Background: an optimization exercise with open tools, aiming at small area. Do not read the settings as production practice. At most, simulation tests tie the RTL to the original design; equivalence was not proved. Some runs may be left out. An edit can pass the tests and still lose a function that they never use. For runs 2 to 5 and 8, only the layout was checked, not whether the RTL still works.

==> run_1/pinout.png <==
Pins as bars across the die edge, other pins in gray.
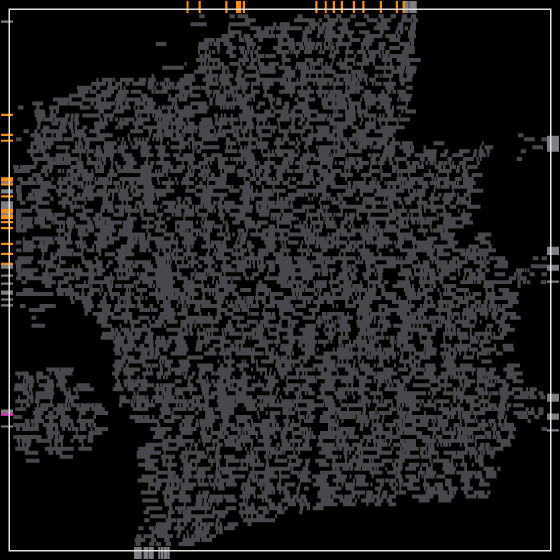
==> run_1/placed.png <==
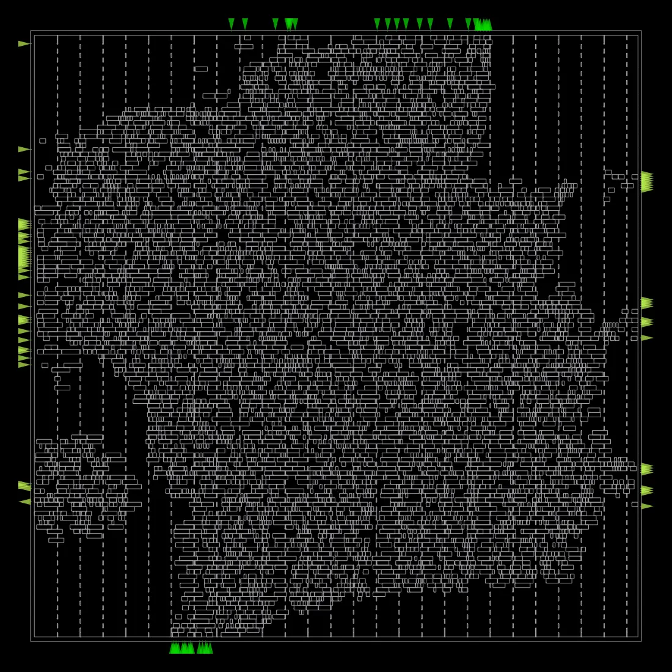
==> run_1/chip.png <==
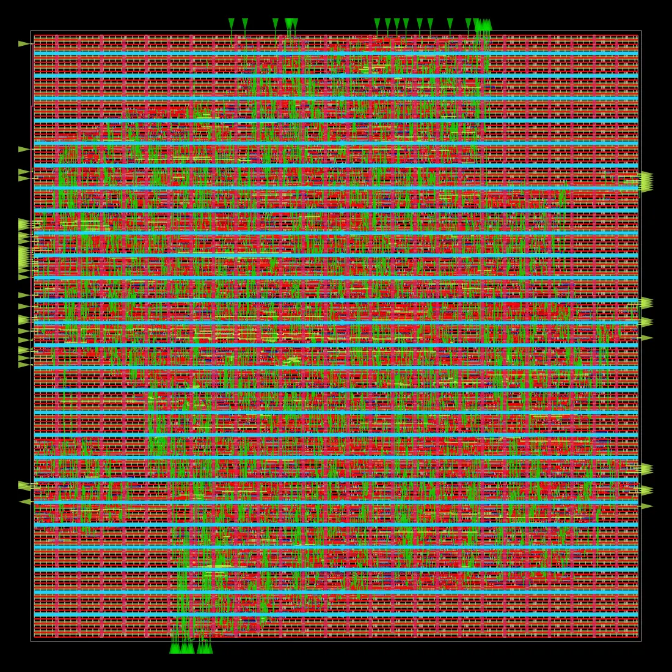
==> run_1/clock_wires.png <==
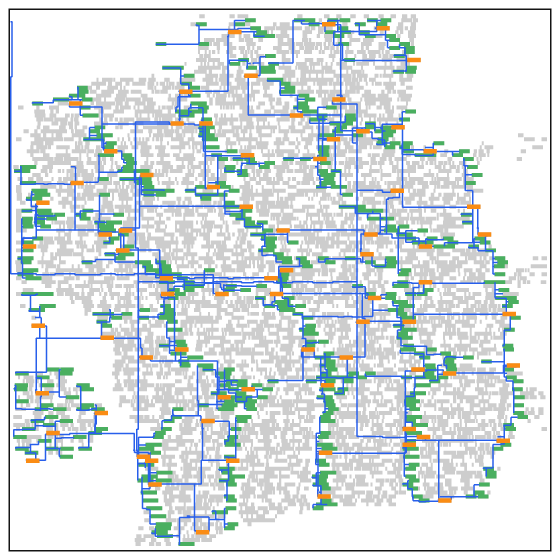
## flow/design.v

```verilog
module MAC (
  input  wire        clk    ,
  input  wire        rst    ,
  input  wire [ 7:0] a_in   ,
  input  wire [ 7:0] w_in   ,
  input  wire [23:0] sum_in ,
  output reg  [23:0] sum_out,
  output wire [ 7:0] a_out  ,
  output wire [ 7:0] w_out
);
  reg [7:0] a_reg, w_reg;
  wire [23:0] sum    ;
  wire [15:0] product;
  assign product = a_reg * w_reg;
  assign sum     = sum_in + product;
  assign a_out   = a_reg;
  assign w_out   = w_reg;
  always @(posedge clk) begin
    a_reg   <= a_in;
    w_reg   <= w_in;
    sum_out <= sum;
  end
endmodule
module Quantization (
  input  wire [23:0] data_in ,
  output wire [ 7:0] data_out
);
  assign data_out = data_in < 255 ? data_in : 255;
endmodule
module Activation (
  input  wire [7:0] data_in ,
  input  wire [7:0] thresh  ,
  output wire [7:0] data_out
);
  assign data_out = data_in < thresh ? 0 : data_in;
endmodule
module Array #(parameter N = 4) (
  input  wire       clk          ,
  input  wire       rst          ,
  input  wire       start        ,
  input  wire [8*N-1:0] a_in    ,
  input  wire [8*N-1:0] w_in    ,
  output wire [8*N-1:0] y_out   ,
  output wire       ready        ,
  output wire       done
);
  wire [ 7:0] mac_a_in   [0:N-1][0:N-1];
  wire [ 7:0] mac_w_in   [0:N-1][0:N-1];
  wire [23:0] mac_sum_in [0:N-1][0:N-1];
  wire [23:0] mac_sum_out[0:N-1][0:N-1];
  wire [ 7:0] mac_a_out  [0:N-1][0:N-1];
  wire [ 7:0] mac_w_out  [0:N-1][0:N-1];
  wire [7:0] quantization[0:N-1];
  wire [7:0] activation  [0:N-1];
  parameter IDLE         = 2'b00;
  parameter LOAD_WEIGHTS = 2'b01;
  parameter COMPUTE      = 2'b10;
  parameter DONE         = 2'b11;
  reg [ 1:0] state, next_state;
  reg [31:0] counter;
  always @(posedge clk or posedge rst) begin
    if (rst) begin
      state <= IDLE;
    end else begin
      state <= next_state;
    end
  end
  always @(*) begin
    case (state)
      IDLE : begin
        next_state <= start ? LOAD_WEIGHTS : IDLE;
      end
      LOAD_WEIGHTS : begin
        next_state <= counter == N-1 ? COMPUTE : LOAD_WEIGHTS;
      end
      COMPUTE : begin
        next_state <= counter == 4*N-1 ? DONE : COMPUTE;
      end
      DONE : begin
        next_state <= IDLE;
      end
      default : next_state <= IDLE;
    endcase
  end
  assign ready = state == IDLE;
  assign done  = state == DONE;
  always @(posedge clk or posedge rst) begin
    if (rst) begin
      counter <= 0;
    end else begin
      if (state == IDLE) begin
        counter <= 0;
      end else begin
        counter <= counter + 1;
      end
    end
  end
  generate
    for (genvar i = 0; i < N; i = i + 1) begin
      for (genvar j = 0; j < N; j = j + 1) begin
        MAC mac_i_j (
          .clk(clk),
          .rst(rst),
          .a_in(mac_a_in[i][j]),
          .w_in(mac_w_in[i][j]),
          .sum_in(mac_sum_in[i][j]),
          .sum_out(mac_sum_out[i][j]),
          .a_out(mac_a_out[i][j]),
          .w_out(mac_w_out[i][j])
        );
        if (j != N-1) begin
          assign mac_a_in[i][j+1] = mac_a_out[i][j];
        end
        if (i != N-1) begin
          assign mac_sum_in[i+1][j] = mac_sum_out[i][j];
        end
        if (i > 0)
          assign mac_w_in[i][j] = state == LOAD_WEIGHTS ? mac_w_out[i-1][j] : mac_w_out[i][j];
      end
      assign mac_sum_in[0][i] = 0;
      assign mac_a_in[i][0]   = a_in[8*i+:8];
      assign mac_w_in[0][i]   = state == LOAD_WEIGHTS ? w_in[8*i+:8] : mac_w_out[0][i];
    end
  endgenerate
  generate
    for (genvar i = 0; i < N; i = i + 1) begin
      Quantization quantization_i (
        .data_in(mac_sum_out[N-1][i]),
        .data_out(quantization[i])
      );
      Activation activation_i (
        .data_in (quantization[i]),
        .thresh  (10             ),
        .data_out(activation[i]  )
      );
      assign y_out[8*i+:8] = activation[i];
    end
  endgenerate
endmodule
module top #(parameter N = 4) (
  input  wire           clk  ,
  input  wire           rst  ,
  input  wire           start,
  input  wire [8*N-1:0] a_in ,
  input  wire [8*N-1:0] w_in ,
  output wire [8*N-1:0] y_out,
  output wire           ready,
  output wire           done
);
  Array #(.N(N)) dut (
    .clk  (clk  ),
    .rst  (rst  ),
    .start(start),
    .a_in (a_in ),
    .w_in (w_in ),
    .y_out(y_out),
    .ready(ready),
    .done (done )
  );
endmodule
```

## flow/run.sh

```bash
#!/bin/bash
# synth_recipe.tcl (not shown) runs the flow's synth.tcl, then flattens the netlist and writes it again
# the make line also repeats each setting of config.mk as NAME=value (left out here)
make -C /OpenROAD-flow-scripts/flow DESIGN_CONFIG=/design/flow/config.mk WORK_HOME=/design/flow/orfs CLKGATE_MAP_FILE= SYNTH_SCRIPT=/design/flow/synth_recipe.tcl finish
```

## flow/config.mk

```make
export PLATFORM = sky130hd
export DESIGN_NAME = top
export DESIGN_NICKNAME = top
export VERILOG_FILES = /design/flow/design.v
export SDC_FILE = /design/flow/constraint.sdc
export NUM_CORES = 4
export LEC_CHECK = 0
export CAP_MARGIN = 20
export CORE_MARGIN = 2
export CORE_UTILIZATION = 40
export SLEW_MARGIN = 20
```

## flow/constraint.sdc

```tcl
create_clock -name core_clock -period 5.0 [get_ports {clk}]
set_input_delay 1.0000 -clock core_clock [delete_from_list [all_inputs] [get_ports {clk}]]
set_output_delay 1.0000 -clock core_clock [all_outputs]
set_load 0.01 [all_outputs]
```

==> results.py, run 1 <==
metrics = {
    "status": {
        "status": "no timing/DRC/antenna violations",
    },
    "synth": {
        "synth.most_common_cell": "inv_1",
        "netlist_area_mm2": 0.0536,
        "synth_edf_count": 128,
        "yosys.area_share.simple_pct": 15.2,
        "ys_top_cells_by_area": "fa_1 28%, dfxtp_1 15%, ha_1 14%",
        "synthCells": 5533,
        "yosysSeqAreaShare_pct": 24.0,
    },
    "cts": {
        "clock_sinks": 570,
        "cts_resized": 0,
    },
    "final_layout": {
        "fin_nets": 7122,
        "clkCellAreaFrac_pct": 4.46,
        "buffers": 113,
        "final_common_cell": "inv_1",
    },
    "sta": {
        "final_max_slew_viol_count": 0,
        "period_needed_ns": 4.74,
    },
    "placed_design": {
        "gp_congestion": 0.814,
    },
    "route": {
        "wl_met2_um": 46800,
        "antenna_left": 0,
        "wl_per_cell_um": 13.6,
        "first_pass_iters": 5,
    },
    "floorplan": {
        "initial_utilization_pct": 40.2,
    },
    "worst_setup_path": {
        "slowest_stage": "fa_1",
        "arrival_ns": 5.31,
        "worstSetupStartpoint": "dut.genblk1[3].genblk1[2].mac_i_j.w_reg[2]",
        "cp_num_buf_inv": 4,
        "reg2reg_setup_slack_ns": 0.26,
        "cp-start-kind": "flop",
        "max_stage_delay_ns": 0.55,
    },
    "grt": {
        "grt_pass1_wl_um": 180000,
        "grt_max_degree": 130,
        "track_usage_pct": 15.7,
    },
}
About pinout.png:
- `a_in`: orange (pins 32; direction input; edge 16 left, 16 top)
- `done`: magenta (pins 1; direction output; edge left)
- all pins by edge: 37 left, 24 top, 24 right, 16 bottom
die height: 370 µm
die width: 370 µm
PortBufs: 100

About placed.png:
fin cells: 7522
Layout Utilization: 44.6%
Fill cells: 12810
tap cells: 1768
Seq/total area: 21.6%

About chip.png:
FP Rows: 134
post-route cell area: 0.0595 mm²
Detailed Route WL: 102000 µm
die footprint: 0.137 mm²
IO Pins: 101

About clock_wires.png:
- flip-flops: green (count 570)
- clock-net drivers: orange (count 74)
- clock wires: blue (length 8710 µm)
- routed clock nets: 75
- flops lie: widely spread
skew final: 0.0279 ns

==> run_1/class_map.png <==
Fill, decap, tap and diode cells in gray.
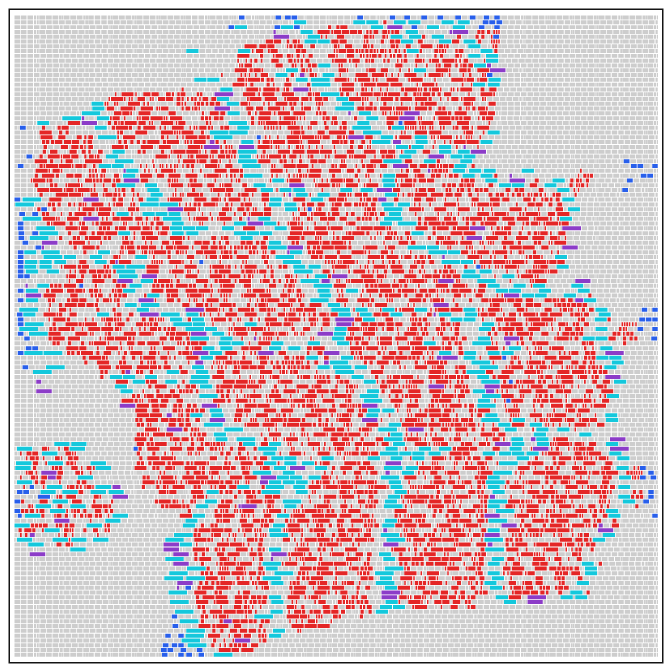

==> run 2: a larger rewrite; changed files in full <==
==> flow/design.v <==
module Column (
  input  wire [7:0] x0, x1, x2, x3,
  input  wire [7:0] w0, w1, w2, w3,
  output wire [7:0] y
);
  wire p0_0_0 = (x0[0] & w0[0]);
  wire p0_0_1 = (x0[0] & w0[1]);
  wire p0_0_2 = (x0[0] & w0[2]);
  wire p0_0_3 = (x0[0] & w0[3]);
  wire p0_0_4 = (x0[0] & w0[4]);
  wire p0_0_5 = (x0[0] & w0[5]);
  wire p0_0_6 = (x0[0] & w0[6]);
  wire p0_0_7 = (x0[0] & w0[7]);
  wire p0_1_0 = (x0[1] & w0[0]);
  wire p0_1_1 = (x0[1] & w0[1]);
  wire p0_1_2 = (x0[1] & w0[2]);
  wire p0_1_3 = (x0[1] & w0[3]);
  wire p0_1_4 = (x0[1] & w0[4]);
  wire p0_1_5 = (x0[1] & w0[5]);
  wire p0_1_6 = (x0[1] & w0[6]);
  wire p0_2_0 = (x0[2] & w0[0]);
  wire p0_2_1 = (x0[2] & w0[1]);
  wire p0_2_2 = (x0[2] & w0[2]);
  wire p0_2_3 = (x0[2] & w0[3]);
  wire p0_2_4 = (x0[2] & w0[4]);
  wire p0_2_5 = (x0[2] & w0[5]);
  wire p0_3_0 = (x0[3] & w0[0]);
  wire p0_3_1 = (x0[3] & w0[1]);
  wire p0_3_2 = (x0[3] & w0[2]);
  wire p0_3_3 = (x0[3] & w0[3]);
  wire p0_3_4 = (x0[3] & w0[4]);
  wire p0_4_0 = (x0[4] & w0[0]);
  wire p0_4_1 = (x0[4] & w0[1]);
  wire p0_4_2 = (x0[4] & w0[2]);
  wire p0_4_3 = (x0[4] & w0[3]);
  wire p0_5_0 = (x0[5] & w0[0]);
  wire p0_5_1 = (x0[5] & w0[1]);
  wire p0_5_2 = (x0[5] & w0[2]);
  wire p0_6_0 = (x0[6] & w0[0]);
  wire p0_6_1 = (x0[6] & w0[1]);
  wire p0_7_0 = (x0[7] & w0[0]);
  wire p1_0_0 = (x1[0] & w1[0]);
  wire p1_0_1 = (x1[0] & w1[1]);
  wire p1_0_2 = (x1[0] & w1[2]);
  wire p1_0_3 = (x1[0] & w1[3]);
  wire p1_0_4 = (x1[0] & w1[4]);
  wire p1_0_5 = (x1[0] & w1[5]);
  wire p1_0_6 = (x1[0] & w1[6]);
  wire p1_0_7 = (x1[0] & w1[7]);
  wire p1_1_0 = (x1[1] & w1[0]);
  wire p1_1_1 = (x1[1] & w1[1]);
  wire p1_1_2 = (x1[1] & w1[2]);
  wire p1_1_3 = (x1[1] & w1[3]);
  wire p1_1_4 = (x1[1] & w1[4]);
  wire p1_1_5 = (x1[1] & w1[5]);
  wire p1_1_6 = (x1[1] & w1[6]);
  wire p1_2_0 = (x1[2] & w1[0]);
  wire p1_2_1 = (x1[2] & w1[1]);
  wire p1_2_2 = (x1[2] & w1[2]);
  wire p1_2_3 = (x1[2] & w1[3]);
  wire p1_2_4 = (x1[2] & w1[4]);
  wire p1_2_5 = (x1[2] & w1[5]);
  wire p1_3_0 = (x1[3] & w1[0]);
  wire p1_3_1 = (x1[3] & w1[1]);
  wire p1_3_2 = (x1[3] & w1[2]);
  wire p1_3_3 = (x1[3] & w1[3]);
  wire p1_3_4 = (x1[3] & w1[4]);
  wire p1_4_0 = (x1[4] & w1[0]);
  wire p1_4_1 = (x1[4] & w1[1]);
  wire p1_4_2 = (x1[4] & w1[2]);
  wire p1_4_3 = (x1[4] & w1[3]);
  wire p1_5_0 = (x1[5] & w1[0]);
  wire p1_5_1 = (x1[5] & w1[1]);
  wire p1_5_2 = (x1[5] & w1[2]);
  wire p1_6_0 = (x1[6] & w1[0]);
  wire p1_6_1 = (x1[6] & w1[1]);
  wire p1_7_0 = (x1[7] & w1[0]);
  wire p2_0_0 = (x2[0] & w2[0]);
  wire p2_0_1 = (x2[0] & w2[1]);
  wire p2_0_2 = (x2[0] & w2[2]);
  wire p2_0_3 = (x2[0] & w2[3]);
  wire p2_0_4 = (x2[0] & w2[4]);
  wire p2_0_5 = (x2[0] & w2[5]);
  wire p2_0_6 = (x2[0] & w2[6]);
  wire p2_0_7 = (x2[0] & w2[7]);
  wire p2_1_0 = (x2[1] & w2[0]);
  wire p2_1_1 = (x2[1] & w2[1]);
  wire p2_1_2 = (x2[1] & w2[2]);
  wire p2_1_3 = (x2[1] & w2[3]);
  wire p2_1_4 = (x2[1] & w2[4]);
  wire p2_1_5 = (x2[1] & w2[5]);
  wire p2_1_6 = (x2[1] & w2[6]);
  wire p2_2_0 = (x2[2] & w2[0]);
  wire p2_2_1 = (x2[2] & w2[1]);
  wire p2_2_2 = (x2[2] & w2[2]);
  wire p2_2_3 = (x2[2] & w2[3]);
  wire p2_2_4 = (x2[2] & w2[4]);
  wire p2_2_5 = (x2[2] & w2[5]);
  wire p2_3_0 = (x2[3] & w2[0]);
  wire p2_3_1 = (x2[3] & w2[1]);
  wire p2_3_2 = (x2[3] & w2[2]);
  wire p2_3_3 = (x2[3] & w2[3]);
  wire p2_3_4 = (x2[3] & w2[4]);
  wire p2_4_0 = (x2[4] & w2[0]);
  wire p2_4_1 = (x2[4] & w2[1]);
  wire p2_4_2 = (x2[4] & w2[2]);
  wire p2_4_3 = (x2[4] & w2[3]);
  wire p2_5_0 = (x2[5] & w2[0]);
  wire p2_5_1 = (x2[5] & w2[1]);
  wire p2_5_2 = (x2[5] & w2[2]);
  wire p2_6_0 = (x2[6] & w2[0]);
  wire p2_6_1 = (x2[6] & w2[1]);
  wire p2_7_0 = (x2[7] & w2[0]);
  wire p3_0_0 = (x3[0] & w3[0]);
  wire p3_0_1 = (x3[0] & w3[1]);
  wire p3_0_2 = (x3[0] & w3[2]);
  wire p3_0_3 = (x3[0] & w3[3]);
  wire p3_0_4 = (x3[0] & w3[4]);
  wire p3_0_5 = (x3[0] & w3[5]);
  wire p3_0_6 = (x3[0] & w3[6]);
  wire p3_0_7 = (x3[0] & w3[7]);
  wire p3_1_0 = (x3[1] & w3[0]);
  wire p3_1_1 = (x3[1] & w3[1]);
  wire p3_1_2 = (x3[1] & w3[2]);
  wire p3_1_3 = (x3[1] & w3[3]);
  wire p3_1_4 = (x3[1] & w3[4]);
  wire p3_1_5 = (x3[1] & w3[5]);
  wire p3_1_6 = (x3[1] & w3[6]);
  wire p3_2_0 = (x3[2] & w3[0]);
  wire p3_2_1 = (x3[2] & w3[1]);
  wire p3_2_2 = (x3[2] & w3[2]);
  wire p3_2_3 = (x3[2] & w3[3]);
  wire p3_2_4 = (x3[2] & w3[4]);
  wire p3_2_5 = (x3[2] & w3[5]);
  wire p3_3_0 = (x3[3] & w3[0]);
  wire p3_3_1 = (x3[3] & w3[1]);
  wire p3_3_2 = (x3[3] & w3[2]);
  wire p3_3_3 = (x3[3] & w3[3]);
  wire p3_3_4 = (x3[3] & w3[4]);
  wire p3_4_0 = (x3[4] & w3[0]);
  wire p3_4_1 = (x3[4] & w3[1]);
  wire p3_4_2 = (x3[4] & w3[2]);
  wire p3_4_3 = (x3[4] & w3[3]);
  wire p3_5_0 = (x3[5] & w3[0]);
  wire p3_5_1 = (x3[5] & w3[1]);
  wire p3_5_2 = (x3[5] & w3[2]);
  wire p3_6_0 = (x3[6] & w3[0]);
  wire p3_6_1 = (x3[6] & w3[1]);
  wire p3_7_0 = (x3[7] & w3[0]);
  wire s1;
  wire c2;
  assign s1 = p0_0_0 ^ p1_0_0 ^ p2_0_0;
  assign c2 = (p0_0_0 & p1_0_0) | (p0_0_0 & p2_0_0) | (p1_0_0 & p2_0_0);
  wire s3;
  wire c4;
  assign s3 = p3_0_0 ^ s1;
  assign c4 = p3_0_0 & s1;
  wire s5;
  wire c6;
  assign s5 = p0_0_1 ^ p0_1_0 ^ p1_0_1;
  assign c6 = (p0_0_1 & p0_1_0) | (p0_0_1 & p1_0_1) | (p0_1_0 & p1_0_1);
  wire s7;
  wire c8;
  assign s7 = p1_1_0 ^ p2_0_1 ^ p2_1_0;
  assign c8 = (p1_1_0 & p2_0_1) | (p1_1_0 & p2_1_0) | (p2_0_1 & p2_1_0);
  wire s9;
  wire c10;
  assign s9 = p3_0_1 ^ p3_1_0 ^ c2;
  assign c10 = (p3_0_1 & p3_1_0) | (p3_0_1 & c2) | (p3_1_0 & c2);
  wire s11;
  wire c12;
  assign s11 = s5 ^ s7 ^ c4;
  assign c12 = (s5 & s7) | (s5 & c4) | (s7 & c4);
  wire s13;
  wire c14;
  assign s13 = s9 ^ s11;
  assign c14 = s9 & s11;
  wire s15;
  wire c16;
  assign s15 = p0_0_2 ^ p0_1_1 ^ p0_2_0;
  assign c16 = (p0_0_2 & p0_1_1) | (p0_0_2 & p0_2_0) | (p0_1_1 & p0_2_0);
  wire s17;
  wire c18;
  assign s17 = p1_0_2 ^ p1_1_1 ^ p1_2_0;
  assign c18 = (p1_0_2 & p1_1_1) | (p1_0_2 & p1_2_0) | (p1_1_1 & p1_2_0);
  wire s19;
  wire c20;
  assign s19 = p2_0_2 ^ p2_1_1 ^ p2_2_0;
  assign c20 = (p2_0_2 & p2_1_1) | (p2_0_2 & p2_2_0) | (p2_1_1 & p2_2_0);
  wire s21;
  wire c22;
  assign s21 = p3_0_2 ^ p3_1_1 ^ p3_2_0;
  assign c22 = (p3_0_2 & p3_1_1) | (p3_0_2 & p3_2_0) | (p3_1_1 & p3_2_0);
  wire s23;
  wire c24;
  assign s23 = c6 ^ c8 ^ s15;
  assign c24 = (c6 & c8) | (c6 & s15) | (c8 & s15);
  wire s25;
  wire c26;
  assign s25 = s17 ^ s19 ^ s21;
  assign c26 = (s17 & s19) | (s17 & s21) | (s19 & s21);
  wire s27;
  wire c28;
  assign s27 = c10 ^ s23 ^ s25;
  assign c28 = (c10 & s23) | (c10 & s25) | (s23 & s25);
  wire s29;
  wire c30;
  assign s29 = c12 ^ s27 ^ c14;
  assign c30 = (c12 & s27) | (c12 & c14) | (s27 & c14);
  wire s31;
  wire c32;
  assign s31 = p0_0_3 ^ p0_1_2 ^ p0_2_1;
  assign c32 = (p0_0_3 & p0_1_2) | (p0_0_3 & p0_2_1) | (p0_1_2 & p0_2_1);
  wire s33;
  wire c34;
  assign s33 = p0_3_0 ^ p1_0_3 ^ p1_1_2;
  assign c34 = (p0_3_0 & p1_0_3) | (p0_3_0 & p1_1_2) | (p1_0_3 & p1_1_2);
  wire s35;
  wire c36;
  assign s35 = p1_2_1 ^ p1_3_0 ^ p2_0_3;
  assign c36 = (p1_2_1 & p1_3_0) | (p1_2_1 & p2_0_3) | (p1_3_0 & p2_0_3);
  wire s37;
  wire c38;
  assign s37 = p2_1_2 ^ p2_2_1 ^ p2_3_0;
  assign c38 = (p2_1_2 & p2_2_1) | (p2_1_2 & p2_3_0) | (p2_2_1 & p2_3_0);
  wire s39;
  wire c40;
  assign s39 = p3_0_3 ^ p3_1_2 ^ p3_2_1;
  assign c40 = (p3_0_3 & p3_1_2) | (p3_0_3 & p3_2_1) | (p3_1_2 & p3_2_1);
  wire s41;
  wire c42;
  assign s41 = p3_3_0 ^ c16 ^ c18;
  assign c42 = (p3_3_0 & c16) | (p3_3_0 & c18) | (c16 & c18);
  wire s43;
  wire c44;
  assign s43 = c20 ^ c22 ^ s31;
  assign c44 = (c20 & c22) | (c20 & s31) | (c22 & s31);
  wire s45;
  wire c46;
  assign s45 = s33 ^ s35 ^ s37;
  assign c46 = (s33 & s35) | (s33 & s37) | (s35 & s37);
  wire s47;
  wire c48;
  assign s47 = s39 ^ s41 ^ c24;
  assign c48 = (s39 & s41) | (s39 & c24) | (s41 & c24);
  wire s49;
  wire c50;
  assign s49 = c26 ^ s43 ^ s45;
  assign c50 = (c26 & s43) | (c26 & s45) | (s43 & s45);
  wire s51;
  wire c52;
  assign s51 = c28 ^ s47 ^ s49;
  assign c52 = (c28 & s47) | (c28 & s49) | (s47 & s49);
  wire s53;
  wire c54;
  assign s53 = c30 ^ s51;
  assign c54 = c30 & s51;
  wire s55;
  wire c56;
  assign s55 = p0_0_4 ^ p0_1_3 ^ p0_2_2;
  assign c56 = (p0_0_4 & p0_1_3) | (p0_0_4 & p0_2_2) | (p0_1_3 & p0_2_2);
  wire s57;
  wire c58;
  assign s57 = p0_3_1 ^ p0_4_0 ^ p1_0_4;
  assign c58 = (p0_3_1 & p0_4_0) | (p0_3_1 & p1_0_4) | (p0_4_0 & p1_0_4);
  wire s59;
  wire c60;
  assign s59 = p1_1_3 ^ p1_2_2 ^ p1_3_1;
  assign c60 = (p1_1_3 & p1_2_2) | (p1_1_3 & p1_3_1) | (p1_2_2 & p1_3_1);
  wire s61;
  wire c62;
  assign s61 = p1_4_0 ^ p2_0_4 ^ p2_1_3;
  assign c62 = (p1_4_0 & p2_0_4) | (p1_4_0 & p2_1_3) | (p2_0_4 & p2_1_3);
  wire s63;
  wire c64;
  assign s63 = p2_2_2 ^ p2_3_1 ^ p2_4_0;
  assign c64 = (p2_2_2 & p2_3_1) | (p2_2_2 & p2_4_0) | (p2_3_1 & p2_4_0);
  wire s65;
  wire c66;
  assign s65 = p3_0_4 ^ p3_1_3 ^ p3_2_2;
  assign c66 = (p3_0_4 & p3_1_3) | (p3_0_4 & p3_2_2) | (p3_1_3 & p3_2_2);
  wire s67;
  wire c68;
  assign s67 = p3_3_1 ^ p3_4_0 ^ c32;
  assign c68 = (p3_3_1 & p3_4_0) | (p3_3_1 & c32) | (p3_4_0 & c32);
  wire s69;
  wire c70;
  assign s69 = c34 ^ c36 ^ c38;
  assign c70 = (c34 & c36) | (c34 & c38) | (c36 & c38);
  wire s71;
  wire c72;
  assign s71 = c40 ^ s55 ^ s57;
  assign c72 = (c40 & s55) | (c40 & s57) | (s55 & s57);
  wire s73;
  wire c74;
  assign s73 = s59 ^ s61 ^ s63;
  assign c74 = (s59 & s61) | (s59 & s63) | (s61 & s63);
  wire s75;
  wire c76;
  assign s75 = s65 ^ c42 ^ s67;
  assign c76 = (s65 & c42) | (s65 & s67) | (c42 & s67);
  wire s77;
  wire c78;
  assign s77 = s69 ^ c44 ^ c46;
  assign c78 = (s69 & c44) | (s69 & c46) | (c44 & c46);
  wire s79;
  wire c80;
  assign s79 = s71 ^ s73 ^ c48;
  assign c80 = (s71 & s73) | (s71 & c48) | (s73 & c48);
  wire s81;
  wire c82;
  assign s81 = c50 ^ s75 ^ s77;
  assign c82 = (c50 & s75) | (c50 & s77) | (s75 & s77);
  wire s83;
  wire c84;
  assign s83 = s79 ^ c52 ^ s81;
  assign c84 = (s79 & c52) | (s79 & s81) | (c52 & s81);
  wire s85;
  wire c86;
  assign s85 = c54 ^ s83;
  assign c86 = c54 & s83;
  wire s87;
  wire c88;
  assign s87 = p0_0_5 ^ p0_1_4 ^ p0_2_3;
  assign c88 = (p0_0_5 & p0_1_4) | (p0_0_5 & p0_2_3) | (p0_1_4 & p0_2_3);
  wire s89;
  wire c90;
  assign s89 = p0_3_2 ^ p0_4_1 ^ p0_5_0;
  assign c90 = (p0_3_2 & p0_4_1) | (p0_3_2 & p0_5_0) | (p0_4_1 & p0_5_0);
  wire s91;
  wire c92;
  assign s91 = p1_0_5 ^ p1_1_4 ^ p1_2_3;
  assign c92 = (p1_0_5 & p1_1_4) | (p1_0_5 & p1_2_3) | (p1_1_4 & p1_2_3);
  wire s93;
  wire c94;
  assign s93 = p1_3_2 ^ p1_4_1 ^ p1_5_0;
  assign c94 = (p1_3_2 & p1_4_1) | (p1_3_2 & p1_5_0) | (p1_4_1 & p1_5_0);
  wire s95;
  wire c96;
  assign s95 = p2_0_5 ^ p2_1_4 ^ p2_2_3;
  assign c96 = (p2_0_5 & p2_1_4) | (p2_0_5 & p2_2_3) | (p2_1_4 & p2_2_3);
  wire s97;
  wire c98;
  assign s97 = p2_3_2 ^ p2_4_1 ^ p2_5_0;
  assign c98 = (p2_3_2 & p2_4_1) | (p2_3_2 & p2_5_0) | (p2_4_1 & p2_5_0);
  wire s99;
  wire c100;
  assign s99 = p3_0_5 ^ p3_1_4 ^ p3_2_3;
  assign c100 = (p3_0_5 & p3_1_4) | (p3_0_5 & p3_2_3) | (p3_1_4 & p3_2_3);
  wire s101;
  wire c102;
  assign s101 = p3_3_2 ^ p3_4_1 ^ p3_5_0;
  assign c102 = (p3_3_2 & p3_4_1) | (p3_3_2 & p3_5_0) | (p3_4_1 & p3_5_0);
  wire s103;
  wire c104;
  assign s103 = c56 ^ c58 ^ c60;
  assign c104 = (c56 & c58) | (c56 & c60) | (c58 & c60);
  wire s105;
  wire c106;
  assign s105 = c62 ^ c64 ^ c66;
  assign c106 = (c62 & c64) | (c62 & c66) | (c64 & c66);
  wire s107;
  wire c108;
  assign s107 = s101 ^ s87 ^ s89;
  assign c108 = (s101 & s87) | (s101 & s89) | (s87 & s89);
  wire s109;
  wire c110;
  assign s109 = s91 ^ s93 ^ s95;
  assign c110 = (s91 & s93) | (s91 & s95) | (s93 & s95);
  wire s111;
  wire c112;
  assign s111 = s97 ^ s99 ^ c68;
  assign c112 = (s97 & s99) | (s97 & c68) | (s99 & c68);
  wire s113;
  wire c114;
  assign s113 = c70 ^ s103 ^ s105;
  assign c114 = (c70 & s103) | (c70 & s105) | (s103 & s105);
  wire s115;
  wire c116;
  assign s115 = c72 ^ c74 ^ s107;
  assign c116 = (c72 & c74) | (c72 & s107) | (c74 & s107);
  wire s117;
  wire c118;
  assign s117 = s109 ^ s111 ^ c76;
  assign c118 = (s109 & s111) | (s109 & c76) | (s111 & c76);
  wire s119;
  wire c120;
  assign s119 = c78 ^ s113 ^ s115;
  assign c120 = (c78 & s113) | (c78 & s115) | (s113 & s115);
  wire s121;
  wire c122;
  assign s121 = c80 ^ c82 ^ s117;
  assign c122 = (c80 & c82) | (c80 & s117) | (c82 & s117);
  wire s123;
  wire c124;
  assign s123 = s119 ^ c84 ^ s121;
  assign c124 = (s119 & c84) | (s119 & s121) | (c84 & s121);
  wire s125;
  wire c126;
  assign s125 = c86 ^ s123;
  assign c126 = c86 & s123;
  wire s127;
  wire c128;
  assign s127 = p0_0_6 ^ p0_1_5 ^ p0_2_4;
  assign c128 = (p0_0_6 & p0_1_5) | (p0_0_6 & p0_2_4) | (p0_1_5 & p0_2_4);
  wire s129;
  wire c130;
  assign s129 = p0_3_3 ^ p0_4_2 ^ p0_5_1;
  assign c130 = (p0_3_3 & p0_4_2) | (p0_3_3 & p0_5_1) | (p0_4_2 & p0_5_1);
  wire s131;
  wire c132;
  assign s131 = p0_6_0 ^ p1_0_6 ^ p1_1_5;
  assign c132 = (p0_6_0 & p1_0_6) | (p0_6_0 & p1_1_5) | (p1_0_6 & p1_1_5);
  wire s133;
  wire c134;
  assign s133 = p1_2_4 ^ p1_3_3 ^ p1_4_2;
  assign c134 = (p1_2_4 & p1_3_3) | (p1_2_4 & p1_4_2) | (p1_3_3 & p1_4_2);
  wire s135;
  wire c136;
  assign s135 = p1_5_1 ^ p1_6_0 ^ p2_0_6;
  assign c136 = (p1_5_1 & p1_6_0) | (p1_5_1 & p2_0_6) | (p1_6_0 & p2_0_6);
  wire s137;
  wire c138;
  assign s137 = p2_1_5 ^ p2_2_4 ^ p2_3_3;
  assign c138 = (p2_1_5 & p2_2_4) | (p2_1_5 & p2_3_3) | (p2_2_4 & p2_3_3);
  wire s139;
  wire c140;
  assign s139 = p2_4_2 ^ p2_5_1 ^ p2_6_0;
  assign c140 = (p2_4_2 & p2_5_1) | (p2_4_2 & p2_6_0) | (p2_5_1 & p2_6_0);
  wire s141;
  wire c142;
  assign s141 = p3_0_6 ^ p3_1_5 ^ p3_2_4;
  assign c142 = (p3_0_6 & p3_1_5) | (p3_0_6 & p3_2_4) | (p3_1_5 & p3_2_4);
  wire s143;
  wire c144;
  assign s143 = p3_3_3 ^ p3_4_2 ^ p3_5_1;
  assign c144 = (p3_3_3 & p3_4_2) | (p3_3_3 & p3_5_1) | (p3_4_2 & p3_5_1);
  wire s145;
  wire c146;
  assign s145 = p3_6_0 ^ c100 ^ c102;
  assign c146 = (p3_6_0 & c100) | (p3_6_0 & c102) | (c100 & c102);
  wire s147;
  wire c148;
  assign s147 = c88 ^ c90 ^ c92;
  assign c148 = (c88 & c90) | (c88 & c92) | (c90 & c92);
  wire s149;
  wire c150;
  assign s149 = c94 ^ c96 ^ c98;
  assign c150 = (c94 & c96) | (c94 & c98) | (c96 & c98);
  wire s151;
  wire c152;
  assign s151 = s127 ^ s129 ^ s131;
  assign c152 = (s127 & s129) | (s127 & s131) | (s129 & s131);
  wire s153;
  wire c154;
  assign s153 = s133 ^ s135 ^ s137;
  assign c154 = (s133 & s135) | (s133 & s137) | (s135 & s137);
  wire s155;
  wire c156;
  assign s155 = s139 ^ s141 ^ s143;
  assign c156 = (s139 & s141) | (s139 & s143) | (s141 & s143);
  wire s157;
  wire c158;
  assign s157 = c104 ^ c106 ^ s145;
  assign c158 = (c104 & c106) | (c104 & s145) | (c106 & s145);
  wire s159;
  wire c160;
  assign s159 = s147 ^ s149 ^ c108;
  assign c160 = (s147 & s149) | (s147 & c108) | (s149 & c108);
  wire s161;
  wire c162;
  assign s161 = c110 ^ s151 ^ s153;
  assign c162 = (c110 & s151) | (c110 & s153) | (s151 & s153);
  wire s163;
  wire c164;
  assign s163 = s155 ^ c112 ^ c114;
  assign c164 = (s155 & c112) | (s155 & c114) | (c112 & c114);
  wire s165;
  wire c166;
  assign s165 = c116 ^ s157 ^ s159;
  assign c166 = (c116 & s157) | (c116 & s159) | (s157 & s159);
  wire s167;
  wire c168;
  assign s167 = s161 ^ c118 ^ s163;
  assign c168 = (s161 & c118) | (s161 & s163) | (c118 & s163);
  wire s169;
  wire c170;
  assign s169 = c120 ^ s165 ^ c122;
  assign c170 = (c120 & s165) | (c120 & c122) | (s165 & c122);
  wire s171;
  wire c172;
  assign s171 = s167 ^ c124 ^ s169;
  assign c172 = (s167 & c124) | (s167 & s169) | (c124 & s169);
  wire s173;
  wire c174;
  assign s173 = c126 ^ s171;
  assign c174 = c126 & s171;
  wire s175;
  wire c176;
  assign s175 = p0_0_7 ^ p0_1_6 ^ p0_2_5;
  assign c176 = (p0_0_7 & p0_1_6) | (p0_0_7 & p0_2_5) | (p0_1_6 & p0_2_5);
  wire s177;
  wire c178;
  assign s177 = p0_3_4 ^ p0_4_3 ^ p0_5_2;
  assign c178 = (p0_3_4 & p0_4_3) | (p0_3_4 & p0_5_2) | (p0_4_3 & p0_5_2);
  wire s179;
  wire c180;
  assign s179 = p0_6_1 ^ p0_7_0 ^ p1_0_7;
  assign c180 = (p0_6_1 & p0_7_0) | (p0_6_1 & p1_0_7) | (p0_7_0 & p1_0_7);
  wire s181;
  wire c182;
  assign s181 = p1_1_6 ^ p1_2_5 ^ p1_3_4;
  assign c182 = (p1_1_6 & p1_2_5) | (p1_1_6 & p1_3_4) | (p1_2_5 & p1_3_4);
  wire s183;
  wire c184;
  assign s183 = p1_4_3 ^ p1_5_2 ^ p1_6_1;
  assign c184 = (p1_4_3 & p1_5_2) | (p1_4_3 & p1_6_1) | (p1_5_2 & p1_6_1);
  wire s185;
  wire c186;
  assign s185 = p1_7_0 ^ p2_0_7 ^ p2_1_6;
  assign c186 = (p1_7_0 & p2_0_7) | (p1_7_0 & p2_1_6) | (p2_0_7 & p2_1_6);
  wire s187;
  wire c188;
  assign s187 = p2_2_5 ^ p2_3_4 ^ p2_4_3;
  assign c188 = (p2_2_5 & p2_3_4) | (p2_2_5 & p2_4_3) | (p2_3_4 & p2_4_3);
  wire s189;
  wire c190;
  assign s189 = p2_5_2 ^ p2_6_1 ^ p2_7_0;
  assign c190 = (p2_5_2 & p2_6_1) | (p2_5_2 & p2_7_0) | (p2_6_1 & p2_7_0);
  wire s191;
  wire c192;
  assign s191 = p3_0_7 ^ p3_1_6 ^ p3_2_5;
  assign c192 = (p3_0_7 & p3_1_6) | (p3_0_7 & p3_2_5) | (p3_1_6 & p3_2_5);
  wire s193;
  wire c194;
  assign s193 = p3_3_4 ^ p3_4_3 ^ p3_5_2;
  assign c194 = (p3_3_4 & p3_4_3) | (p3_3_4 & p3_5_2) | (p3_4_3 & p3_5_2);
  wire s195;
  wire c196;
  assign s195 = p3_6_1 ^ p3_7_0 ^ c128;
  assign c196 = (p3_6_1 & p3_7_0) | (p3_6_1 & c128) | (p3_7_0 & c128);
  wire s197;
  wire c198;
  assign s197 = c130 ^ c132 ^ c134;
  assign c198 = (c130 & c132) | (c130 & c134) | (c132 & c134);
  wire s199;
  wire c200;
  assign s199 = c136 ^ c138 ^ c140;
  assign c200 = (c136 & c138) | (c136 & c140) | (c138 & c140);
  wire s201;
  wire c202;
  assign s201 = c142 ^ c144 ^ s175;
  assign c202 = (c142 & c144) | (c142 & s175) | (c144 & s175);
  wire s203;
  wire c204;
  assign s203 = s177 ^ s179 ^ s181;
  assign c204 = (s177 & s179) | (s177 & s181) | (s179 & s181);
  wire s205;
  wire c206;
  assign s205 = s183 ^ s185 ^ s187;
  assign c206 = (s183 & s185) | (s183 & s187) | (s185 & s187);
  wire s207;
  wire c208;
  assign s207 = s189 ^ s191 ^ s193;
  assign c208 = (s189 & s191) | (s189 & s193) | (s191 & s193);
  wire s209;
  wire c210;
  assign s209 = c146 ^ c148 ^ c150;
  assign c210 = (c146 & c148) | (c146 & c150) | (c148 & c150);
  wire s211;
  wire c212;
  assign s211 = s195 ^ s197 ^ s199;
  assign c212 = (s195 & s197) | (s195 & s199) | (s197 & s199);
  wire s213;
  wire c214;
  assign s213 = c152 ^ c154 ^ c156;
  assign c214 = (c152 & c154) | (c152 & c156) | (c154 & c156);
  wire s215;
  wire c216;
  assign s215 = s201 ^ s203 ^ s205;
  assign c216 = (s201 & s203) | (s201 & s205) | (s203 & s205);
  wire s217;
  wire c218;
  assign s217 = s207 ^ s209 ^ c158;
  assign c218 = (s207 & s209) | (s207 & c158) | (s209 & c158);
  wire s219;
  wire c220;
  assign s219 = c160 ^ c162 ^ s211;
  assign c220 = (c160 & c162) | (c160 & s211) | (c162 & s211);
  wire s221;
  wire c222;
  assign s221 = s213 ^ s215 ^ c164;
  assign c222 = (s213 & s215) | (s213 & c164) | (s215 & c164);
  wire s223;
  wire c224;
  assign s223 = c166 ^ s217 ^ s219;
  assign c224 = (c166 & s217) | (c166 & s219) | (s217 & s219);
  wire s225;
  wire c226;
  assign s225 = c168 ^ s221 ^ s223;
  assign c226 = (c168 & s221) | (c168 & s223) | (s221 & s223);
  wire s227;
  wire c228;
  assign s227 = c170 ^ s225 ^ c172;
  assign c228 = (c170 & s225) | (c170 & c172) | (s225 & c172);
  wire s229;
  wire c230;
  assign s229 = c174 ^ s227;
  assign c230 = c174 & s227;
  wire [7:0] low = {s229, s173, s125, s85, s53, s29, s13, s3};
  wire cout = c176 | c178 | c180 | c182 | c184 | c186 | c188 | c190 | c192 | c194 | c196 | c198 | c200 | c202 | c204 | c206 | c208 | c210 | c212 | c214 | c216 | c218 | c220 | c222 | c224 | c226 | c228 | c230;
  wire hi = (x0[1] & (|w0[7:7])) |
    (x0[2] & (|w0[7:6])) |
    (x0[3] & (|w0[7:5])) |
    (x0[4] & (|w0[7:4])) |
    (x0[5] & (|w0[7:3])) |
    (x0[6] & (|w0[7:2])) |
    (x0[7] & (|w0[7:1])) |
    (x1[1] & (|w1[7:7])) |
    (x1[2] & (|w1[7:6])) |
    (x1[3] & (|w1[7:5])) |
    (x1[4] & (|w1[7:4])) |
    (x1[5] & (|w1[7:3])) |
    (x1[6] & (|w1[7:2])) |
    (x1[7] & (|w1[7:1])) |
    (x2[1] & (|w2[7:7])) |
    (x2[2] & (|w2[7:6])) |
    (x2[3] & (|w2[7:5])) |
    (x2[4] & (|w2[7:4])) |
    (x2[5] & (|w2[7:3])) |
    (x2[6] & (|w2[7:2])) |
    (x2[7] & (|w2[7:1])) |
    (x3[1] & (|w3[7:7])) |
    (x3[2] & (|w3[7:6])) |
    (x3[3] & (|w3[7:5])) |
    (x3[4] & (|w3[7:4])) |
    (x3[5] & (|w3[7:3])) |
    (x3[6] & (|w3[7:2])) |
    (x3[7] & (|w3[7:1]));
  wire [7:0] q;
  Quantization qz (.sat(cout | hi), .data_in(low), .data_out(q));
  Activation act (.data_in(q), .thresh(8'd10), .data_out(y));
endmodule
module Quantization (
  input  wire       sat     ,
  input  wire [7:0] data_in ,
  output wire [7:0] data_out
);
  assign data_out = sat ? 8'd255 : data_in;
endmodule
module Activation (
  input  wire [7:0] data_in ,
  input  wire [7:0] thresh  ,
  output wire [7:0] data_out
);
  assign data_out = data_in < thresh ? 8'd0 : data_in;
endmodule
module Array (
  input  wire        clk  ,
  input  wire        rst  ,
  input  wire        start,
  input  wire [31:0] a_in ,
  input  wire [31:0] w_in ,
  output wire [31:0] y_out,
  output wire        ready,
  output wire        done
);
  reg [4:0] cnt;
  always @(posedge clk or posedge rst) begin
    if (rst) cnt <= 5'd0;
    else if (cnt == 5'd0) cnt <= start ? 5'd1 : 5'd0;
    else if (cnt == 5'd17) cnt <= 5'd0;
    else cnt <= cnt + 5'd1;
  end
  assign ready = cnt == 5'd0;
  assign done  = cnt == 5'd17;
  wire load = (cnt >= 5'd1) && (cnt <= 5'd4);
  reg [7:0] w [0:3][0:3];
  always @(posedge clk) begin
    if (load) begin
      for (int j = 0; j < 4; j++) begin
        w[0][j] <= w_in[8*j+:8];
        for (int i = 1; i < 4; i++) w[i][j] <= w[i-1][j];
      end
    end
  end
  reg [7:0] a0d1, a0d2, a0d3, a0d4, a1d1, a1d2, a1d3, a2d1, a2d2, a3d1;
  always @(posedge clk) begin
    a0d1 <= a_in[7:0];   a0d2 <= a0d1; a0d3 <= a0d2; a0d4 <= a0d3;
    a1d1 <= a_in[15:8];  a1d2 <= a1d1; a1d3 <= a1d2;
    a2d1 <= a_in[23:16]; a2d2 <= a2d1;
    a3d1 <= a_in[31:24];
  end
  wire [7:0] yv [0:3];
  genvar j;
  generate
    for (j = 0; j < 4; j = j + 1) begin : col
      Column c (
        .x0(a0d4), .x1(a1d3), .x2(a2d2), .x3(a3d1),
        .w0(w[0][j]), .w1(w[1][j]), .w2(w[2][j]), .w3(w[3][j]),
        .y(yv[j])
      );
    end
  endgenerate
  reg [7:0] r0, r1a, r1b, r2a, r2b, r2c, r3a, r3b, r3c, r3d;
  always @(posedge clk) begin
    r0  <= yv[0];
    r1a <= yv[1]; r1b <= r1a;
    r2a <= yv[2]; r2b <= r2a; r2c <= r2b;
    r3a <= yv[3]; r3b <= r3a; r3c <= r3b; r3d <= r3c;
  end
  assign y_out = {r3d, r2c, r1b, r0};
endmodule
module top #(parameter N = 4) (
  input  wire           clk  ,
  input  wire           rst  ,
  input  wire           start,
  input  wire [8*N-1:0] a_in ,
  input  wire [8*N-1:0] w_in ,
  output wire [8*N-1:0] y_out,
  output wire           ready,
  output wire           done
);
  Array dut (
    .clk  (clk  ),
    .rst  (rst  ),
    .start(start),
    .a_in (a_in ),
    .w_in (w_in ),
    .y_out(y_out),
    .ready(ready),
    .done (done )
  );
endmodule
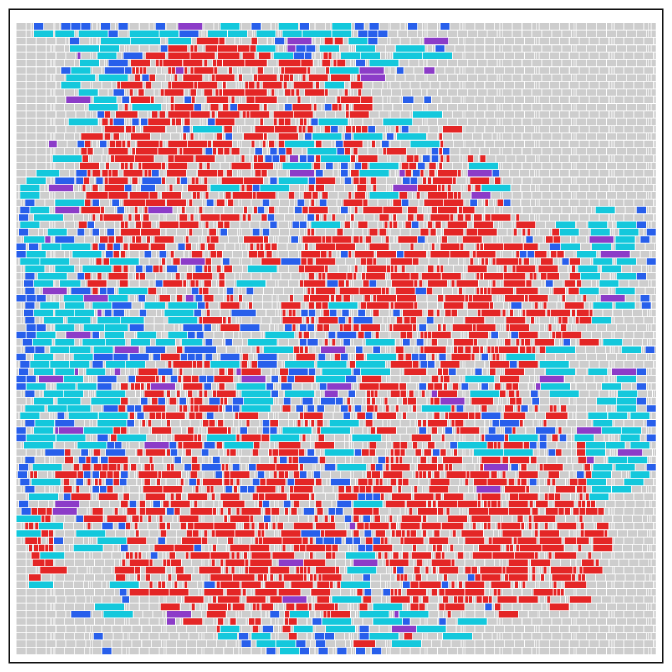
(run_2/class_map.png)
Fill, decap, tap and diode cells in gray.
- remaining buffers and delay cells: blue (cells 471)
- clock drivers and dummy loads: purple (cells 63)
- remaining logic cells: red (cells 1655)
- sequential cells: cyan (cells 293)
Layout Utilization: 52.7%
Seq/total area: 24.7%
core area: 0.0554 mm²
post-route cell area: 0.0292 mm²
FP Rows: 86

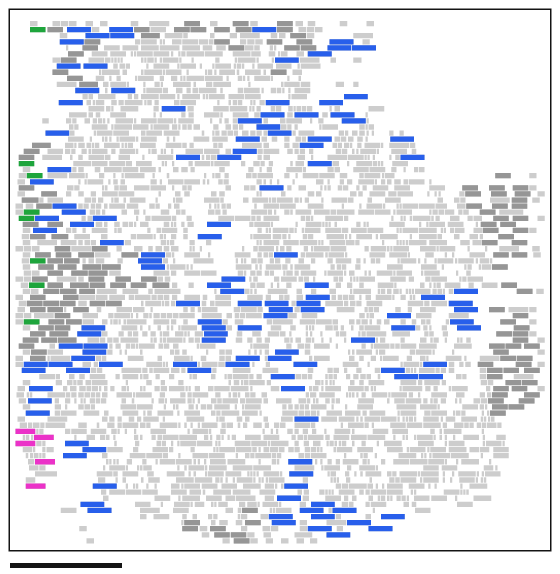
(run_2/ff_map.png)
Bar = 50 µm. Other sequential cells in the stronger gray, the rest of the logic in the fainter gray.
- `dut.w`: blue (sequential cells 128; where widely spread)
- `dut.cnt`: magenta (sequential cells 5; where lower left)
- `dut.a0d1`: green (sequential cells 8)
register area: 0.00722 mm²

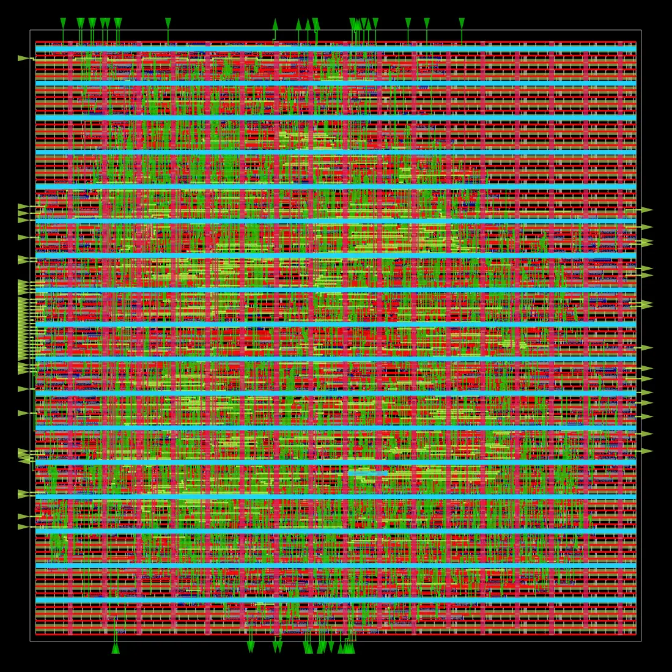
(run_2/chip.png)
die height: 241 µm
die footprint: 0.0582 mm²
die width: 241 µm

==> run 2 against run 1 <==
Now fails the layout checks on setup timing. Die area down 57%. Via count down 53%. Fmax down 21%. First-iteration DRC count down 15%. Count of clock-buffer cells in the layout down 56. Utilization up 8.1 points. Sequential share of layout area up 3.1 points. Design area down 51%. Critical path depth up 3. Routed wire length down 30%.
==> results.py, run 2 <==
metrics = {
    "grt": {
        "grt_pass1_wl_um": 108000,
        "track_usage_pct": 25.4,
        "grt_max_degree": 64,
    },
    "synth": {
        "synth_edf_count": 128,
        "yosysSeqAreaShare_pct": 31.8,
        "netlist_area_mm2": 0.0225,
        "synth.most_common_cell": "fa_1",
        "synthCells": 2015,
        "ys_top_cells_by_area": "fa_1 38%, edfxtp_1 17%, dfxtp_1 14%",
    },
    "status": {
        "status": "finished with violations",
        "failed_checks": "setup timing",
    },
    "worst_setup_path": {
        "arrival_ns": 6.46,
        "max_stage_delay_ns": 0.56,
        "worstSetupStartpoint": "dut.a2d2[0]",
    },
    "route": {
        "antenna_left": 0,
        "wl_per_cell_um": 22.1,
        "wl_met2_um": 33600,
        "routed_wl_um": 71300,
    },
    "sta": {
        "setup_viol": 32,
        "period_needed_ns": 6.02,
        "fin_ws_ns": -1.02,
        "final_max_slew_viol_count": 0,
        "fin_skew_ns": 0.0238,
    },
    "placed_design": {
        "gp_congestion": 0.988,
    },
    "floorplan": {
        "io_pins": 101,
        "initial_utilization_pct": 40.7,
        "taps": 748,
    },
    "final_layout": {
        "final_common_cell": "fa_1",
        "fin_nets": 2986,
        "clkCellAreaFrac_pct": 4.10,
        "final_cells": 3231,
    },
    "cts": {
        "clock_sinks": 293,
        "cts_resized": 127,
    },
}
==> run_2/pinout.png <==
Pins as bars across the die edge, other pins in gray.
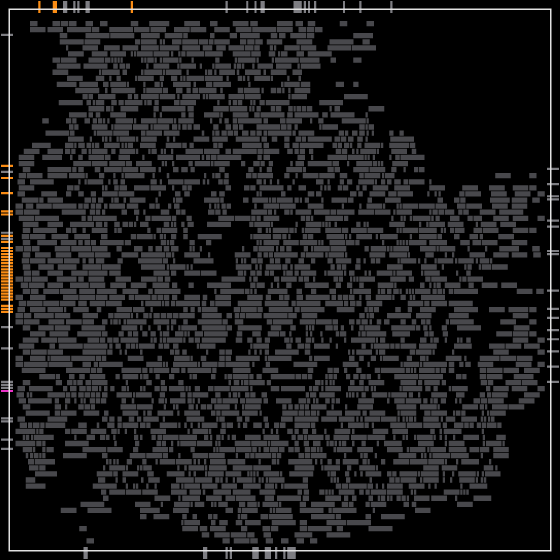

## Run 3: files that changed since run 2, shown whole
==> flow/design.v <==
module Column (
  input  wire [7:0] x0, x1, x2, x3,
  input  wire [7:0] w0, w1, w2, w3,
  output wire [7:0] low,
  output wire       sat
);
  wire p0_0_0 = ~(x0[0] & w0[0]);
  wire p0_0_1 = ~(x0[0] & w0[1]);
  wire p0_0_2 = ~(x0[0] & w0[2]);
  wire p0_0_3 = ~(x0[0] & w0[3]);
  wire p0_0_4 = ~(x0[0] & w0[4]);
  wire p0_0_5 = ~(x0[0] & w0[5]);
  wire p0_0_6 = ~(x0[0] & w0[6]);
  wire p0_0_7 = ~(x0[0] & w0[7]);
  wire p0_1_0 = ~(x0[1] & w0[0]);
  wire p0_1_1 = ~(x0[1] & w0[1]);
  wire p0_1_2 = ~(x0[1] & w0[2]);
  wire p0_1_3 = ~(x0[1] & w0[3]);
  wire p0_1_4 = ~(x0[1] & w0[4]);
  wire p0_1_5 = ~(x0[1] & w0[5]);
  wire p0_1_6 = ~(x0[1] & w0[6]);
  wire p0_2_0 = ~(x0[2] & w0[0]);
  wire p0_2_1 = ~(x0[2] & w0[1]);
  wire p0_2_2 = ~(x0[2] & w0[2]);
  wire p0_2_3 = ~(x0[2] & w0[3]);
  wire p0_2_4 = ~(x0[2] & w0[4]);
  wire p0_2_5 = ~(x0[2] & w0[5]);
  wire p0_3_0 = ~(x0[3] & w0[0]);
  wire p0_3_1 = ~(x0[3] & w0[1]);
  wire p0_3_2 = ~(x0[3] & w0[2]);
  wire p0_3_3 = ~(x0[3] & w0[3]);
  wire p0_3_4 = ~(x0[3] & w0[4]);
  wire p0_4_0 = ~(x0[4] & w0[0]);
  wire p0_4_1 = ~(x0[4] & w0[1]);
  wire p0_4_2 = ~(x0[4] & w0[2]);
  wire p0_4_3 = ~(x0[4] & w0[3]);
  wire p0_5_0 = ~(x0[5] & w0[0]);
  wire p0_5_1 = ~(x0[5] & w0[1]);
  wire p0_5_2 = ~(x0[5] & w0[2]);
  wire p0_6_0 = ~(x0[6] & w0[0]);
  wire p0_6_1 = ~(x0[6] & w0[1]);
  wire p0_7_0 = ~(x0[7] & w0[0]);
  wire p1_0_0 = ~(x1[0] & w1[0]);
  wire p1_0_1 = ~(x1[0] & w1[1]);
  wire p1_0_2 = ~(x1[0] & w1[2]);
  wire p1_0_3 = ~(x1[0] & w1[3]);
  wire p1_0_4 = ~(x1[0] & w1[4]);
  wire p1_0_5 = ~(x1[0] & w1[5]);
  wire p1_0_6 = ~(x1[0] & w1[6]);
  wire p1_0_7 = ~(x1[0] & w1[7]);
  wire p1_1_0 = ~(x1[1] & w1[0]);
  wire p1_1_1 = ~(x1[1] & w1[1]);
  wire p1_1_2 = ~(x1[1] & w1[2]);
  wire p1_1_3 = ~(x1[1] & w1[3]);
  wire p1_1_4 = ~(x1[1] & w1[4]);
  wire p1_1_5 = ~(x1[1] & w1[5]);
  wire p1_1_6 = ~(x1[1] & w1[6]);
  wire p1_2_0 = ~(x1[2] & w1[0]);
  wire p1_2_1 = ~(x1[2] & w1[1]);
  wire p1_2_2 = ~(x1[2] & w1[2]);
  wire p1_2_3 = ~(x1[2] & w1[3]);
  wire p1_2_4 = ~(x1[2] & w1[4]);
  wire p1_2_5 = ~(x1[2] & w1[5]);
  wire p1_3_0 = ~(x1[3] & w1[0]);
  wire p1_3_1 = ~(x1[3] & w1[1]);
  wire p1_3_2 = ~(x1[3] & w1[2]);
  wire p1_3_3 = ~(x1[3] & w1[3]);
  wire p1_3_4 = ~(x1[3] & w1[4]);
  wire p1_4_0 = ~(x1[4] & w1[0]);
  wire p1_4_1 = ~(x1[4] & w1[1]);
  wire p1_4_2 = ~(x1[4] & w1[2]);
  wire p1_4_3 = ~(x1[4] & w1[3]);
  wire p1_5_0 = ~(x1[5] & w1[0]);
  wire p1_5_1 = ~(x1[5] & w1[1]);
  wire p1_5_2 = ~(x1[5] & w1[2]);
  wire p1_6_0 = ~(x1[6] & w1[0]);
  wire p1_6_1 = ~(x1[6] & w1[1]);
  wire p1_7_0 = ~(x1[7] & w1[0]);
  wire p2_0_0 = ~(x2[0] & w2[0]);
  wire p2_0_1 = ~(x2[0] & w2[1]);
  wire p2_0_2 = ~(x2[0] & w2[2]);
  wire p2_0_3 = ~(x2[0] & w2[3]);
  wire p2_0_4 = ~(x2[0] & w2[4]);
  wire p2_0_5 = ~(x2[0] & w2[5]);
  wire p2_0_6 = ~(x2[0] & w2[6]);
  wire p2_0_7 = ~(x2[0] & w2[7]);
  wire p2_1_0 = ~(x2[1] & w2[0]);
  wire p2_1_1 = ~(x2[1] & w2[1]);
  wire p2_1_2 = ~(x2[1] & w2[2]);
  wire p2_1_3 = ~(x2[1] & w2[3]);
  wire p2_1_4 = ~(x2[1] & w2[4]);
  wire p2_1_5 = ~(x2[1] & w2[5]);
  wire p2_1_6 = ~(x2[1] & w2[6]);
  wire p2_2_0 = ~(x2[2] & w2[0]);
  wire p2_2_1 = ~(x2[2] & w2[1]);
  wire p2_2_2 = ~(x2[2] & w2[2]);
  wire p2_2_3 = ~(x2[2] & w2[3]);
  wire p2_2_4 = ~(x2[2] & w2[4]);
  wire p2_2_5 = ~(x2[2] & w2[5]);
  wire p2_3_0 = ~(x2[3] & w2[0]);
  wire p2_3_1 = ~(x2[3] & w2[1]);
  wire p2_3_2 = ~(x2[3] & w2[2]);
  wire p2_3_3 = ~(x2[3] & w2[3]);
  wire p2_3_4 = ~(x2[3] & w2[4]);
  wire p2_4_0 = ~(x2[4] & w2[0]);
  wire p2_4_1 = ~(x2[4] & w2[1]);
  wire p2_4_2 = ~(x2[4] & w2[2]);
  wire p2_4_3 = ~(x2[4] & w2[3]);
  wire p2_5_0 = ~(x2[5] & w2[0]);
  wire p2_5_1 = ~(x2[5] & w2[1]);
  wire p2_5_2 = ~(x2[5] & w2[2]);
  wire p2_6_0 = ~(x2[6] & w2[0]);
  wire p2_6_1 = ~(x2[6] & w2[1]);
  wire p2_7_0 = ~(x2[7] & w2[0]);
  wire p3_0_0 = ~(x3[0] & w3[0]);
  wire p3_0_1 = ~(x3[0] & w3[1]);
  wire p3_0_2 = ~(x3[0] & w3[2]);
  wire p3_0_3 = ~(x3[0] & w3[3]);
  wire p3_0_4 = ~(x3[0] & w3[4]);
  wire p3_0_5 = ~(x3[0] & w3[5]);
  wire p3_0_6 = ~(x3[0] & w3[6]);
  wire p3_0_7 = ~(x3[0] & w3[7]);
  wire p3_1_0 = ~(x3[1] & w3[0]);
  wire p3_1_1 = ~(x3[1] & w3[1]);
  wire p3_1_2 = ~(x3[1] & w3[2]);
  wire p3_1_3 = ~(x3[1] & w3[3]);
  wire p3_1_4 = ~(x3[1] & w3[4]);
  wire p3_1_5 = ~(x3[1] & w3[5]);
  wire p3_1_6 = ~(x3[1] & w3[6]);
  wire p3_2_0 = ~(x3[2] & w3[0]);
  wire p3_2_1 = ~(x3[2] & w3[1]);
  wire p3_2_2 = ~(x3[2] & w3[2]);
  wire p3_2_3 = ~(x3[2] & w3[3]);
  wire p3_2_4 = ~(x3[2] & w3[4]);
  wire p3_2_5 = ~(x3[2] & w3[5]);
  wire p3_3_0 = ~(x3[3] & w3[0]);
  wire p3_3_1 = ~(x3[3] & w3[1]);
  wire p3_3_2 = ~(x3[3] & w3[2]);
  wire p3_3_3 = ~(x3[3] & w3[3]);
  wire p3_3_4 = ~(x3[3] & w3[4]);
  wire p3_4_0 = ~(x3[4] & w3[0]);
  wire p3_4_1 = ~(x3[4] & w3[1]);
  wire p3_4_2 = ~(x3[4] & w3[2]);
  wire p3_4_3 = ~(x3[4] & w3[3]);
  wire p3_5_0 = ~(x3[5] & w3[0]);
  wire p3_5_1 = ~(x3[5] & w3[1]);
  wire p3_5_2 = ~(x3[5] & w3[2]);
  wire p3_6_0 = ~(x3[6] & w3[0]);
  wire p3_6_1 = ~(x3[6] & w3[1]);
  wire p3_7_0 = ~(x3[7] & w3[0]);
  wire s1;
  wire c2;
  FullAdder fa2 (.a(p0_0_0), .b(p1_0_0), .c(p2_0_0), .s(s1), .co(c2));
  wire s3;
  wire c4;
  HalfAdderN ha4 (.an(p3_0_0), .bn(s1), .s(s3), .co(c4));
  wire s5;
  wire c6;
  FullAdder fa6 (.a(p0_0_1), .b(p0_1_0), .c(p1_0_1), .s(s5), .co(c6));
  wire s7;
  wire c8;
  FullAdder fa8 (.a(p1_1_0), .b(p2_0_1), .c(p2_1_0), .s(s7), .co(c8));
  wire s9;
  wire c10;
  FullAdder fa10 (.a(p3_0_1), .b(p3_1_0), .c(c2), .s(s9), .co(c10));
  wire s11;
  wire c12;
  FullAdder fa12 (.a(s5), .b(s7), .c(s9), .s(s11), .co(c12));
  wire i13;
  assign i13 = ~s11;
  wire s14;
  wire c15;
  HalfAdder ha15 (.a(c4), .b(i13), .s(s14), .co(c15));
  wire s16;
  wire c17;
  FullAdder fa17 (.a(p0_0_2), .b(p0_1_1), .c(p0_2_0), .s(s16), .co(c17));
  wire s18;
  wire c19;
  FullAdder fa19 (.a(p1_0_2), .b(p1_1_1), .c(p1_2_0), .s(s18), .co(c19));
  wire s20;
  wire c21;
  FullAdder fa21 (.a(p2_0_2), .b(p2_1_1), .c(p2_2_0), .s(s20), .co(c21));
  wire s22;
  wire c23;
  FullAdder fa23 (.a(p3_0_2), .b(p3_1_1), .c(p3_2_0), .s(s22), .co(c23));
  wire s24;
  wire c25;
  FullAdder fa25 (.a(c6), .b(c8), .c(s16), .s(s24), .co(c25));
  wire s26;
  wire c27;
  FullAdder fa27 (.a(s18), .b(s20), .c(s22), .s(s26), .co(c27));
  wire s28;
  wire c29;
  FullAdder fa29 (.a(c10), .b(s24), .c(s26), .s(s28), .co(c29));
  wire i30;
  assign i30 = ~c15;
  wire s31;
  wire c32;
  FullAdder fa32 (.a(c12), .b(s28), .c(i30), .s(s31), .co(c32));
  wire s33;
  wire c34;
  FullAdder fa34 (.a(p0_0_3), .b(p0_1_2), .c(p0_2_1), .s(s33), .co(c34));
  wire s35;
  wire c36;
  FullAdder fa36 (.a(p0_3_0), .b(p1_0_3), .c(p1_1_2), .s(s35), .co(c36));
  wire s37;
  wire c38;
  FullAdder fa38 (.a(p1_2_1), .b(p1_3_0), .c(p2_0_3), .s(s37), .co(c38));
  wire s39;
  wire c40;
  FullAdder fa40 (.a(p2_1_2), .b(p2_2_1), .c(p2_3_0), .s(s39), .co(c40));
  wire s41;
  wire c42;
  FullAdder fa42 (.a(p3_0_3), .b(p3_1_2), .c(p3_2_1), .s(s41), .co(c42));
  wire s43;
  wire c44;
  FullAdder fa44 (.a(p3_3_0), .b(c17), .c(c19), .s(s43), .co(c44));
  wire s45;
  wire c46;
  FullAdder fa46 (.a(c21), .b(c23), .c(s33), .s(s45), .co(c46));
  wire s47;
  wire c48;
  FullAdder fa48 (.a(s35), .b(s37), .c(s39), .s(s47), .co(c48));
  wire s49;
  wire c50;
  FullAdder fa50 (.a(s41), .b(s43), .c(c25), .s(s49), .co(c50));
  wire s51;
  wire c52;
  FullAdder fa52 (.a(c27), .b(s45), .c(s47), .s(s51), .co(c52));
  wire s53;
  wire c54;
  FullAdder fa54 (.a(c29), .b(s49), .c(s51), .s(s53), .co(c54));
  wire s55;
  wire c56;
  HalfAdderN ha56 (.an(s53), .bn(c32), .s(s55), .co(c56));
  wire s57;
  wire c58;
  FullAdder fa58 (.a(p0_0_4), .b(p0_1_3), .c(p0_2_2), .s(s57), .co(c58));
  wire s59;
  wire c60;
  FullAdder fa60 (.a(p0_3_1), .b(p0_4_0), .c(p1_0_4), .s(s59), .co(c60));
  wire s61;
  wire c62;
  FullAdder fa62 (.a(p1_1_3), .b(p1_2_2), .c(p1_3_1), .s(s61), .co(c62));
  wire s63;
  wire c64;
  FullAdder fa64 (.a(p1_4_0), .b(p2_0_4), .c(p2_1_3), .s(s63), .co(c64));
  wire s65;
  wire c66;
  FullAdder fa66 (.a(p2_2_2), .b(p2_3_1), .c(p2_4_0), .s(s65), .co(c66));
  wire s67;
  wire c68;
  FullAdder fa68 (.a(p3_0_4), .b(p3_1_3), .c(p3_2_2), .s(s67), .co(c68));
  wire s69;
  wire c70;
  FullAdder fa70 (.a(p3_3_1), .b(p3_4_0), .c(c34), .s(s69), .co(c70));
  wire s71;
  wire c72;
  FullAdder fa72 (.a(c36), .b(c38), .c(c40), .s(s71), .co(c72));
  wire s73;
  wire c74;
  FullAdder fa74 (.a(c42), .b(s57), .c(s59), .s(s73), .co(c74));
  wire s75;
  wire c76;
  FullAdder fa76 (.a(s61), .b(s63), .c(s65), .s(s75), .co(c76));
  wire s77;
  wire c78;
  FullAdder fa78 (.a(s67), .b(c44), .c(s69), .s(s77), .co(c78));
  wire s79;
  wire c80;
  FullAdder fa80 (.a(s71), .b(c46), .c(c48), .s(s79), .co(c80));
  wire s81;
  wire c82;
  FullAdder fa82 (.a(s73), .b(s75), .c(c50), .s(s81), .co(c82));
  wire s83;
  wire c84;
  FullAdder fa84 (.a(c52), .b(s77), .c(s79), .s(s83), .co(c84));
  wire s85;
  wire c86;
  FullAdder fa86 (.a(s81), .b(c54), .c(s83), .s(s85), .co(c86));
  wire i87;
  assign i87 = ~s85;
  wire s88;
  wire c89;
  HalfAdder ha89 (.a(i87), .b(c56), .s(s88), .co(c89));
  wire s90;
  wire c91;
  FullAdder fa91 (.a(p0_0_5), .b(p0_1_4), .c(p0_2_3), .s(s90), .co(c91));
  wire s92;
  wire c93;
  FullAdder fa93 (.a(p0_3_2), .b(p0_4_1), .c(p0_5_0), .s(s92), .co(c93));
  wire s94;
  wire c95;
  FullAdder fa95 (.a(p1_0_5), .b(p1_1_4), .c(p1_2_3), .s(s94), .co(c95));
  wire s96;
  wire c97;
  FullAdder fa97 (.a(p1_3_2), .b(p1_4_1), .c(p1_5_0), .s(s96), .co(c97));
  wire s98;
  wire c99;
  FullAdder fa99 (.a(p2_0_5), .b(p2_1_4), .c(p2_2_3), .s(s98), .co(c99));
  wire s100;
  wire c101;
  FullAdder fa101 (.a(p2_3_2), .b(p2_4_1), .c(p2_5_0), .s(s100), .co(c101));
  wire s102;
  wire c103;
  FullAdder fa103 (.a(p3_0_5), .b(p3_1_4), .c(p3_2_3), .s(s102), .co(c103));
  wire s104;
  wire c105;
  FullAdder fa105 (.a(p3_3_2), .b(p3_4_1), .c(p3_5_0), .s(s104), .co(c105));
  wire s106;
  wire c107;
  FullAdder fa107 (.a(c58), .b(c60), .c(c62), .s(s106), .co(c107));
  wire s108;
  wire c109;
  FullAdder fa109 (.a(c64), .b(c66), .c(c68), .s(s108), .co(c109));
  wire s110;
  wire c111;
  FullAdder fa111 (.a(s100), .b(s102), .c(s104), .s(s110), .co(c111));
  wire s112;
  wire c113;
  FullAdder fa113 (.a(s90), .b(s92), .c(s94), .s(s112), .co(c113));
  wire s114;
  wire c115;
  FullAdder fa115 (.a(s96), .b(s98), .c(c70), .s(s114), .co(c115));
  wire s116;
  wire c117;
  FullAdder fa117 (.a(c72), .b(s106), .c(s108), .s(s116), .co(c117));
  wire s118;
  wire c119;
  FullAdder fa119 (.a(c74), .b(c76), .c(s110), .s(s118), .co(c119));
  wire s120;
  wire c121;
  FullAdder fa121 (.a(s112), .b(s114), .c(c78), .s(s120), .co(c121));
  wire s122;
  wire c123;
  FullAdder fa123 (.a(c80), .b(s116), .c(s118), .s(s122), .co(c123));
  wire s124;
  wire c125;
  FullAdder fa125 (.a(c82), .b(c84), .c(s120), .s(s124), .co(c125));
  wire s126;
  wire c127;
  FullAdder fa127 (.a(s122), .b(c86), .c(s124), .s(s126), .co(c127));
  wire i128;
  assign i128 = ~s126;
  wire s129;
  wire c130;
  HalfAdder ha130 (.a(i128), .b(c89), .s(s129), .co(c130));
  wire s131;
  wire c132;
  FullAdder fa132 (.a(p0_0_6), .b(p0_1_5), .c(p0_2_4), .s(s131), .co(c132));
  wire s133;
  wire c134;
  FullAdder fa134 (.a(p0_3_3), .b(p0_4_2), .c(p0_5_1), .s(s133), .co(c134));
  wire s135;
  wire c136;
  FullAdder fa136 (.a(p0_6_0), .b(p1_0_6), .c(p1_1_5), .s(s135), .co(c136));
  wire s137;
  wire c138;
  FullAdder fa138 (.a(p1_2_4), .b(p1_3_3), .c(p1_4_2), .s(s137), .co(c138));
  wire s139;
  wire c140;
  FullAdder fa140 (.a(p1_5_1), .b(p1_6_0), .c(p2_0_6), .s(s139), .co(c140));
  wire s141;
  wire c142;
  FullAdder fa142 (.a(p2_1_5), .b(p2_2_4), .c(p2_3_3), .s(s141), .co(c142));
  wire s143;
  wire c144;
  FullAdder fa144 (.a(p2_4_2), .b(p2_5_1), .c(p2_6_0), .s(s143), .co(c144));
  wire s145;
  wire c146;
  FullAdder fa146 (.a(p3_0_6), .b(p3_1_5), .c(p3_2_4), .s(s145), .co(c146));
  wire s147;
  wire c148;
  FullAdder fa148 (.a(p3_3_3), .b(p3_4_2), .c(p3_5_1), .s(s147), .co(c148));
  wire s149;
  wire c150;
  FullAdder fa150 (.a(p3_6_0), .b(c101), .c(c103), .s(s149), .co(c150));
  wire s151;
  wire c152;
  FullAdder fa152 (.a(c105), .b(c91), .c(c93), .s(s151), .co(c152));
  wire s153;
  wire c154;
  FullAdder fa154 (.a(c95), .b(c97), .c(c99), .s(s153), .co(c154));
  wire s155;
  wire c156;
  FullAdder fa156 (.a(s131), .b(s133), .c(s135), .s(s155), .co(c156));
  wire s157;
  wire c158;
  FullAdder fa158 (.a(s137), .b(s139), .c(s141), .s(s157), .co(c158));
  wire s159;
  wire c160;
  FullAdder fa160 (.a(s143), .b(s145), .c(s147), .s(s159), .co(c160));
  wire s161;
  wire c162;
  FullAdder fa162 (.a(c107), .b(c109), .c(s149), .s(s161), .co(c162));
  wire s163;
  wire c164;
  FullAdder fa164 (.a(s151), .b(s153), .c(c111), .s(s163), .co(c164));
  wire s165;
  wire c166;
  FullAdder fa166 (.a(c113), .b(s155), .c(s157), .s(s165), .co(c166));
  wire s167;
  wire c168;
  FullAdder fa168 (.a(s159), .b(c115), .c(c117), .s(s167), .co(c168));
  wire s169;
  wire c170;
  FullAdder fa170 (.a(c119), .b(s161), .c(s163), .s(s169), .co(c170));
  wire s171;
  wire c172;
  FullAdder fa172 (.a(s165), .b(c121), .c(s167), .s(s171), .co(c172));
  wire s173;
  wire c174;
  FullAdder fa174 (.a(c123), .b(s169), .c(c125), .s(s173), .co(c174));
  wire s175;
  wire c176;
  FullAdder fa176 (.a(s171), .b(c127), .c(s173), .s(s175), .co(c176));
  wire i177;
  assign i177 = ~s175;
  wire s178;
  wire c179;
  HalfAdder ha179 (.a(c130), .b(i177), .s(s178), .co(c179));
  wire s180;
  wire c181;
  FullAdder fa181 (.a(p0_0_7), .b(p0_1_6), .c(p0_2_5), .s(s180), .co(c181));
  wire s182;
  wire c183;
  FullAdder fa183 (.a(p0_3_4), .b(p0_4_3), .c(p0_5_2), .s(s182), .co(c183));
  wire s184;
  wire c185;
  FullAdder fa185 (.a(p0_6_1), .b(p0_7_0), .c(p1_0_7), .s(s184), .co(c185));
  wire s186;
  wire c187;
  FullAdder fa187 (.a(p1_1_6), .b(p1_2_5), .c(p1_3_4), .s(s186), .co(c187));
  wire s188;
  wire c189;
  FullAdder fa189 (.a(p1_4_3), .b(p1_5_2), .c(p1_6_1), .s(s188), .co(c189));
  wire s190;
  wire c191;
  FullAdder fa191 (.a(p1_7_0), .b(p2_0_7), .c(p2_1_6), .s(s190), .co(c191));
  wire s192;
  wire c193;
  FullAdder fa193 (.a(p2_2_5), .b(p2_3_4), .c(p2_4_3), .s(s192), .co(c193));
  wire s194;
  wire c195;
  FullAdder fa195 (.a(p2_5_2), .b(p2_6_1), .c(p2_7_0), .s(s194), .co(c195));
  wire s196;
  wire c197;
  FullAdder fa197 (.a(p3_0_7), .b(p3_1_6), .c(p3_2_5), .s(s196), .co(c197));
  wire s198;
  wire c199;
  FullAdder fa199 (.a(p3_3_4), .b(p3_4_3), .c(p3_5_2), .s(s198), .co(c199));
  wire s200;
  wire c201;
  FullAdder fa201 (.a(p3_6_1), .b(p3_7_0), .c(c132), .s(s200), .co(c201));
  wire s202;
  wire c203;
  FullAdder fa203 (.a(c134), .b(c136), .c(c138), .s(s202), .co(c203));
  wire s204;
  wire c205;
  FullAdder fa205 (.a(c140), .b(c142), .c(c144), .s(s204), .co(c205));
  wire s206;
  wire c207;
  FullAdder fa207 (.a(c146), .b(c148), .c(s180), .s(s206), .co(c207));
  wire s208;
  wire c209;
  FullAdder fa209 (.a(s182), .b(s184), .c(s186), .s(s208), .co(c209));
  wire s210;
  wire c211;
  FullAdder fa211 (.a(s188), .b(s190), .c(s192), .s(s210), .co(c211));
  wire s212;
  wire c213;
  FullAdder fa213 (.a(s194), .b(s196), .c(s198), .s(s212), .co(c213));
  wire s214;
  wire c215;
  FullAdder fa215 (.a(c150), .b(c152), .c(c154), .s(s214), .co(c215));
  wire s216;
  wire c217;
  FullAdder fa217 (.a(s200), .b(s202), .c(s204), .s(s216), .co(c217));
  wire s218;
  wire c219;
  FullAdder fa219 (.a(c156), .b(c158), .c(c160), .s(s218), .co(c219));
  wire s220;
  wire c221;
  FullAdder fa221 (.a(s206), .b(s208), .c(s210), .s(s220), .co(c221));
  wire s222;
  wire c223;
  FullAdder fa223 (.a(s212), .b(s214), .c(c162), .s(s222), .co(c223));
  wire s224;
  wire c225;
  FullAdder fa225 (.a(c164), .b(c166), .c(s216), .s(s224), .co(c225));
  wire s226;
  wire c227;
  FullAdder fa227 (.a(s218), .b(s220), .c(c168), .s(s226), .co(c227));
  wire s228;
  wire c229;
  FullAdder fa229 (.a(c170), .b(s222), .c(s224), .s(s228), .co(c229));
  wire s230;
  wire c231;
  FullAdder fa231 (.a(c172), .b(s226), .c(s228), .s(s230), .co(c231));
  wire s232;
  wire c233;
  FullAdder fa233 (.a(c174), .b(s230), .c(c176), .s(s232), .co(c233));
  wire i234;
  assign i234 = ~s232;
  wire s235;
  wire c236;
  HalfAdder ha236 (.a(c179), .b(i234), .s(s235), .co(c236));
  assign low = {s235, s178, s129, s88, s55, ~s31, s14, s3};
  wire cout = ~c181 | ~c183 | ~c185 | ~c187 | ~c189 | ~c191 | ~c193 | ~c195 | ~c197 | ~c199 | ~c201 | ~c203 | ~c205 | ~c207 | ~c209 | ~c211 | ~c213 | ~c215 | ~c217 | ~c219 | ~c221 | ~c223 | ~c225 | ~c227 | ~c229 | ~c231 | ~c233 | c236;
  wire hi = (x0[1] & (|w0[7:7])) |
    (x0[2] & (|w0[7:6])) |
    (x0[3] & (|w0[7:5])) |
    (x0[4] & (|w0[7:4])) |
    (x0[5] & (|w0[7:3])) |
    (x0[6] & (|w0[7:2])) |
    (x0[7] & (|w0[7:1])) |
    (x1[1] & (|w1[7:7])) |
    (x1[2] & (|w1[7:6])) |
    (x1[3] & (|w1[7:5])) |
    (x1[4] & (|w1[7:4])) |
    (x1[5] & (|w1[7:3])) |
    (x1[6] & (|w1[7:2])) |
    (x1[7] & (|w1[7:1])) |
    (x2[1] & (|w2[7:7])) |
    (x2[2] & (|w2[7:6])) |
    (x2[3] & (|w2[7:5])) |
    (x2[4] & (|w2[7:4])) |
    (x2[5] & (|w2[7:3])) |
    (x2[6] & (|w2[7:2])) |
    (x2[7] & (|w2[7:1])) |
    (x3[1] & (|w3[7:7])) |
    (x3[2] & (|w3[7:6])) |
    (x3[3] & (|w3[7:5])) |
    (x3[4] & (|w3[7:4])) |
    (x3[5] & (|w3[7:3])) |
    (x3[6] & (|w3[7:2])) |
    (x3[7] & (|w3[7:1]));
  assign sat = cout | hi;
endmodule
module FullAdder (
  input  wire a, b, c,
  output wire s, co
);
  assign s  = a ^ b ^ c;
  assign co = (a & b) | (a & c) | (b & c);
endmodule
module HalfAdder (
  input  wire a, b,
  output wire s, co
);
  assign s  = a ^ b;
  assign co = a & b;
endmodule
module HalfAdderN (
  input  wire an, bn,
  output wire s, co
);
  assign s  = an ^ bn;
  assign co = ~(an | bn);
endmodule
module Activation (
  input  wire       sat,
  input  wire [7:0] low,
  output wire [7:0] y
);
  wire keep = (|low[7:4]) | (low[3] & (low[2] | low[1]));
  assign y = {8{sat}} | (low & {8{keep}});
endmodule
module Array (
  input  wire        clk  ,
  input  wire        rst  ,
  input  wire        start,
  input  wire [31:0] a_in ,
  input  wire [31:0] w_in ,
  output wire [31:0] y_out,
  output wire        ready,
  output wire        done
);
  reg [4:0] cnt;
  always @(posedge clk or posedge rst) begin
    if (rst) cnt <= 5'd0;
    else if (cnt == 5'd0) cnt <= start ? 5'd1 : 5'd0;
    else if (cnt == 5'd17) cnt <= 5'd0;
    else cnt <= cnt + 5'd1;
  end
  assign ready = cnt == 5'd0;
  assign done  = cnt == 5'd17;
  wire load = (cnt >= 5'd1) && (cnt <= 5'd4);
  reg [7:0] w [0:3][0:3];
  always @(posedge clk) begin
    if (load) begin
      for (int j = 0; j < 4; j++) begin
        w[0][j] <= w_in[8*j+:8];
        for (int i = 1; i < 4; i++) w[i][j] <= w[i-1][j];
      end
    end
  end
  reg [7:0] a0d1, a0d2, a0d3, a0d4, a1d1, a1d2, a1d3, a2d1, a2d2, a3d1;
  always @(posedge clk) begin
    a0d1 <= a_in[7:0];   a0d2 <= a0d1; a0d3 <= a0d2; a0d4 <= a0d3;
    a1d1 <= a_in[15:8];  a1d2 <= a1d1; a1d3 <= a1d2;
    a2d1 <= a_in[23:16]; a2d2 <= a2d1;
    a3d1 <= a_in[31:24];
  end
  wire [7:0] yv [0:3];
  genvar j;
  generate
    for (j = 0; j < 4; j = j + 1) begin : col
      wire [7:0] low;
      wire       sat;
      Column c (
        .x0(a0d4), .x1(a1d3), .x2(a2d2), .x3(a3d1),
        .w0(w[0][j]), .w1(w[1][j]), .w2(w[2][j]), .w3(w[3][j]),
        .low(low), .sat(sat)
      );
      Activation act (.sat(sat), .low(low), .y(yv[j]));
    end
  endgenerate
  reg [7:0] r0, r1a, r1b, r2a, r2b, r2c, r3a, r3b, r3c, r3d;
  always @(posedge clk) begin
    r0  <= yv[0];
    r1a <= yv[1]; r1b <= r1a;
    r2a <= yv[2]; r2b <= r2a; r2c <= r2b;
    r3a <= yv[3]; r3b <= r3a; r3c <= r3b; r3d <= r3c;
  end
  assign y_out = {r3d, r2c, r1b, r0};
endmodule
module top #(parameter N = 4) (
  input  wire           clk  ,
  input  wire           rst  ,
  input  wire           start,
  input  wire [8*N-1:0] a_in ,
  input  wire [8*N-1:0] w_in ,
  output wire [8*N-1:0] y_out,
  output wire           ready,
  output wire           done
);
  Array dut (
    .clk  (clk  ),
    .rst  (rst  ),
    .start(start),
    .a_in (a_in ),
    .w_in (w_in ),
    .y_out(y_out),
    .ready(ready),
    .done (done )
  );
endmodule
==> flow/config.mk <==
export PLATFORM = sky130hd
export DESIGN_NAME = top
export DESIGN_NICKNAME = top
export VERILOG_FILES = /design/flow/design.v
export SDC_FILE = /design/flow/constraint.sdc
export NUM_CORES = 4
export LEC_CHECK = 0
export CAP_MARGIN = 20
export CORE_MARGIN = 2
export CORE_UTILIZATION = 40
export SLEW_MARGIN = 20
export SYNTH_HIERARCHICAL = 1
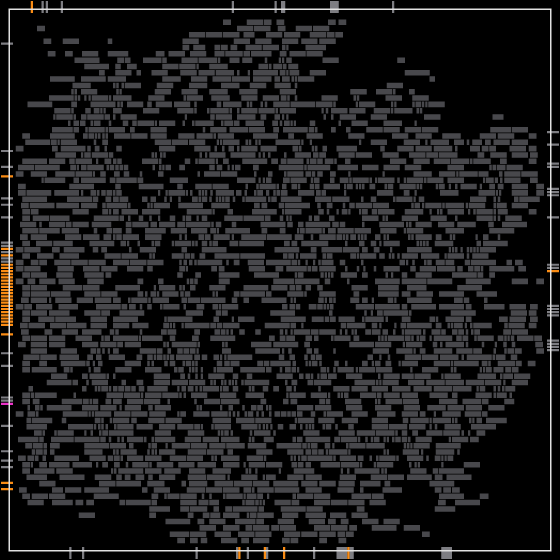
(run_3/pinout.png)
Pins as bars across the die edge, other pins in gray.
- `a_in`: orange (pins 32; direction input; edge 26 left, 4 bottom, 1 top, 1 right)
- `done`: magenta (pins 1; direction output; edge left)
- all pins by edge: 46 left, 23 bottom, 19 right, 13 top
die width: 232 µm
die height: 232 µm

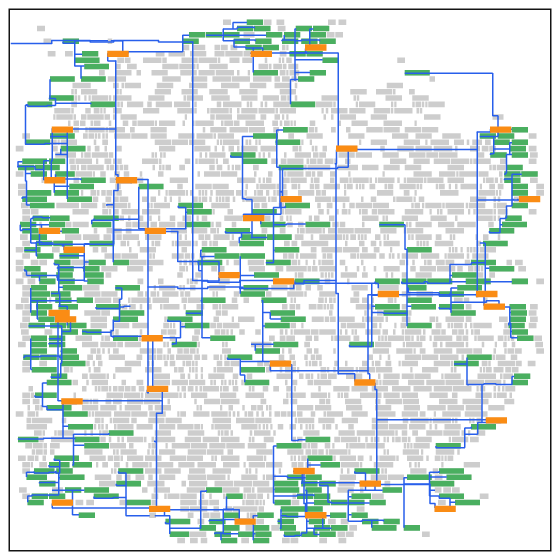
(run_3/clock_wires.png)
- clock wires: blue (length 4380 µm)
- clock-net drivers: orange (count 34)
- flip-flops: green (count 293)
- routed clock nets: 35
- flops lie: widely spread
clock latency at the later pin of the worst-skew pair: 0.56 ns
skew final: 0.0180 ns

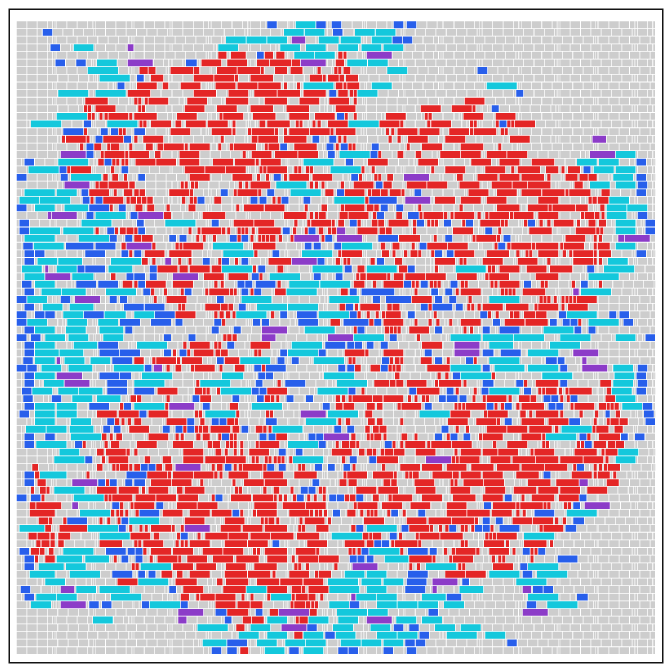
(run_3/class_map.png)
Fill, decap, tap and diode cells in gray.
- clock drivers and dummy loads: purple (cells 62)
- remaining buffers and delay cells: blue (cells 471)
- remaining logic cells: red (cells 1364)
- sequential cells: cyan (cells 293)
Seq/total area: 26.3%
FP Rows: 83

==> run 3 against run 2 <==
The layout still fails its checks (setup timing). Design area down 5.6%. Via count down 7.0%. Critical path depth shrank 3. Final cell count down 11%. Synthesized cell count is 13% lower. Largest cell class unchanged. Highest routed layer is now met4.
==> results.py, run 3 <==
metrics = {
    "cts": {
        "clock_sinks": 293,
    },
    "final_layout": {
        "buffers": 471,
        "final_cell_area_mm2": 0.0276,
        "clkCellAreaFrac_pct": 4.39,
        "final_cells": 2870,
        "seq_area_mm2": 0.00725,
        "final_common_cell": "nand2_1",
        "fill_cells": 4427,
        "fin_nets": 2694,
    },
    "worst_setup_path": {
        "worstSetupStartpoint": "dut.w[4][0]",
        "cp_num_buf_inv": 3,
        "slowest_stage": "fa_1",
    },
    "placed_design": {
        "gp_congestion": 0.950,
        "port_buffers": 100,
    },
    "synth": {
        "yosysSeqAreaShare_pct": 34.4,
        "synth.most_common_cell": "nand2_1",
        "synthCells": 1748,
        "yosys.area_share.simple_pct": 15.0,
        "synth_edf_count": 128,
    },
    "route": {
        "routed_wl_um": 66700,
        "first_pass_iters": 5,
        "wl_met2_um": 31400,
    },
    "status": {
        "status": "finished with violations",
        "failed_checks": "setup timing",
    },
    "sta": {
        "setup_viol": 32,
        "final_max_slew_viol_count": 0,
        "period_needed_ns": 5.93,
        "fin_ws_ns": -0.934,
    },
    "grt": {
        "grt_pass1_wl_um": 101000,
        "grt_max_degree": 129,
        "track_usage_pct": 25.7,
    },
    "floorplan": {
        "taps": 680,
        "core_area_mm2": 0.0514,
        "initial_utilization_pct": 40.6,
    },
}
==> run_3/chip.png <==
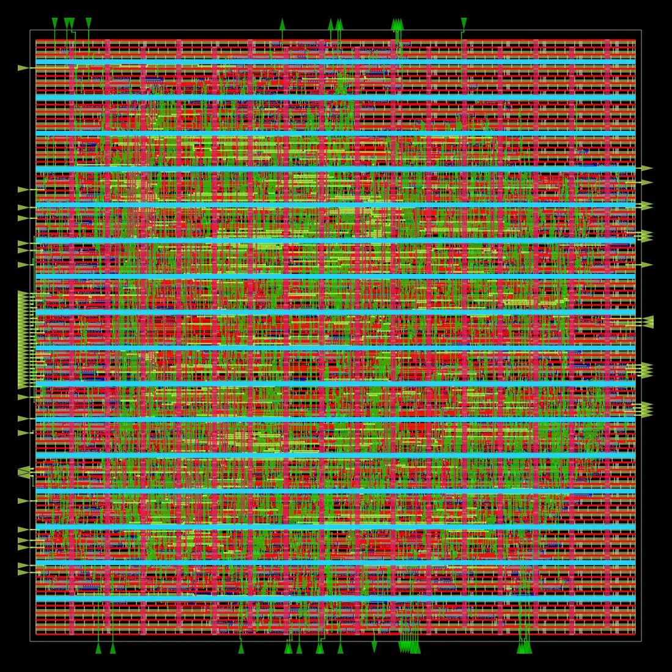

==> run 4, diff against run 3 <==
--- a/flow/design.v
+++ b/flow/design.v
@@ -603,26 +603,35 @@
     a3d1 <= a_in[31:24];
   end
-  wire [7:0] yv [0:3];
+  wire [7:0] low [0:3];
+  wire [3:0] sat;
   genvar j;
   generate
     for (j = 0; j < 4; j = j + 1) begin : col
-      wire [7:0] low;
-      wire       sat;
       Column c (
         .x0(a0d4), .x1(a1d3), .x2(a2d2), .x3(a3d1),
         .w0(w[0][j]), .w1(w[1][j]), .w2(w[2][j]), .w3(w[3][j]),
-        .low(low), .sat(sat)
+        .low(low[j]), .sat(sat[j])
       );
-      Activation act (.sat(sat), .low(low), .y(yv[j]));
     end
   endgenerate
-  reg [7:0] r0, r1a, r1b, r2a, r2b, r2c, r3a, r3b, r3c, r3d;
+  reg [8:0] s0, s1, s2, s3;
   always @(posedge clk) begin
-    r0  <= yv[0];
-    r1a <= yv[1]; r1b <= r1a;
-    r2a <= yv[2]; r2b <= r2a; r2c <= r2b;
-    r3a <= yv[3]; r3b <= r3a; r3c <= r3b; r3d <= r3c;
+    s0 <= {sat[0], low[0]};
+    s1 <= {sat[1], low[1]};
+    s2 <= {sat[2], low[2]};
+    s3 <= {sat[3], low[3]};
   end
-  assign y_out = {r3d, r2c, r1b, r0};
+  wire [7:0] y0, y1, y2, y3;
+  Activation act0 (.sat(s0[8]), .low(s0[7:0]), .y(y0));
+  Activation act1 (.sat(s1[8]), .low(s1[7:0]), .y(y1));
+  Activation act2 (.sat(s2[8]), .low(s2[7:0]), .y(y2));
+  Activation act3 (.sat(s3[8]), .low(s3[7:0]), .y(y3));
+  reg [7:0] r1b, r2b, r2c, r3b, r3c, r3d;
+  always @(posedge clk) begin
+    r1b <= y1;
+    r2b <= y2; r2c <= r2b;
+    r3b <= y3; r3c <= r3b; r3d <= r3c;
+  end
+  assign y_out = {r3d, r2c, r1b, y0};
 endmodule
 module top #(parameter N = 4) (
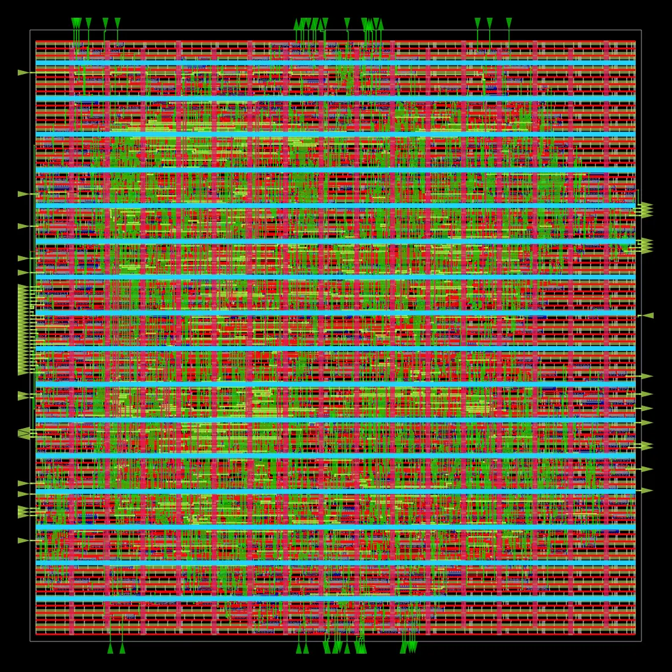
(run_4/chip.png)
die width: 233 µm
Layout Utilization: 52.4%
post-route cell area: 0.0270 mm²
die height: 233 µm

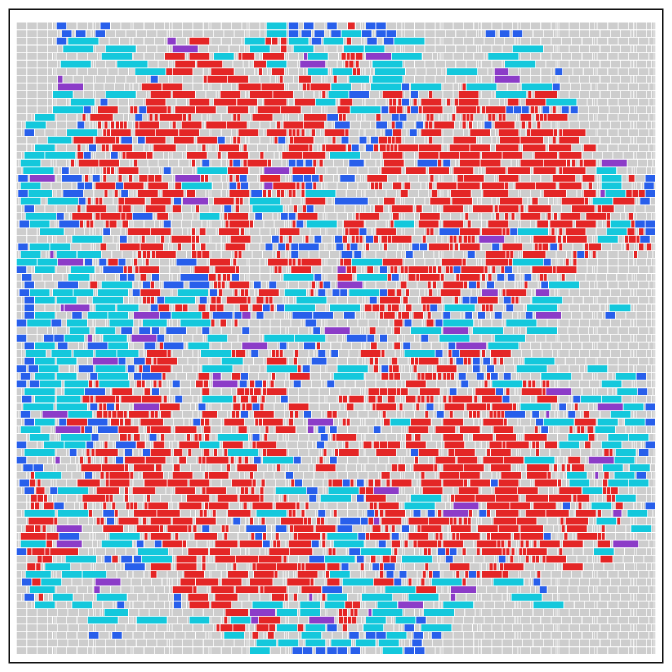
(run_4/class_map.png)
Fill, decap, tap and diode cells in gray.
- sequential cells: cyan (cells 297)
- clock drivers and dummy loads: purple (cells 66)
- remaining buffers and delay cells: blue (cells 424)
- remaining logic cells: red (cells 1364)
Seq/total area: 27.1%
core area: 0.0515 mm²

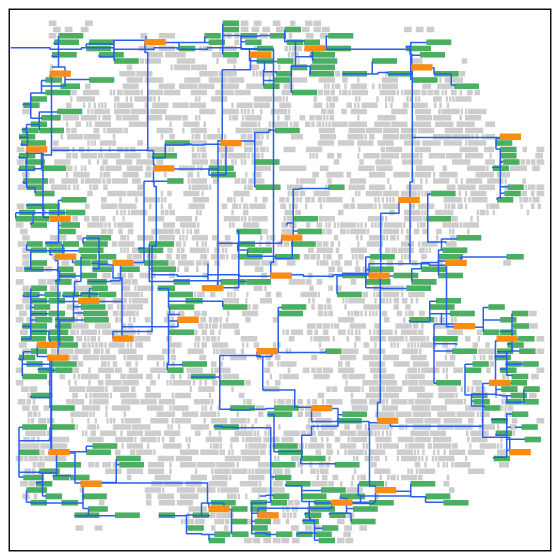
(run_4/clock_wires.png)
- clock wires: blue (length 4430 µm)
- flip-flops: green (count 297)
- clock-net drivers: orange (count 36)
- flops lie: widely spread
- routed clock nets: 37
skew final: 0.0293 ns

==> run 4 against run 3 <==
The layout still fails its checks (setup timing). Global-route usage is 0.16 points lower. Fmax up 7.8%. Worst hold slack got worse by 0.0015 ns. Count of clock-buffer cells in the layout up 1. Critical path type unchanged.
==> results.py, run 4 <==
metrics = {
    "status": {
        "status": "finished with violations",
        "failed_checks": "setup timing",
    },
    "placed_design": {
        "gp_congestion": 0.959,
        "port_buffers": 100,
    },
    "grt": {
        "grt_pass1_wl_um": 101000,
        "track_usage_pct": 25.5,
        "grt_max_degree": 129,
    },
    "synth": {
        "netlist_area_mm2": 0.0209,
        "yosysSeqAreaShare_pct": 34.6,
        "synthCells": 1752,
        "synth.most_common_cell": "nand2_1",
        "ys_top_cells_by_area": "fa_1 41%, edfxtp_1 18%, dfxtp_1 16%",
        "synth_edf_count": 128,
    },
    "route": {
        "wl_met2_um": 31900,
        "wl_per_cell_um": 23.3,
        "routed_wl_um": 65800,
        "antenna_left": 0,
    },
    "final_layout": {
        "fin_nets": 2653,
        "buffers": 424,
        "clkCellAreaFrac_pct": 4.46,
        "final_cells": 2831,
        "fill_cells": 4544,
    },
    "sta": {
        "period_needed_ns": 5.50,
        "setup_viol": 4,
        "fin_ws_ns": -0.503,
        "final_max_slew_viol_count": 0,
    },
    "cts": {
        "clk_latency_ns": 0.56,
        "clock_sinks": 297,
        "cts_resized": 95,
    },
    "floorplan": {
        "taps": 680,
        "rows": 83,
        "die_area_mm2": 0.0542,
        "io_pins": 101,
        "initial_utilization_pct": 40.7,
    },
    "worst_setup_path": {
        "max_stage_delay_ns": 0.54,
        "arrival_ns": 5.92,
        "slowest_stage": "fa_1",
        "cp_num_buf_inv": 5,
        "cp-start-kind": "flop",
    },
}
==> run_4/ff_map.png <==
Bar = 50 µm. Other sequential cells in the stronger gray, the rest of the logic in the fainter gray.
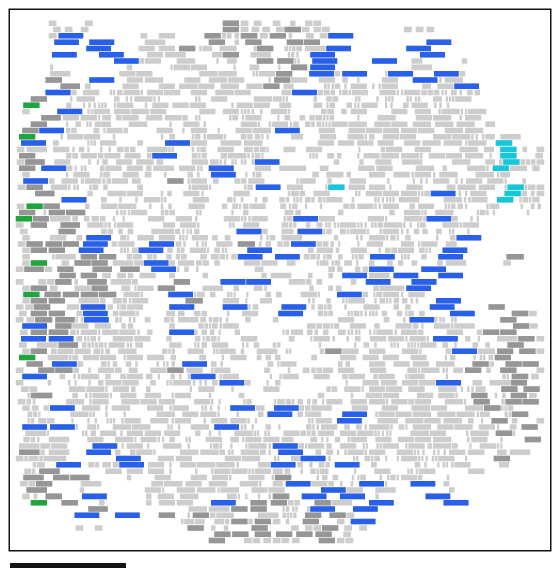

==> run 5, diff against run 4 <==
--- a/flow/config.mk
+++ b/flow/config.mk
@@ -8,5 +8,6 @@
 export CAP_MARGIN = 20
 export CORE_MARGIN = 2
-export CORE_UTILIZATION = 40
+export CORE_UTILIZATION = 60
+export GPL_TIMING_DRIVEN = 0
 export SLEW_MARGIN = 20
 export SYNTH_HIERARCHICAL = 1
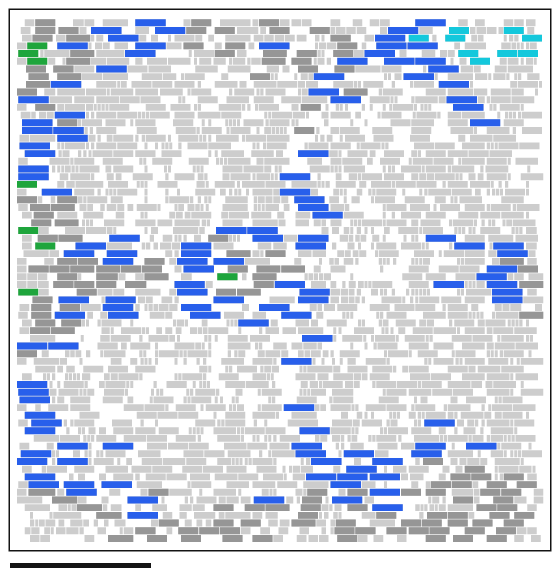
(run_5/ff_map.png)
Bar = 50 µm. Other sequential cells in the stronger gray, the rest of the logic in the fainter gray.
- `dut.s0`: cyan (sequential cells 9; where upper right)
- `dut.a0d1`: green (sequential cells 8)
- `dut.w`: blue (sequential cells 128; where widely spread)
- not colored: 152
Seq/total area: 28.8%
Layout Utilization: 74.1%

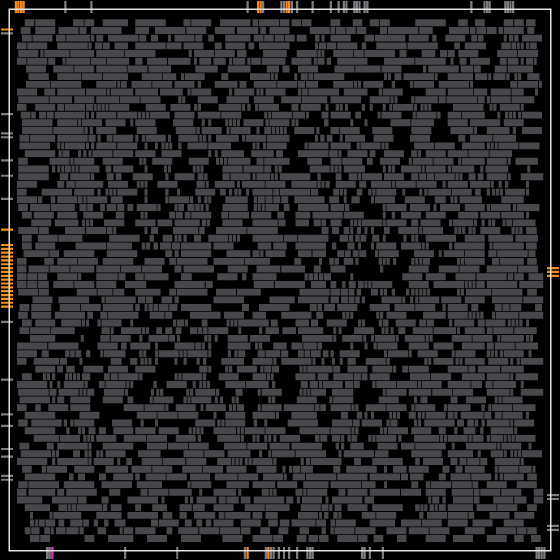
(run_5/pinout.png)
Pins as bars across the die edge, other pins in gray.
- `done`: magenta (pins 1; direction output; edge bottom)
- `a_in`: orange (pins 32; direction input; edge 19 left, 8 top, 3 right, 2 bottom)
die width: 191 µm
die height: 191 µm

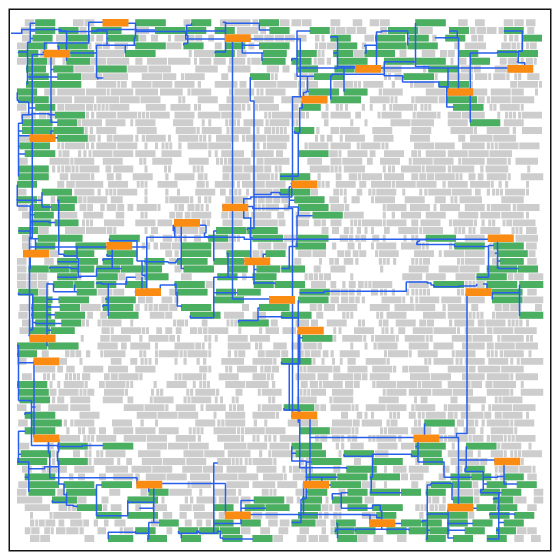
(run_5/clock_wires.png)
- clock wires: blue (length 3570 µm)
- flip-flops: green (count 297)
- clock-net drivers: orange (count 30)
- routed clock nets: 31
skew final: 0.0408 ns

==> run 5 against run 4 <==
Still fails the layout checks on setup timing. First-iteration DRC count is 17% higher. Utilization up 22 points. Count of clock-buffer cells in the layout decreased by 11. Critical path depth shrank 5. Sequential share of layout area grew 1.7 points. Global-route usage up 10 points. Clock skew is 0.012 ns higher.
==> results.py, run 5 <==
metrics = {
    "synth": {
        "netlist_area_mm2": 0.0209,
        "synthCells": 1752,
        "yosys.area_share.simple_pct": 14.9,
        "synth_edf_count": 128,
    },
    "status": {
        "failed_checks": "setup timing",
        "status": "finished with violations",
    },
    "final_layout": {
        "fin_nets": 2519,
        "final_cell_area_mm2": 0.0255,
        "seq_area_mm2": 0.00735,
        "final_common_cell": "nand2_1",
    },
    "cts": {
        "clk_latency_ns": 0.61,
    },
    "route": {
        "first_pass_iters": 6,
        "routed_wl_um": 62500,
        "wl_met2_um": 29300,
    },
    "grt": {
        "grt_max_degree": 29,
        "grt_pass1_wl_um": 95200,
    },
    "worst_setup_path": {
        "cp-start-kind": "flop",
        "max_stage_delay_ns": 0.96,
        "slowest_stage": "dfxtp_1",
        "worstSetupStartpoint": "dut.a0d4[7]",
    },
    "sta": {
        "final_max_slew_viol_count": 0,
        "setup_viol": 4,
        "fin_ws_ns": -0.772,
    },
    "floorplan": {
        "die_area_mm2": 0.0364,
        "taps": 455,
        "rows": 68,
        "core_area_mm2": 0.0345,
    },
}
==> run_5/placed.png <==
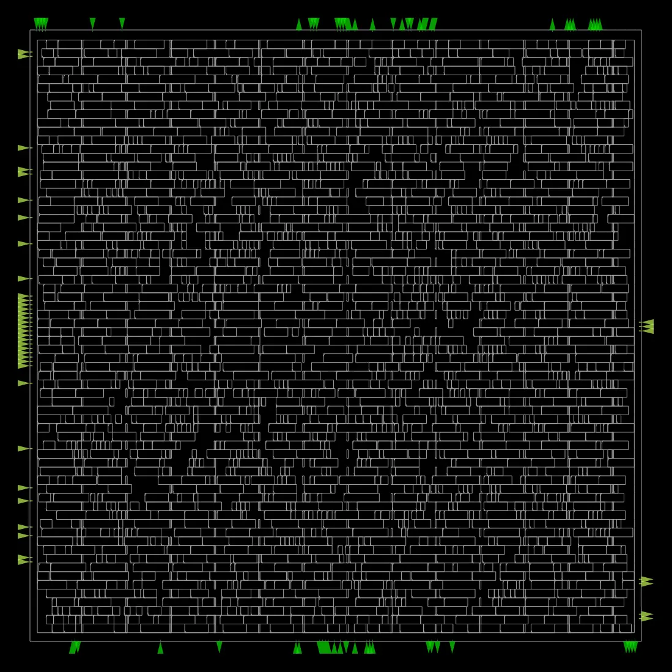

==> run 6, diff against run 5 <==
--- a/flow/design.v
+++ b/flow/design.v
@@ -2,6 +2,7 @@
   input  wire [7:0] x0, x1, x2, x3,
   input  wire [7:0] w0, w1, w2, w3,
-  output wire [7:0] low,
-  output wire       sat
+  output wire [7:0] lowr,
+  output wire       sat_a,
+  output wire       sat_b
 );
   wire p0_0_0 = ~(x0[0] & w0[0]);
@@ -224,8 +225,8 @@
   wire s49;
   wire c50;
-  FullAdder fa50 (.a(s41), .b(s43), .c(c25), .s(s49), .co(c50));
+  FullAdder fa50 (.a(s41), .b(c25), .c(c27), .s(s49), .co(c50));
   wire s51;
   wire c52;
-  FullAdder fa52 (.a(c27), .b(s45), .c(s47), .s(s51), .co(c52));
+  FullAdder fa52 (.a(s43), .b(s45), .c(s47), .s(s51), .co(c52));
   wire s53;
   wire c54;
@@ -266,8 +267,8 @@
   wire s77;
   wire c78;
-  FullAdder fa78 (.a(s67), .b(c44), .c(s69), .s(s77), .co(c78));
+  FullAdder fa78 (.a(s67), .b(c44), .c(c46), .s(s77), .co(c78));
   wire s79;
   wire c80;
-  FullAdder fa80 (.a(s71), .b(c46), .c(c48), .s(s79), .co(c80));
+  FullAdder fa80 (.a(c48), .b(s69), .c(s71), .s(s79), .co(c80));
   wire s81;
   wire c82;
@@ -325,14 +326,14 @@
   wire s116;
   wire c117;
-  FullAdder fa117 (.a(c72), .b(s106), .c(s108), .s(s116), .co(c117));
+  FullAdder fa117 (.a(c72), .b(c74), .c(c76), .s(s116), .co(c117));
   wire s118;
   wire c119;
-  FullAdder fa119 (.a(c74), .b(c76), .c(s110), .s(s118), .co(c119));
+  FullAdder fa119 (.a(s106), .b(s108), .c(s110), .s(s118), .co(c119));
   wire s120;
   wire c121;
-  FullAdder fa121 (.a(s112), .b(s114), .c(c78), .s(s120), .co(c121));
+  FullAdder fa121 (.a(s112), .b(c78), .c(c80), .s(s120), .co(c121));
   wire s122;
   wire c123;
-  FullAdder fa123 (.a(c80), .b(s116), .c(s118), .s(s122), .co(c123));
+  FullAdder fa123 (.a(s114), .b(s116), .c(s118), .s(s122), .co(c123));
   wire s124;
   wire c125;
@@ -345,5 +346,5 @@
   wire s129;
   wire c130;
-  HalfAdder ha130 (.a(i128), .b(c89), .s(s129), .co(c130));
+  HalfAdder ha130 (.a(c89), .b(i128), .s(s129), .co(c130));
   wire s131;
   wire c132;
@@ -393,11 +394,11 @@
   wire s161;
   wire c162;
-  FullAdder fa162 (.a(c107), .b(c109), .c(s149), .s(s161), .co(c162));
+  FullAdder fa162 (.a(c107), .b(c109), .c(c111), .s(s161), .co(c162));
   wire s163;
   wire c164;
-  FullAdder fa164 (.a(s151), .b(s153), .c(c111), .s(s163), .co(c164));
+  FullAdder fa164 (.a(c113), .b(s149), .c(s151), .s(s163), .co(c164));
   wire s165;
   wire c166;
-  FullAdder fa166 (.a(c113), .b(s155), .c(s157), .s(s165), .co(c166));
+  FullAdder fa166 (.a(s153), .b(s155), .c(s157), .s(s165), .co(c166));
   wire s167;
   wire c168;
@@ -476,8 +477,8 @@
   wire s216;
   wire c217;
-  FullAdder fa217 (.a(s200), .b(s202), .c(s204), .s(s216), .co(c217));
+  FullAdder fa217 (.a(c156), .b(c158), .c(c160), .s(s216), .co(c217));
   wire s218;
   wire c219;
-  FullAdder fa219 (.a(c156), .b(c158), .c(c160), .s(s218), .co(c219));
+  FullAdder fa219 (.a(s200), .b(s202), .c(s204), .s(s218), .co(c219));
   wire s220;
   wire c221;
@@ -485,8 +486,8 @@
   wire s222;
   wire c223;
-  FullAdder fa223 (.a(s212), .b(s214), .c(c162), .s(s222), .co(c223));
+  FullAdder fa223 (.a(s212), .b(c162), .c(c164), .s(s222), .co(c223));
   wire s224;
   wire c225;
-  FullAdder fa225 (.a(c164), .b(c166), .c(s216), .s(s224), .co(c225));
+  FullAdder fa225 (.a(s214), .b(c166), .c(s216), .s(s224), .co(c225));
   wire s226;
   wire c227;
@@ -506,7 +507,31 @@
   wire c236;
   HalfAdder ha236 (.a(c179), .b(i234), .s(s235), .co(c236));
-  assign low = {s235, s178, s129, s88, s55, ~s31, s14, s3};
-  wire cout = ~c181 | ~c183 | ~c185 | ~c187 | ~c189 | ~c191 | ~c193 | ~c195 | ~c197 | ~c199 | ~c201 | ~c203 | ~c205 | ~c207 | ~c209 | ~c211 | ~c213 | ~c215 | ~c217 | ~c219 | ~c221 | ~c223 | ~c225 | ~c227 | ~c229 | ~c231 | ~c233 | c236;
-  wire hi = (x0[1] & (|w0[7:7])) |
+  assign lowr = {s235, s178, s129, s88, s55, s31, s14, s3};
+  assign sat_a = ~c181 |
+    ~c183 |
+    ~c185 |
+    ~c187 |
+    ~c189 |
+    ~c191 |
+    ~c193 |
+    ~c195 |
+    ~c197 |
+    ~c199 |
+    ~c201 |
+    ~c203 |
+    ~c205 |
+    ~c207 |
+    ~c209 |
+    ~c211 |
+    ~c213 |
+    ~c215 |
+    ~c217 |
+    ~c219 |
+    ~c221 |
+    ~c223 |
+    ~c225 |
+    ~c227 |
+    ~c229 |
+    (x0[1] & (|w0[7:7])) |
     (x0[2] & (|w0[7:6])) |
     (x0[3] & (|w0[7:5])) |
@@ -536,5 +561,5 @@
     (x3[6] & (|w3[7:2])) |
     (x3[7] & (|w3[7:1]));
-  assign sat = cout | hi;
+  assign sat_b = ~c231 | ~c233 | c236;
 endmodule
 module FullAdder (
@@ -560,8 +585,11 @@
 endmodule
 module Activation (
-  input  wire       sat,
-  input  wire [7:0] low,
+  input  wire       sat_a,
+  input  wire       sat_b,
+  input  wire [7:0] lowr,
   output wire [7:0] y
 );
+  wire [7:0] low = lowr ^ 8'b00000100;
+  wire sat  = sat_a | sat_b;
   wire keep = (|low[7:4]) | (low[3] & (low[2] | low[1]));
   assign y = {8{sat}} | (low & {8{keep}});
@@ -603,6 +631,6 @@
     a3d1 <= a_in[31:24];
   end
-  wire [7:0] low [0:3];
-  wire [3:0] sat;
+  wire [7:0] lowr [0:3];
+  wire [3:0] sat_a, sat_b;
   genvar j;
   generate
@@ -611,20 +639,20 @@
         .x0(a0d4), .x1(a1d3), .x2(a2d2), .x3(a3d1),
         .w0(w[0][j]), .w1(w[1][j]), .w2(w[2][j]), .w3(w[3][j]),
-        .low(low[j]), .sat(sat[j])
+        .lowr(lowr[j]), .sat_a(sat_a[j]), .sat_b(sat_b[j])
       );
     end
   endgenerate
-  reg [8:0] s0, s1, s2, s3;
+  reg [9:0] s0, s1, s2, s3;
   always @(posedge clk) begin
-    s0 <= {sat[0], low[0]};
-    s1 <= {sat[1], low[1]};
-    s2 <= {sat[2], low[2]};
-    s3 <= {sat[3], low[3]};
+    s0 <= {sat_b[0], sat_a[0], lowr[0]};
+    s1 <= {sat_b[1], sat_a[1], lowr[1]};
+    s2 <= {sat_b[2], sat_a[2], lowr[2]};
+    s3 <= {sat_b[3], sat_a[3], lowr[3]};
   end
   wire [7:0] y0, y1, y2, y3;
-  Activation act0 (.sat(s0[8]), .low(s0[7:0]), .y(y0));
-  Activation act1 (.sat(s1[8]), .low(s1[7:0]), .y(y1));
-  Activation act2 (.sat(s2[8]), .low(s2[7:0]), .y(y2));
-  Activation act3 (.sat(s3[8]), .low(s3[7:0]), .y(y3));
+  Activation act0 (.sat_a(s0[8]), .sat_b(s0[9]), .lowr(s0[7:0]), .y(y0));
+  Activation act1 (.sat_a(s1[8]), .sat_b(s1[9]), .lowr(s1[7:0]), .y(y1));
+  Activation act2 (.sat_a(s2[8]), .sat_b(s2[9]), .lowr(s2[7:0]), .y(y2));
+  Activation act3 (.sat_a(s3[8]), .sat_b(s3[9]), .lowr(s3[7:0]), .y(y3));
   reg [7:0] r1b, r2b, r2c, r3b, r3c, r3d;
   always @(posedge clk) begin
--- a/flow/config.mk
+++ b/flow/config.mk
@@ -8,6 +8,5 @@
 export CAP_MARGIN = 20
 export CORE_MARGIN = 2
-export CORE_UTILIZATION = 60
-export GPL_TIMING_DRIVEN = 0
+export CORE_UTILIZATION = 40
 export SLEW_MARGIN = 20
 export SYNTH_HIERARCHICAL = 1
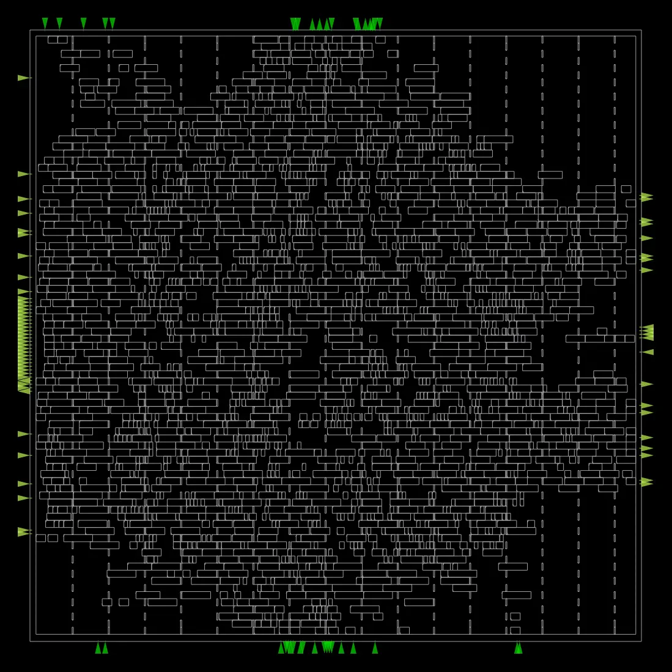
(run_6/placed.png)
Layout Utilization: 48.7%
fin cells: 2662
Seq/total area: 28.9%
core area: 0.0523 mm²
FP Rows: 84

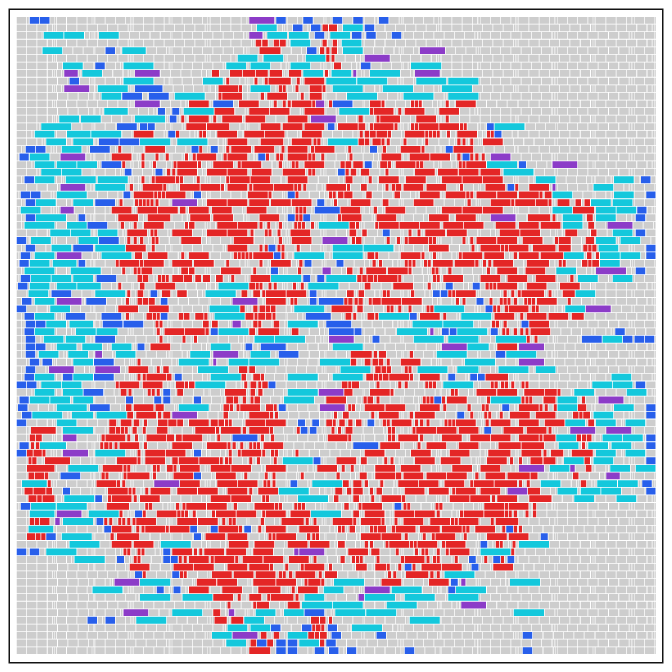
(run_6/class_map.png)
Fill, decap, tap and diode cells in gray.
- clock drivers and dummy loads: purple (cells 64)
- sequential cells: cyan (cells 301)
- remaining logic cells: red (cells 1360)
- remaining buffers and delay cells: blue (cells 248)
post-route cell area: 0.0255 mm²

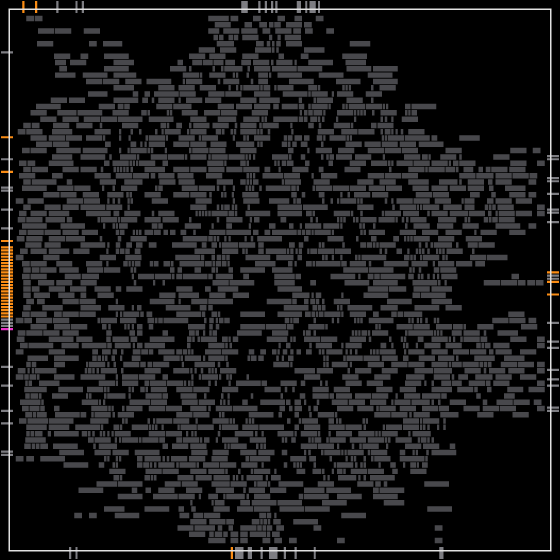
(run_6/pinout.png)
Pins as bars across the die edge, other pins in gray.
- `a_in`: orange (pins 32; direction input; edge 26 left, 3 right, 2 top, 1 bottom)
- `done`: magenta (pins 1; direction output; edge left)
die width: 234 µm
die height: 234 µm

==> run 6 against run 5 <==
Now clean on timing, DRC and antenna. Final cell count grew 7.9%. Worst hold slack improved by 0.015 ns. Synthesized cell count is 0.46% higher. Register-to-register slack improved by 0.89 ns. Global-route usage shrank 13 points. Fmax up 18%. Routed wire length up 3.1%. Highest routed layer unchanged.
==> results.py, run 6 <==
metrics = {
    "final_layout": {
        "final_common_cell": "nand2_1",
        "seq_area_mm2": 0.00736,
        "fill_cells": 4660,
        "buffers": 248,
    },
    "worst_setup_path": {
        "slowest_stage": "fa_1",
        "cp_num_buf_inv": 3,
        "arrival_ns": 5.34,
        "worstSetupStartpoint": "dut.a0d4[0]",
    },
    "sta": {
        "fin_skew_ns": 0.0298,
        "final_max_slew_viol_count": 0,
        "period_needed_ns": 4.88,
    },
    "status": {
        "status": "no timing/DRC/antenna violations",
    },
    "synth": {
        "yosysSeqAreaShare_pct": 34.8,
        "synth.most_common_cell": "nand2_1",
        "yosys.area_share.simple_pct": 15.2,
        "netlist_area_mm2": 0.0211,
        "synth_edf_count": 128,
    },
    "floorplan": {
        "initial_utilization_pct": 40.3,
        "die_area_mm2": 0.0545,
        "io_pins": 101,
    },
    "cts": {
        "cts_resized": 1,
        "clock_sinks": 301,
    },
    "grt": {
        "track_usage_pct": 23.3,
        "grt_pass1_wl_um": 93900,
    },
    "placed_design": {
        "gp_congestion": 0.958,
        "port_buffers": 100,
    },
    "route": {
        "wl_per_cell_um": 24.2,
        "routed_wl_um": 64400,
    },
}
==> run_6/ff_map.png <==
Bar = 50 µm. Other sequential cells in the stronger gray, the rest of the logic in the fainter gray.
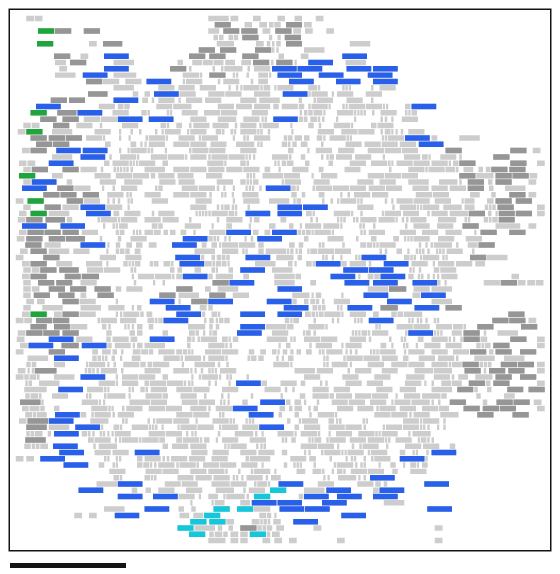

==> run 7, diff against run 6 <==
--- a/flow/config.mk
+++ b/flow/config.mk
@@ -8,5 +8,5 @@
 export CAP_MARGIN = 20
 export CORE_MARGIN = 2
-export CORE_UTILIZATION = 40
+export CORE_UTILIZATION = 55
 export SLEW_MARGIN = 20
 export SYNTH_HIERARCHICAL = 1
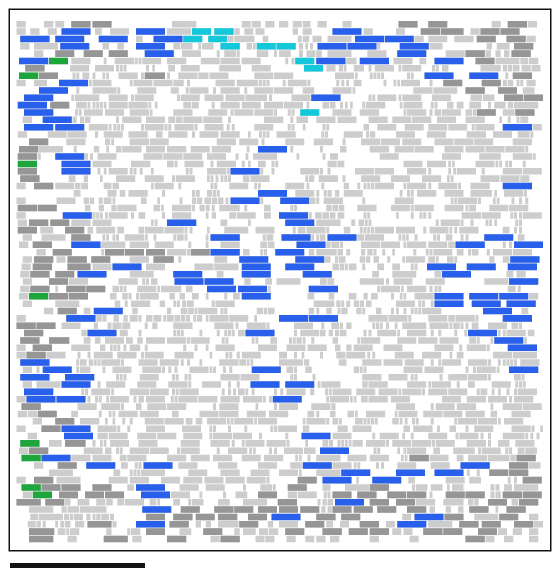
(run_7/ff_map.png)
Bar = 50 µm. Other sequential cells in the stronger gray, the rest of the logic in the fainter gray.
- `dut.s0`: cyan (sequential cells 10; where top center)
- `dut.w`: blue (sequential cells 128; where widely spread)
- `dut.a0d1`: green (sequential cells 8)
- not colored: 155
register area: 0.00735 mm²
Layout Utilization: 65.3%
Seq/total area: 29.9%

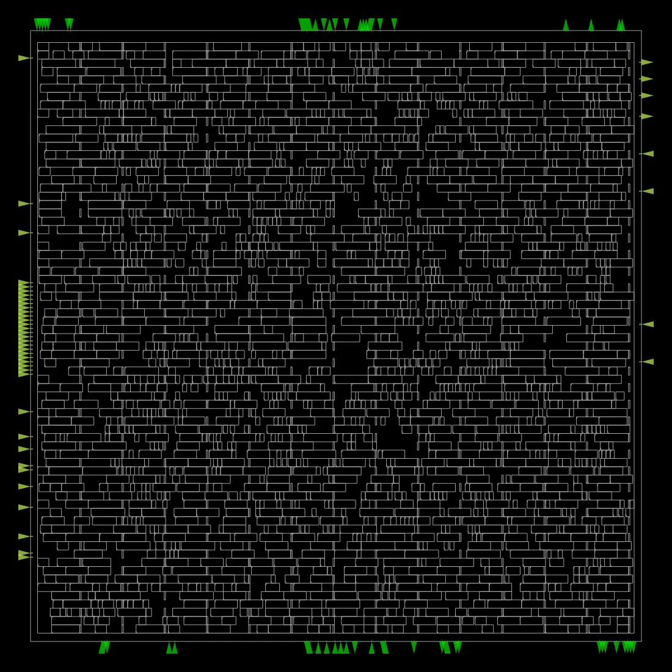
(run_7/placed.png)
tap cells: 511
FFs & Latches: 301
core area: 0.0377 mm²
Fill cells: 3015

==> run 7 against run 6 <==
Synthesized area unchanged. Count of clock-buffer cells in the layout decreased by 3. Die area decreased by 27%. Sequential share of layout area increased by 0.95 points. Routed wire length decreased by 7.6%. Non-clock buffer count decreased by 26. Worst hold slack improved by 0.0010 ns. Via count decreased by 0.99%. Utilization increased by 17 points. Critical path type unchanged. Highest routed layer is now met4.
==> results.py, run 7 <==
metrics = {
    "placed_design": {
        "port_buffers": 100,
        "gp_congestion": 0.966,
    },
    "grt": {
        "grt_pass1_wl_um": 91400,
        "grt_max_degree": 69,
        "track_usage_pct": 31.4,
        "use_met3_pct": 6.60,
    },
    "route": {
        "wl_met2_um": 28700,
        "antenna_left": 0,
        "wl_per_cell_um": 24.3,
        "routed_wl_um": 59500,
        "first_pass_iters": 6,
    },
    "worst_setup_path": {
        "cp_num_buf_inv": 2,
        "cp-start-kind": "flop",
        "worstSetupStartpoint": "dut.a1d3[0]",
        "slowest_stage": "fa_2",
        "reg2reg_setup_slack_ns": 0.15,
        "max_stage_delay_ns": 0.60,
        "arrival_ns": 5.33,
    },
    "synth": {
        "ys_top_cells_by_area": "fa_1 41%, edfxtp_1 18%, dfxtp_1 16%",
        "yosysSeqAreaShare_pct": 34.8,
        "synth_edf_count": 128,
        "synth.most_common_cell": "nand2_1",
        "synthCells": 1760,
    },
    "sta": {
        "final_max_slew_viol_count": 0,
        "fin_skew_ns": 0.0161,
        "fin_ws_ns": 0.148,
        "setup_viol": 0,
    },
    "floorplan": {
        "initial_utilization_pct": 55.9,
        "rows": 71,
        "io_pins": 101,
    },
    "final_layout": {
        "buffers": 222,
        "fin_nets": 2446,
        "final_common_cell": "nand2_1",
        "final_cells": 2452,
        "clkCellAreaFrac_pct": 4.33,
    },
    "cts": {
        "clk_latency_ns": 0.59,
        "clock_sinks": 301,
    },
    "status": {
        "status": "no timing/DRC/antenna violations",
    },
}
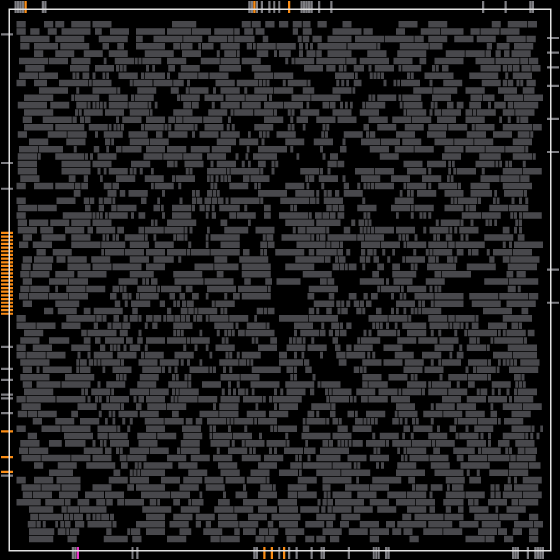
(run_7/pinout.png)
Pins as bars across the die edge, other pins in gray.
- `a_in`: orange (pins 32; direction input; edge 26 left, 3 top, 3 bottom)
- `done`: magenta (pins 1; direction output; edge bottom)
- all pins by edge: 36 left, 30 bottom, 27 top, 8 right
die height: 200 µm
die width: 200 µm

==> run_7/clock_wires.png <==
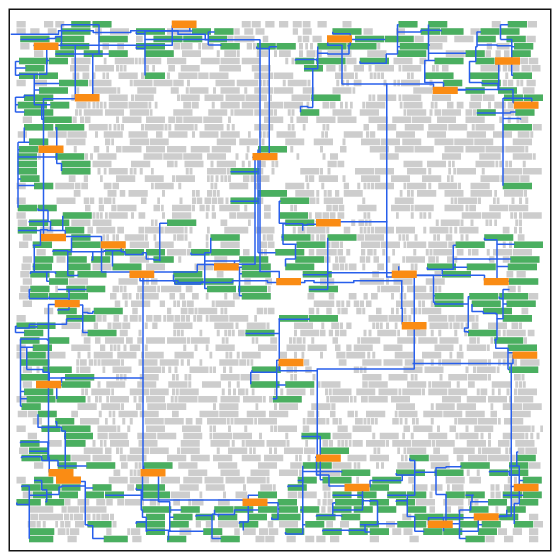

==> run 8, diff against run 7 <==
--- a/flow/design.v
+++ b/flow/design.v
@@ -2,4 +2,5 @@
   input  wire [7:0] x0, x1, x2, x3,
   input  wire [7:0] w0, w1, w2, w3,
+  input  wire [7:1] xs0, xs1, xs2, xs3,
   output wire [7:0] lowr,
   output wire       sat_a,
@@ -533,32 +534,32 @@
     ~c227 |
     ~c229 |
-    (x0[1] & (|w0[7:7])) |
-    (x0[2] & (|w0[7:6])) |
-    (x0[3] & (|w0[7:5])) |
-    (x0[4] & (|w0[7:4])) |
-    (x0[5] & (|w0[7:3])) |
-    (x0[6] & (|w0[7:2])) |
-    (x0[7] & (|w0[7:1])) |
-    (x1[1] & (|w1[7:7])) |
-    (x1[2] & (|w1[7:6])) |
-    (x1[3] & (|w1[7:5])) |
-    (x1[4] & (|w1[7:4])) |
-    (x1[5] & (|w1[7:3])) |
-    (x1[6] & (|w1[7:2])) |
-    (x1[7] & (|w1[7:1])) |
-    (x2[1] & (|w2[7:7])) |
-    (x2[2] & (|w2[7:6])) |
-    (x2[3] & (|w2[7:5])) |
-    (x2[4] & (|w2[7:4])) |
-    (x2[5] & (|w2[7:3])) |
-    (x2[6] & (|w2[7:2])) |
-    (x2[7] & (|w2[7:1])) |
-    (x3[1] & (|w3[7:7])) |
-    (x3[2] & (|w3[7:6])) |
-    (x3[3] & (|w3[7:5])) |
-    (x3[4] & (|w3[7:4])) |
-    (x3[5] & (|w3[7:3])) |
-    (x3[6] & (|w3[7:2])) |
-    (x3[7] & (|w3[7:1]));
+    (w0[1] & xs0[7]) |
+    (w0[2] & xs0[6]) |
+    (w0[3] & xs0[5]) |
+    (w0[4] & xs0[4]) |
+    (w0[5] & xs0[3]) |
+    (w0[6] & xs0[2]) |
+    (w0[7] & xs0[1]) |
+    (w1[1] & xs1[7]) |
+    (w1[2] & xs1[6]) |
+    (w1[3] & xs1[5]) |
+    (w1[4] & xs1[4]) |
+    (w1[5] & xs1[3]) |
+    (w1[6] & xs1[2]) |
+    (w1[7] & xs1[1]) |
+    (w2[1] & xs2[7]) |
+    (w2[2] & xs2[6]) |
+    (w2[3] & xs2[5]) |
+    (w2[4] & xs2[4]) |
+    (w2[5] & xs2[3]) |
+    (w2[6] & xs2[2]) |
+    (w2[7] & xs2[1]) |
+    (w3[1] & xs3[7]) |
+    (w3[2] & xs3[6]) |
+    (w3[3] & xs3[5]) |
+    (w3[4] & xs3[4]) |
+    (w3[5] & xs3[3]) |
+    (w3[6] & xs3[2]) |
+    (w3[7] & xs3[1]);
   assign sat_b = ~c231 | ~c233 | c236;
 endmodule
@@ -631,4 +632,14 @@
     a3d1 <= a_in[31:24];
   end
+  wire [7:0] x0 = a0d4, x1 = a1d3, x2 = a2d2, x3 = a3d1;
+  wire [7:1] xs0, xs1, xs2, xs3;
+  generate
+    for (genvar k = 1; k < 8; k = k + 1) begin : xsuf
+      assign xs0[k] = |x0[7:k];
+      assign xs1[k] = |x1[7:k];
+      assign xs2[k] = |x2[7:k];
+      assign xs3[k] = |x3[7:k];
+    end
+  endgenerate
   wire [7:0] lowr [0:3];
   wire [3:0] sat_a, sat_b;
@@ -639,4 +650,5 @@
         .x0(a0d4), .x1(a1d3), .x2(a2d2), .x3(a3d1),
         .w0(w[0][j]), .w1(w[1][j]), .w2(w[2][j]), .w3(w[3][j]),
+        .xs0(xs0), .xs1(xs1), .xs2(xs2), .xs3(xs3),
         .lowr(lowr[j]), .sat_a(sat_a[j]), .sat_b(sat_b[j])
       );
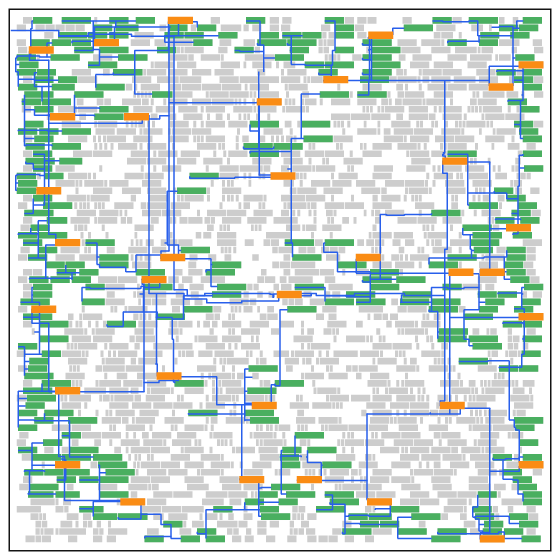
(run_8/clock_wires.png)
- clock wires: blue (length 4140 µm)
- clock-net drivers: orange (count 34)
- flip-flops: green (count 301)
- routed clock nets: 35
- flops lie: widely spread
skew final: 0.0407 ns
clock latency at the later pin of the worst-skew pair: 0.58 ns

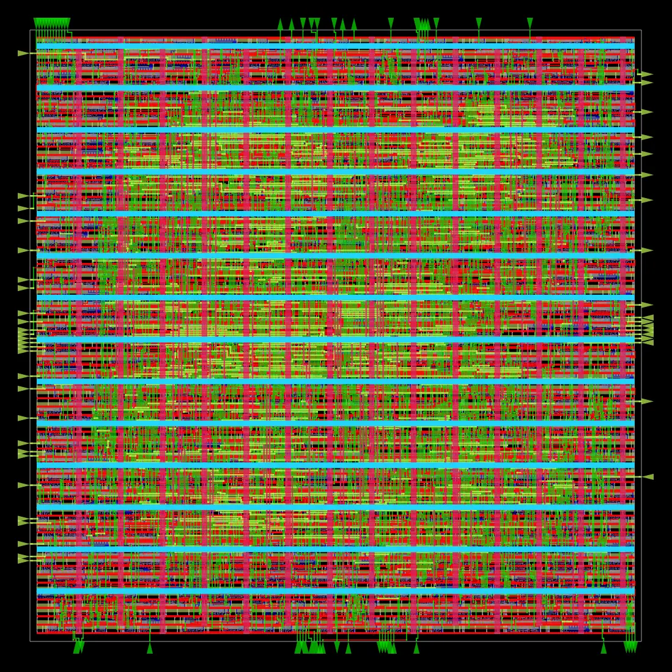
(run_8/chip.png)
FP Rows: 71
post-route cell area: 0.0247 mm²
fin cells: 2397
Layout Utilization: 66.1%
die width: 198 µm

==> run 8 against run 7 <==
Sequential share of layout area down 0.092 points. Critical path depth unchanged. First-iteration DRC count up 14%. Register-to-register slack worse by 0.02 ns. Critical path type unchanged. Largest cell class unchanged. Synthesized cell count down 4.8%.
==> results.py, run 8 <==
metrics = {
    "synth": {
        "yosysSeqAreaShare_pct": 35.3,
        "netlist_area_mm2": 0.0208,
    },
    "sta": {
        "setup_viol": 0,
    },
    "final_layout": {
        "buffers": 232,
        "clkCellAreaFrac_pct": 4.29,
        "seq_area_share_pct": 29.8,
        "seq_cell_count": 301,
    },
    "status": {
        "status": "no timing/DRC/antenna violations",
    },
    "worst_setup_path": {
        "reg2reg_setup_slack_ns": 0.12,
        "cp_num_buf_inv": 2,
        "cp-start-kind": "flop",
        "slowest_stage": "fa_1",
    },
    "route": {
        "routed_wl_um": 62600,
    },
}
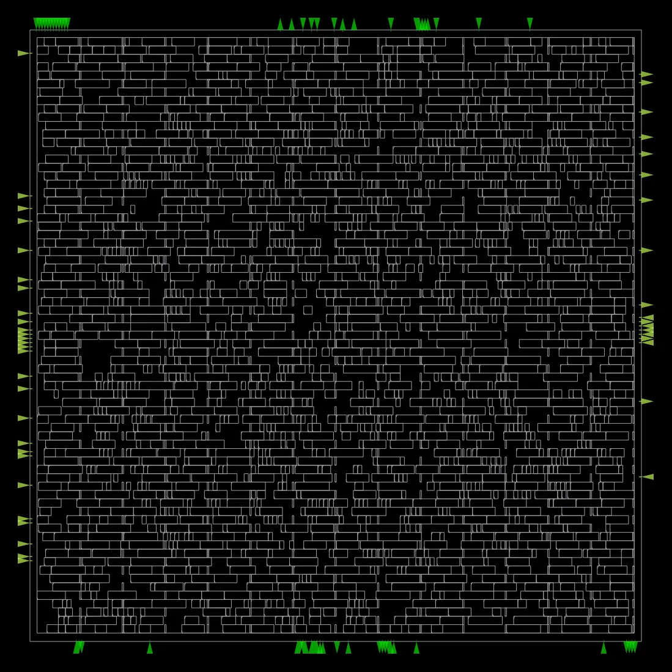
(run_8/placed.png)
core area: 0.0374 mm²
Fill cells: 2871

-- afterwards: timing with drivers on the ports --
The results above use ideal ports. As a check the final layouts listed here were re-extracted and re-timed, cells and wires unchanged. Step 1 sets driving cells, clkbuf_16 on the clock port and buf_2 on the other inputs (assumed; they add their load-dependent delay and slew). Step 2, shift: input delay + t, output delay - t, t = (earliest + latest rising clock arrival at the registers) / 2. This alone moves slack from input paths to output paths. Slacks: ideal ports / drivers / drivers and shift; pairs: ideal ports / drivers.
run | t, ns | setup slack, ns | worst setup path at the end | clock arrival spread, ns | pins driven straight from the clock port
run 1 | 0.722 | 0.265 / 0.265 / 0.265 | register to register | 0.030 / 0.029 | 1
run 2 | 0.615 | -1.017 / -1.017 / -1.017 | register to register | 0.029 / 0.029 | 1
run 3 | 0.607 | -0.934 / -0.934 / -0.934 | register to register | 0.023 / 0.023 | 1
run 4 | 0.603 | -0.503 / -0.503 / -0.503 | register to register | 0.032 / 0.032 | 1
run 5 | 0.641 | -0.772 / -0.772 / -0.772 | register to register | 0.043 / 0.044 | 1
run 6 | 0.617 | 0.120 / 0.120 / 0.120 | register to register | 0.031 / 0.031 | 1
run 7 | 0.637 | 0.148 / 0.148 / 0.148 | register to register | 0.018 / 0.018 | 1
run 8 | 0.615 | 0.123 / 0.123 / 0.123 | register to register | 0.041 / 0.042 | 1
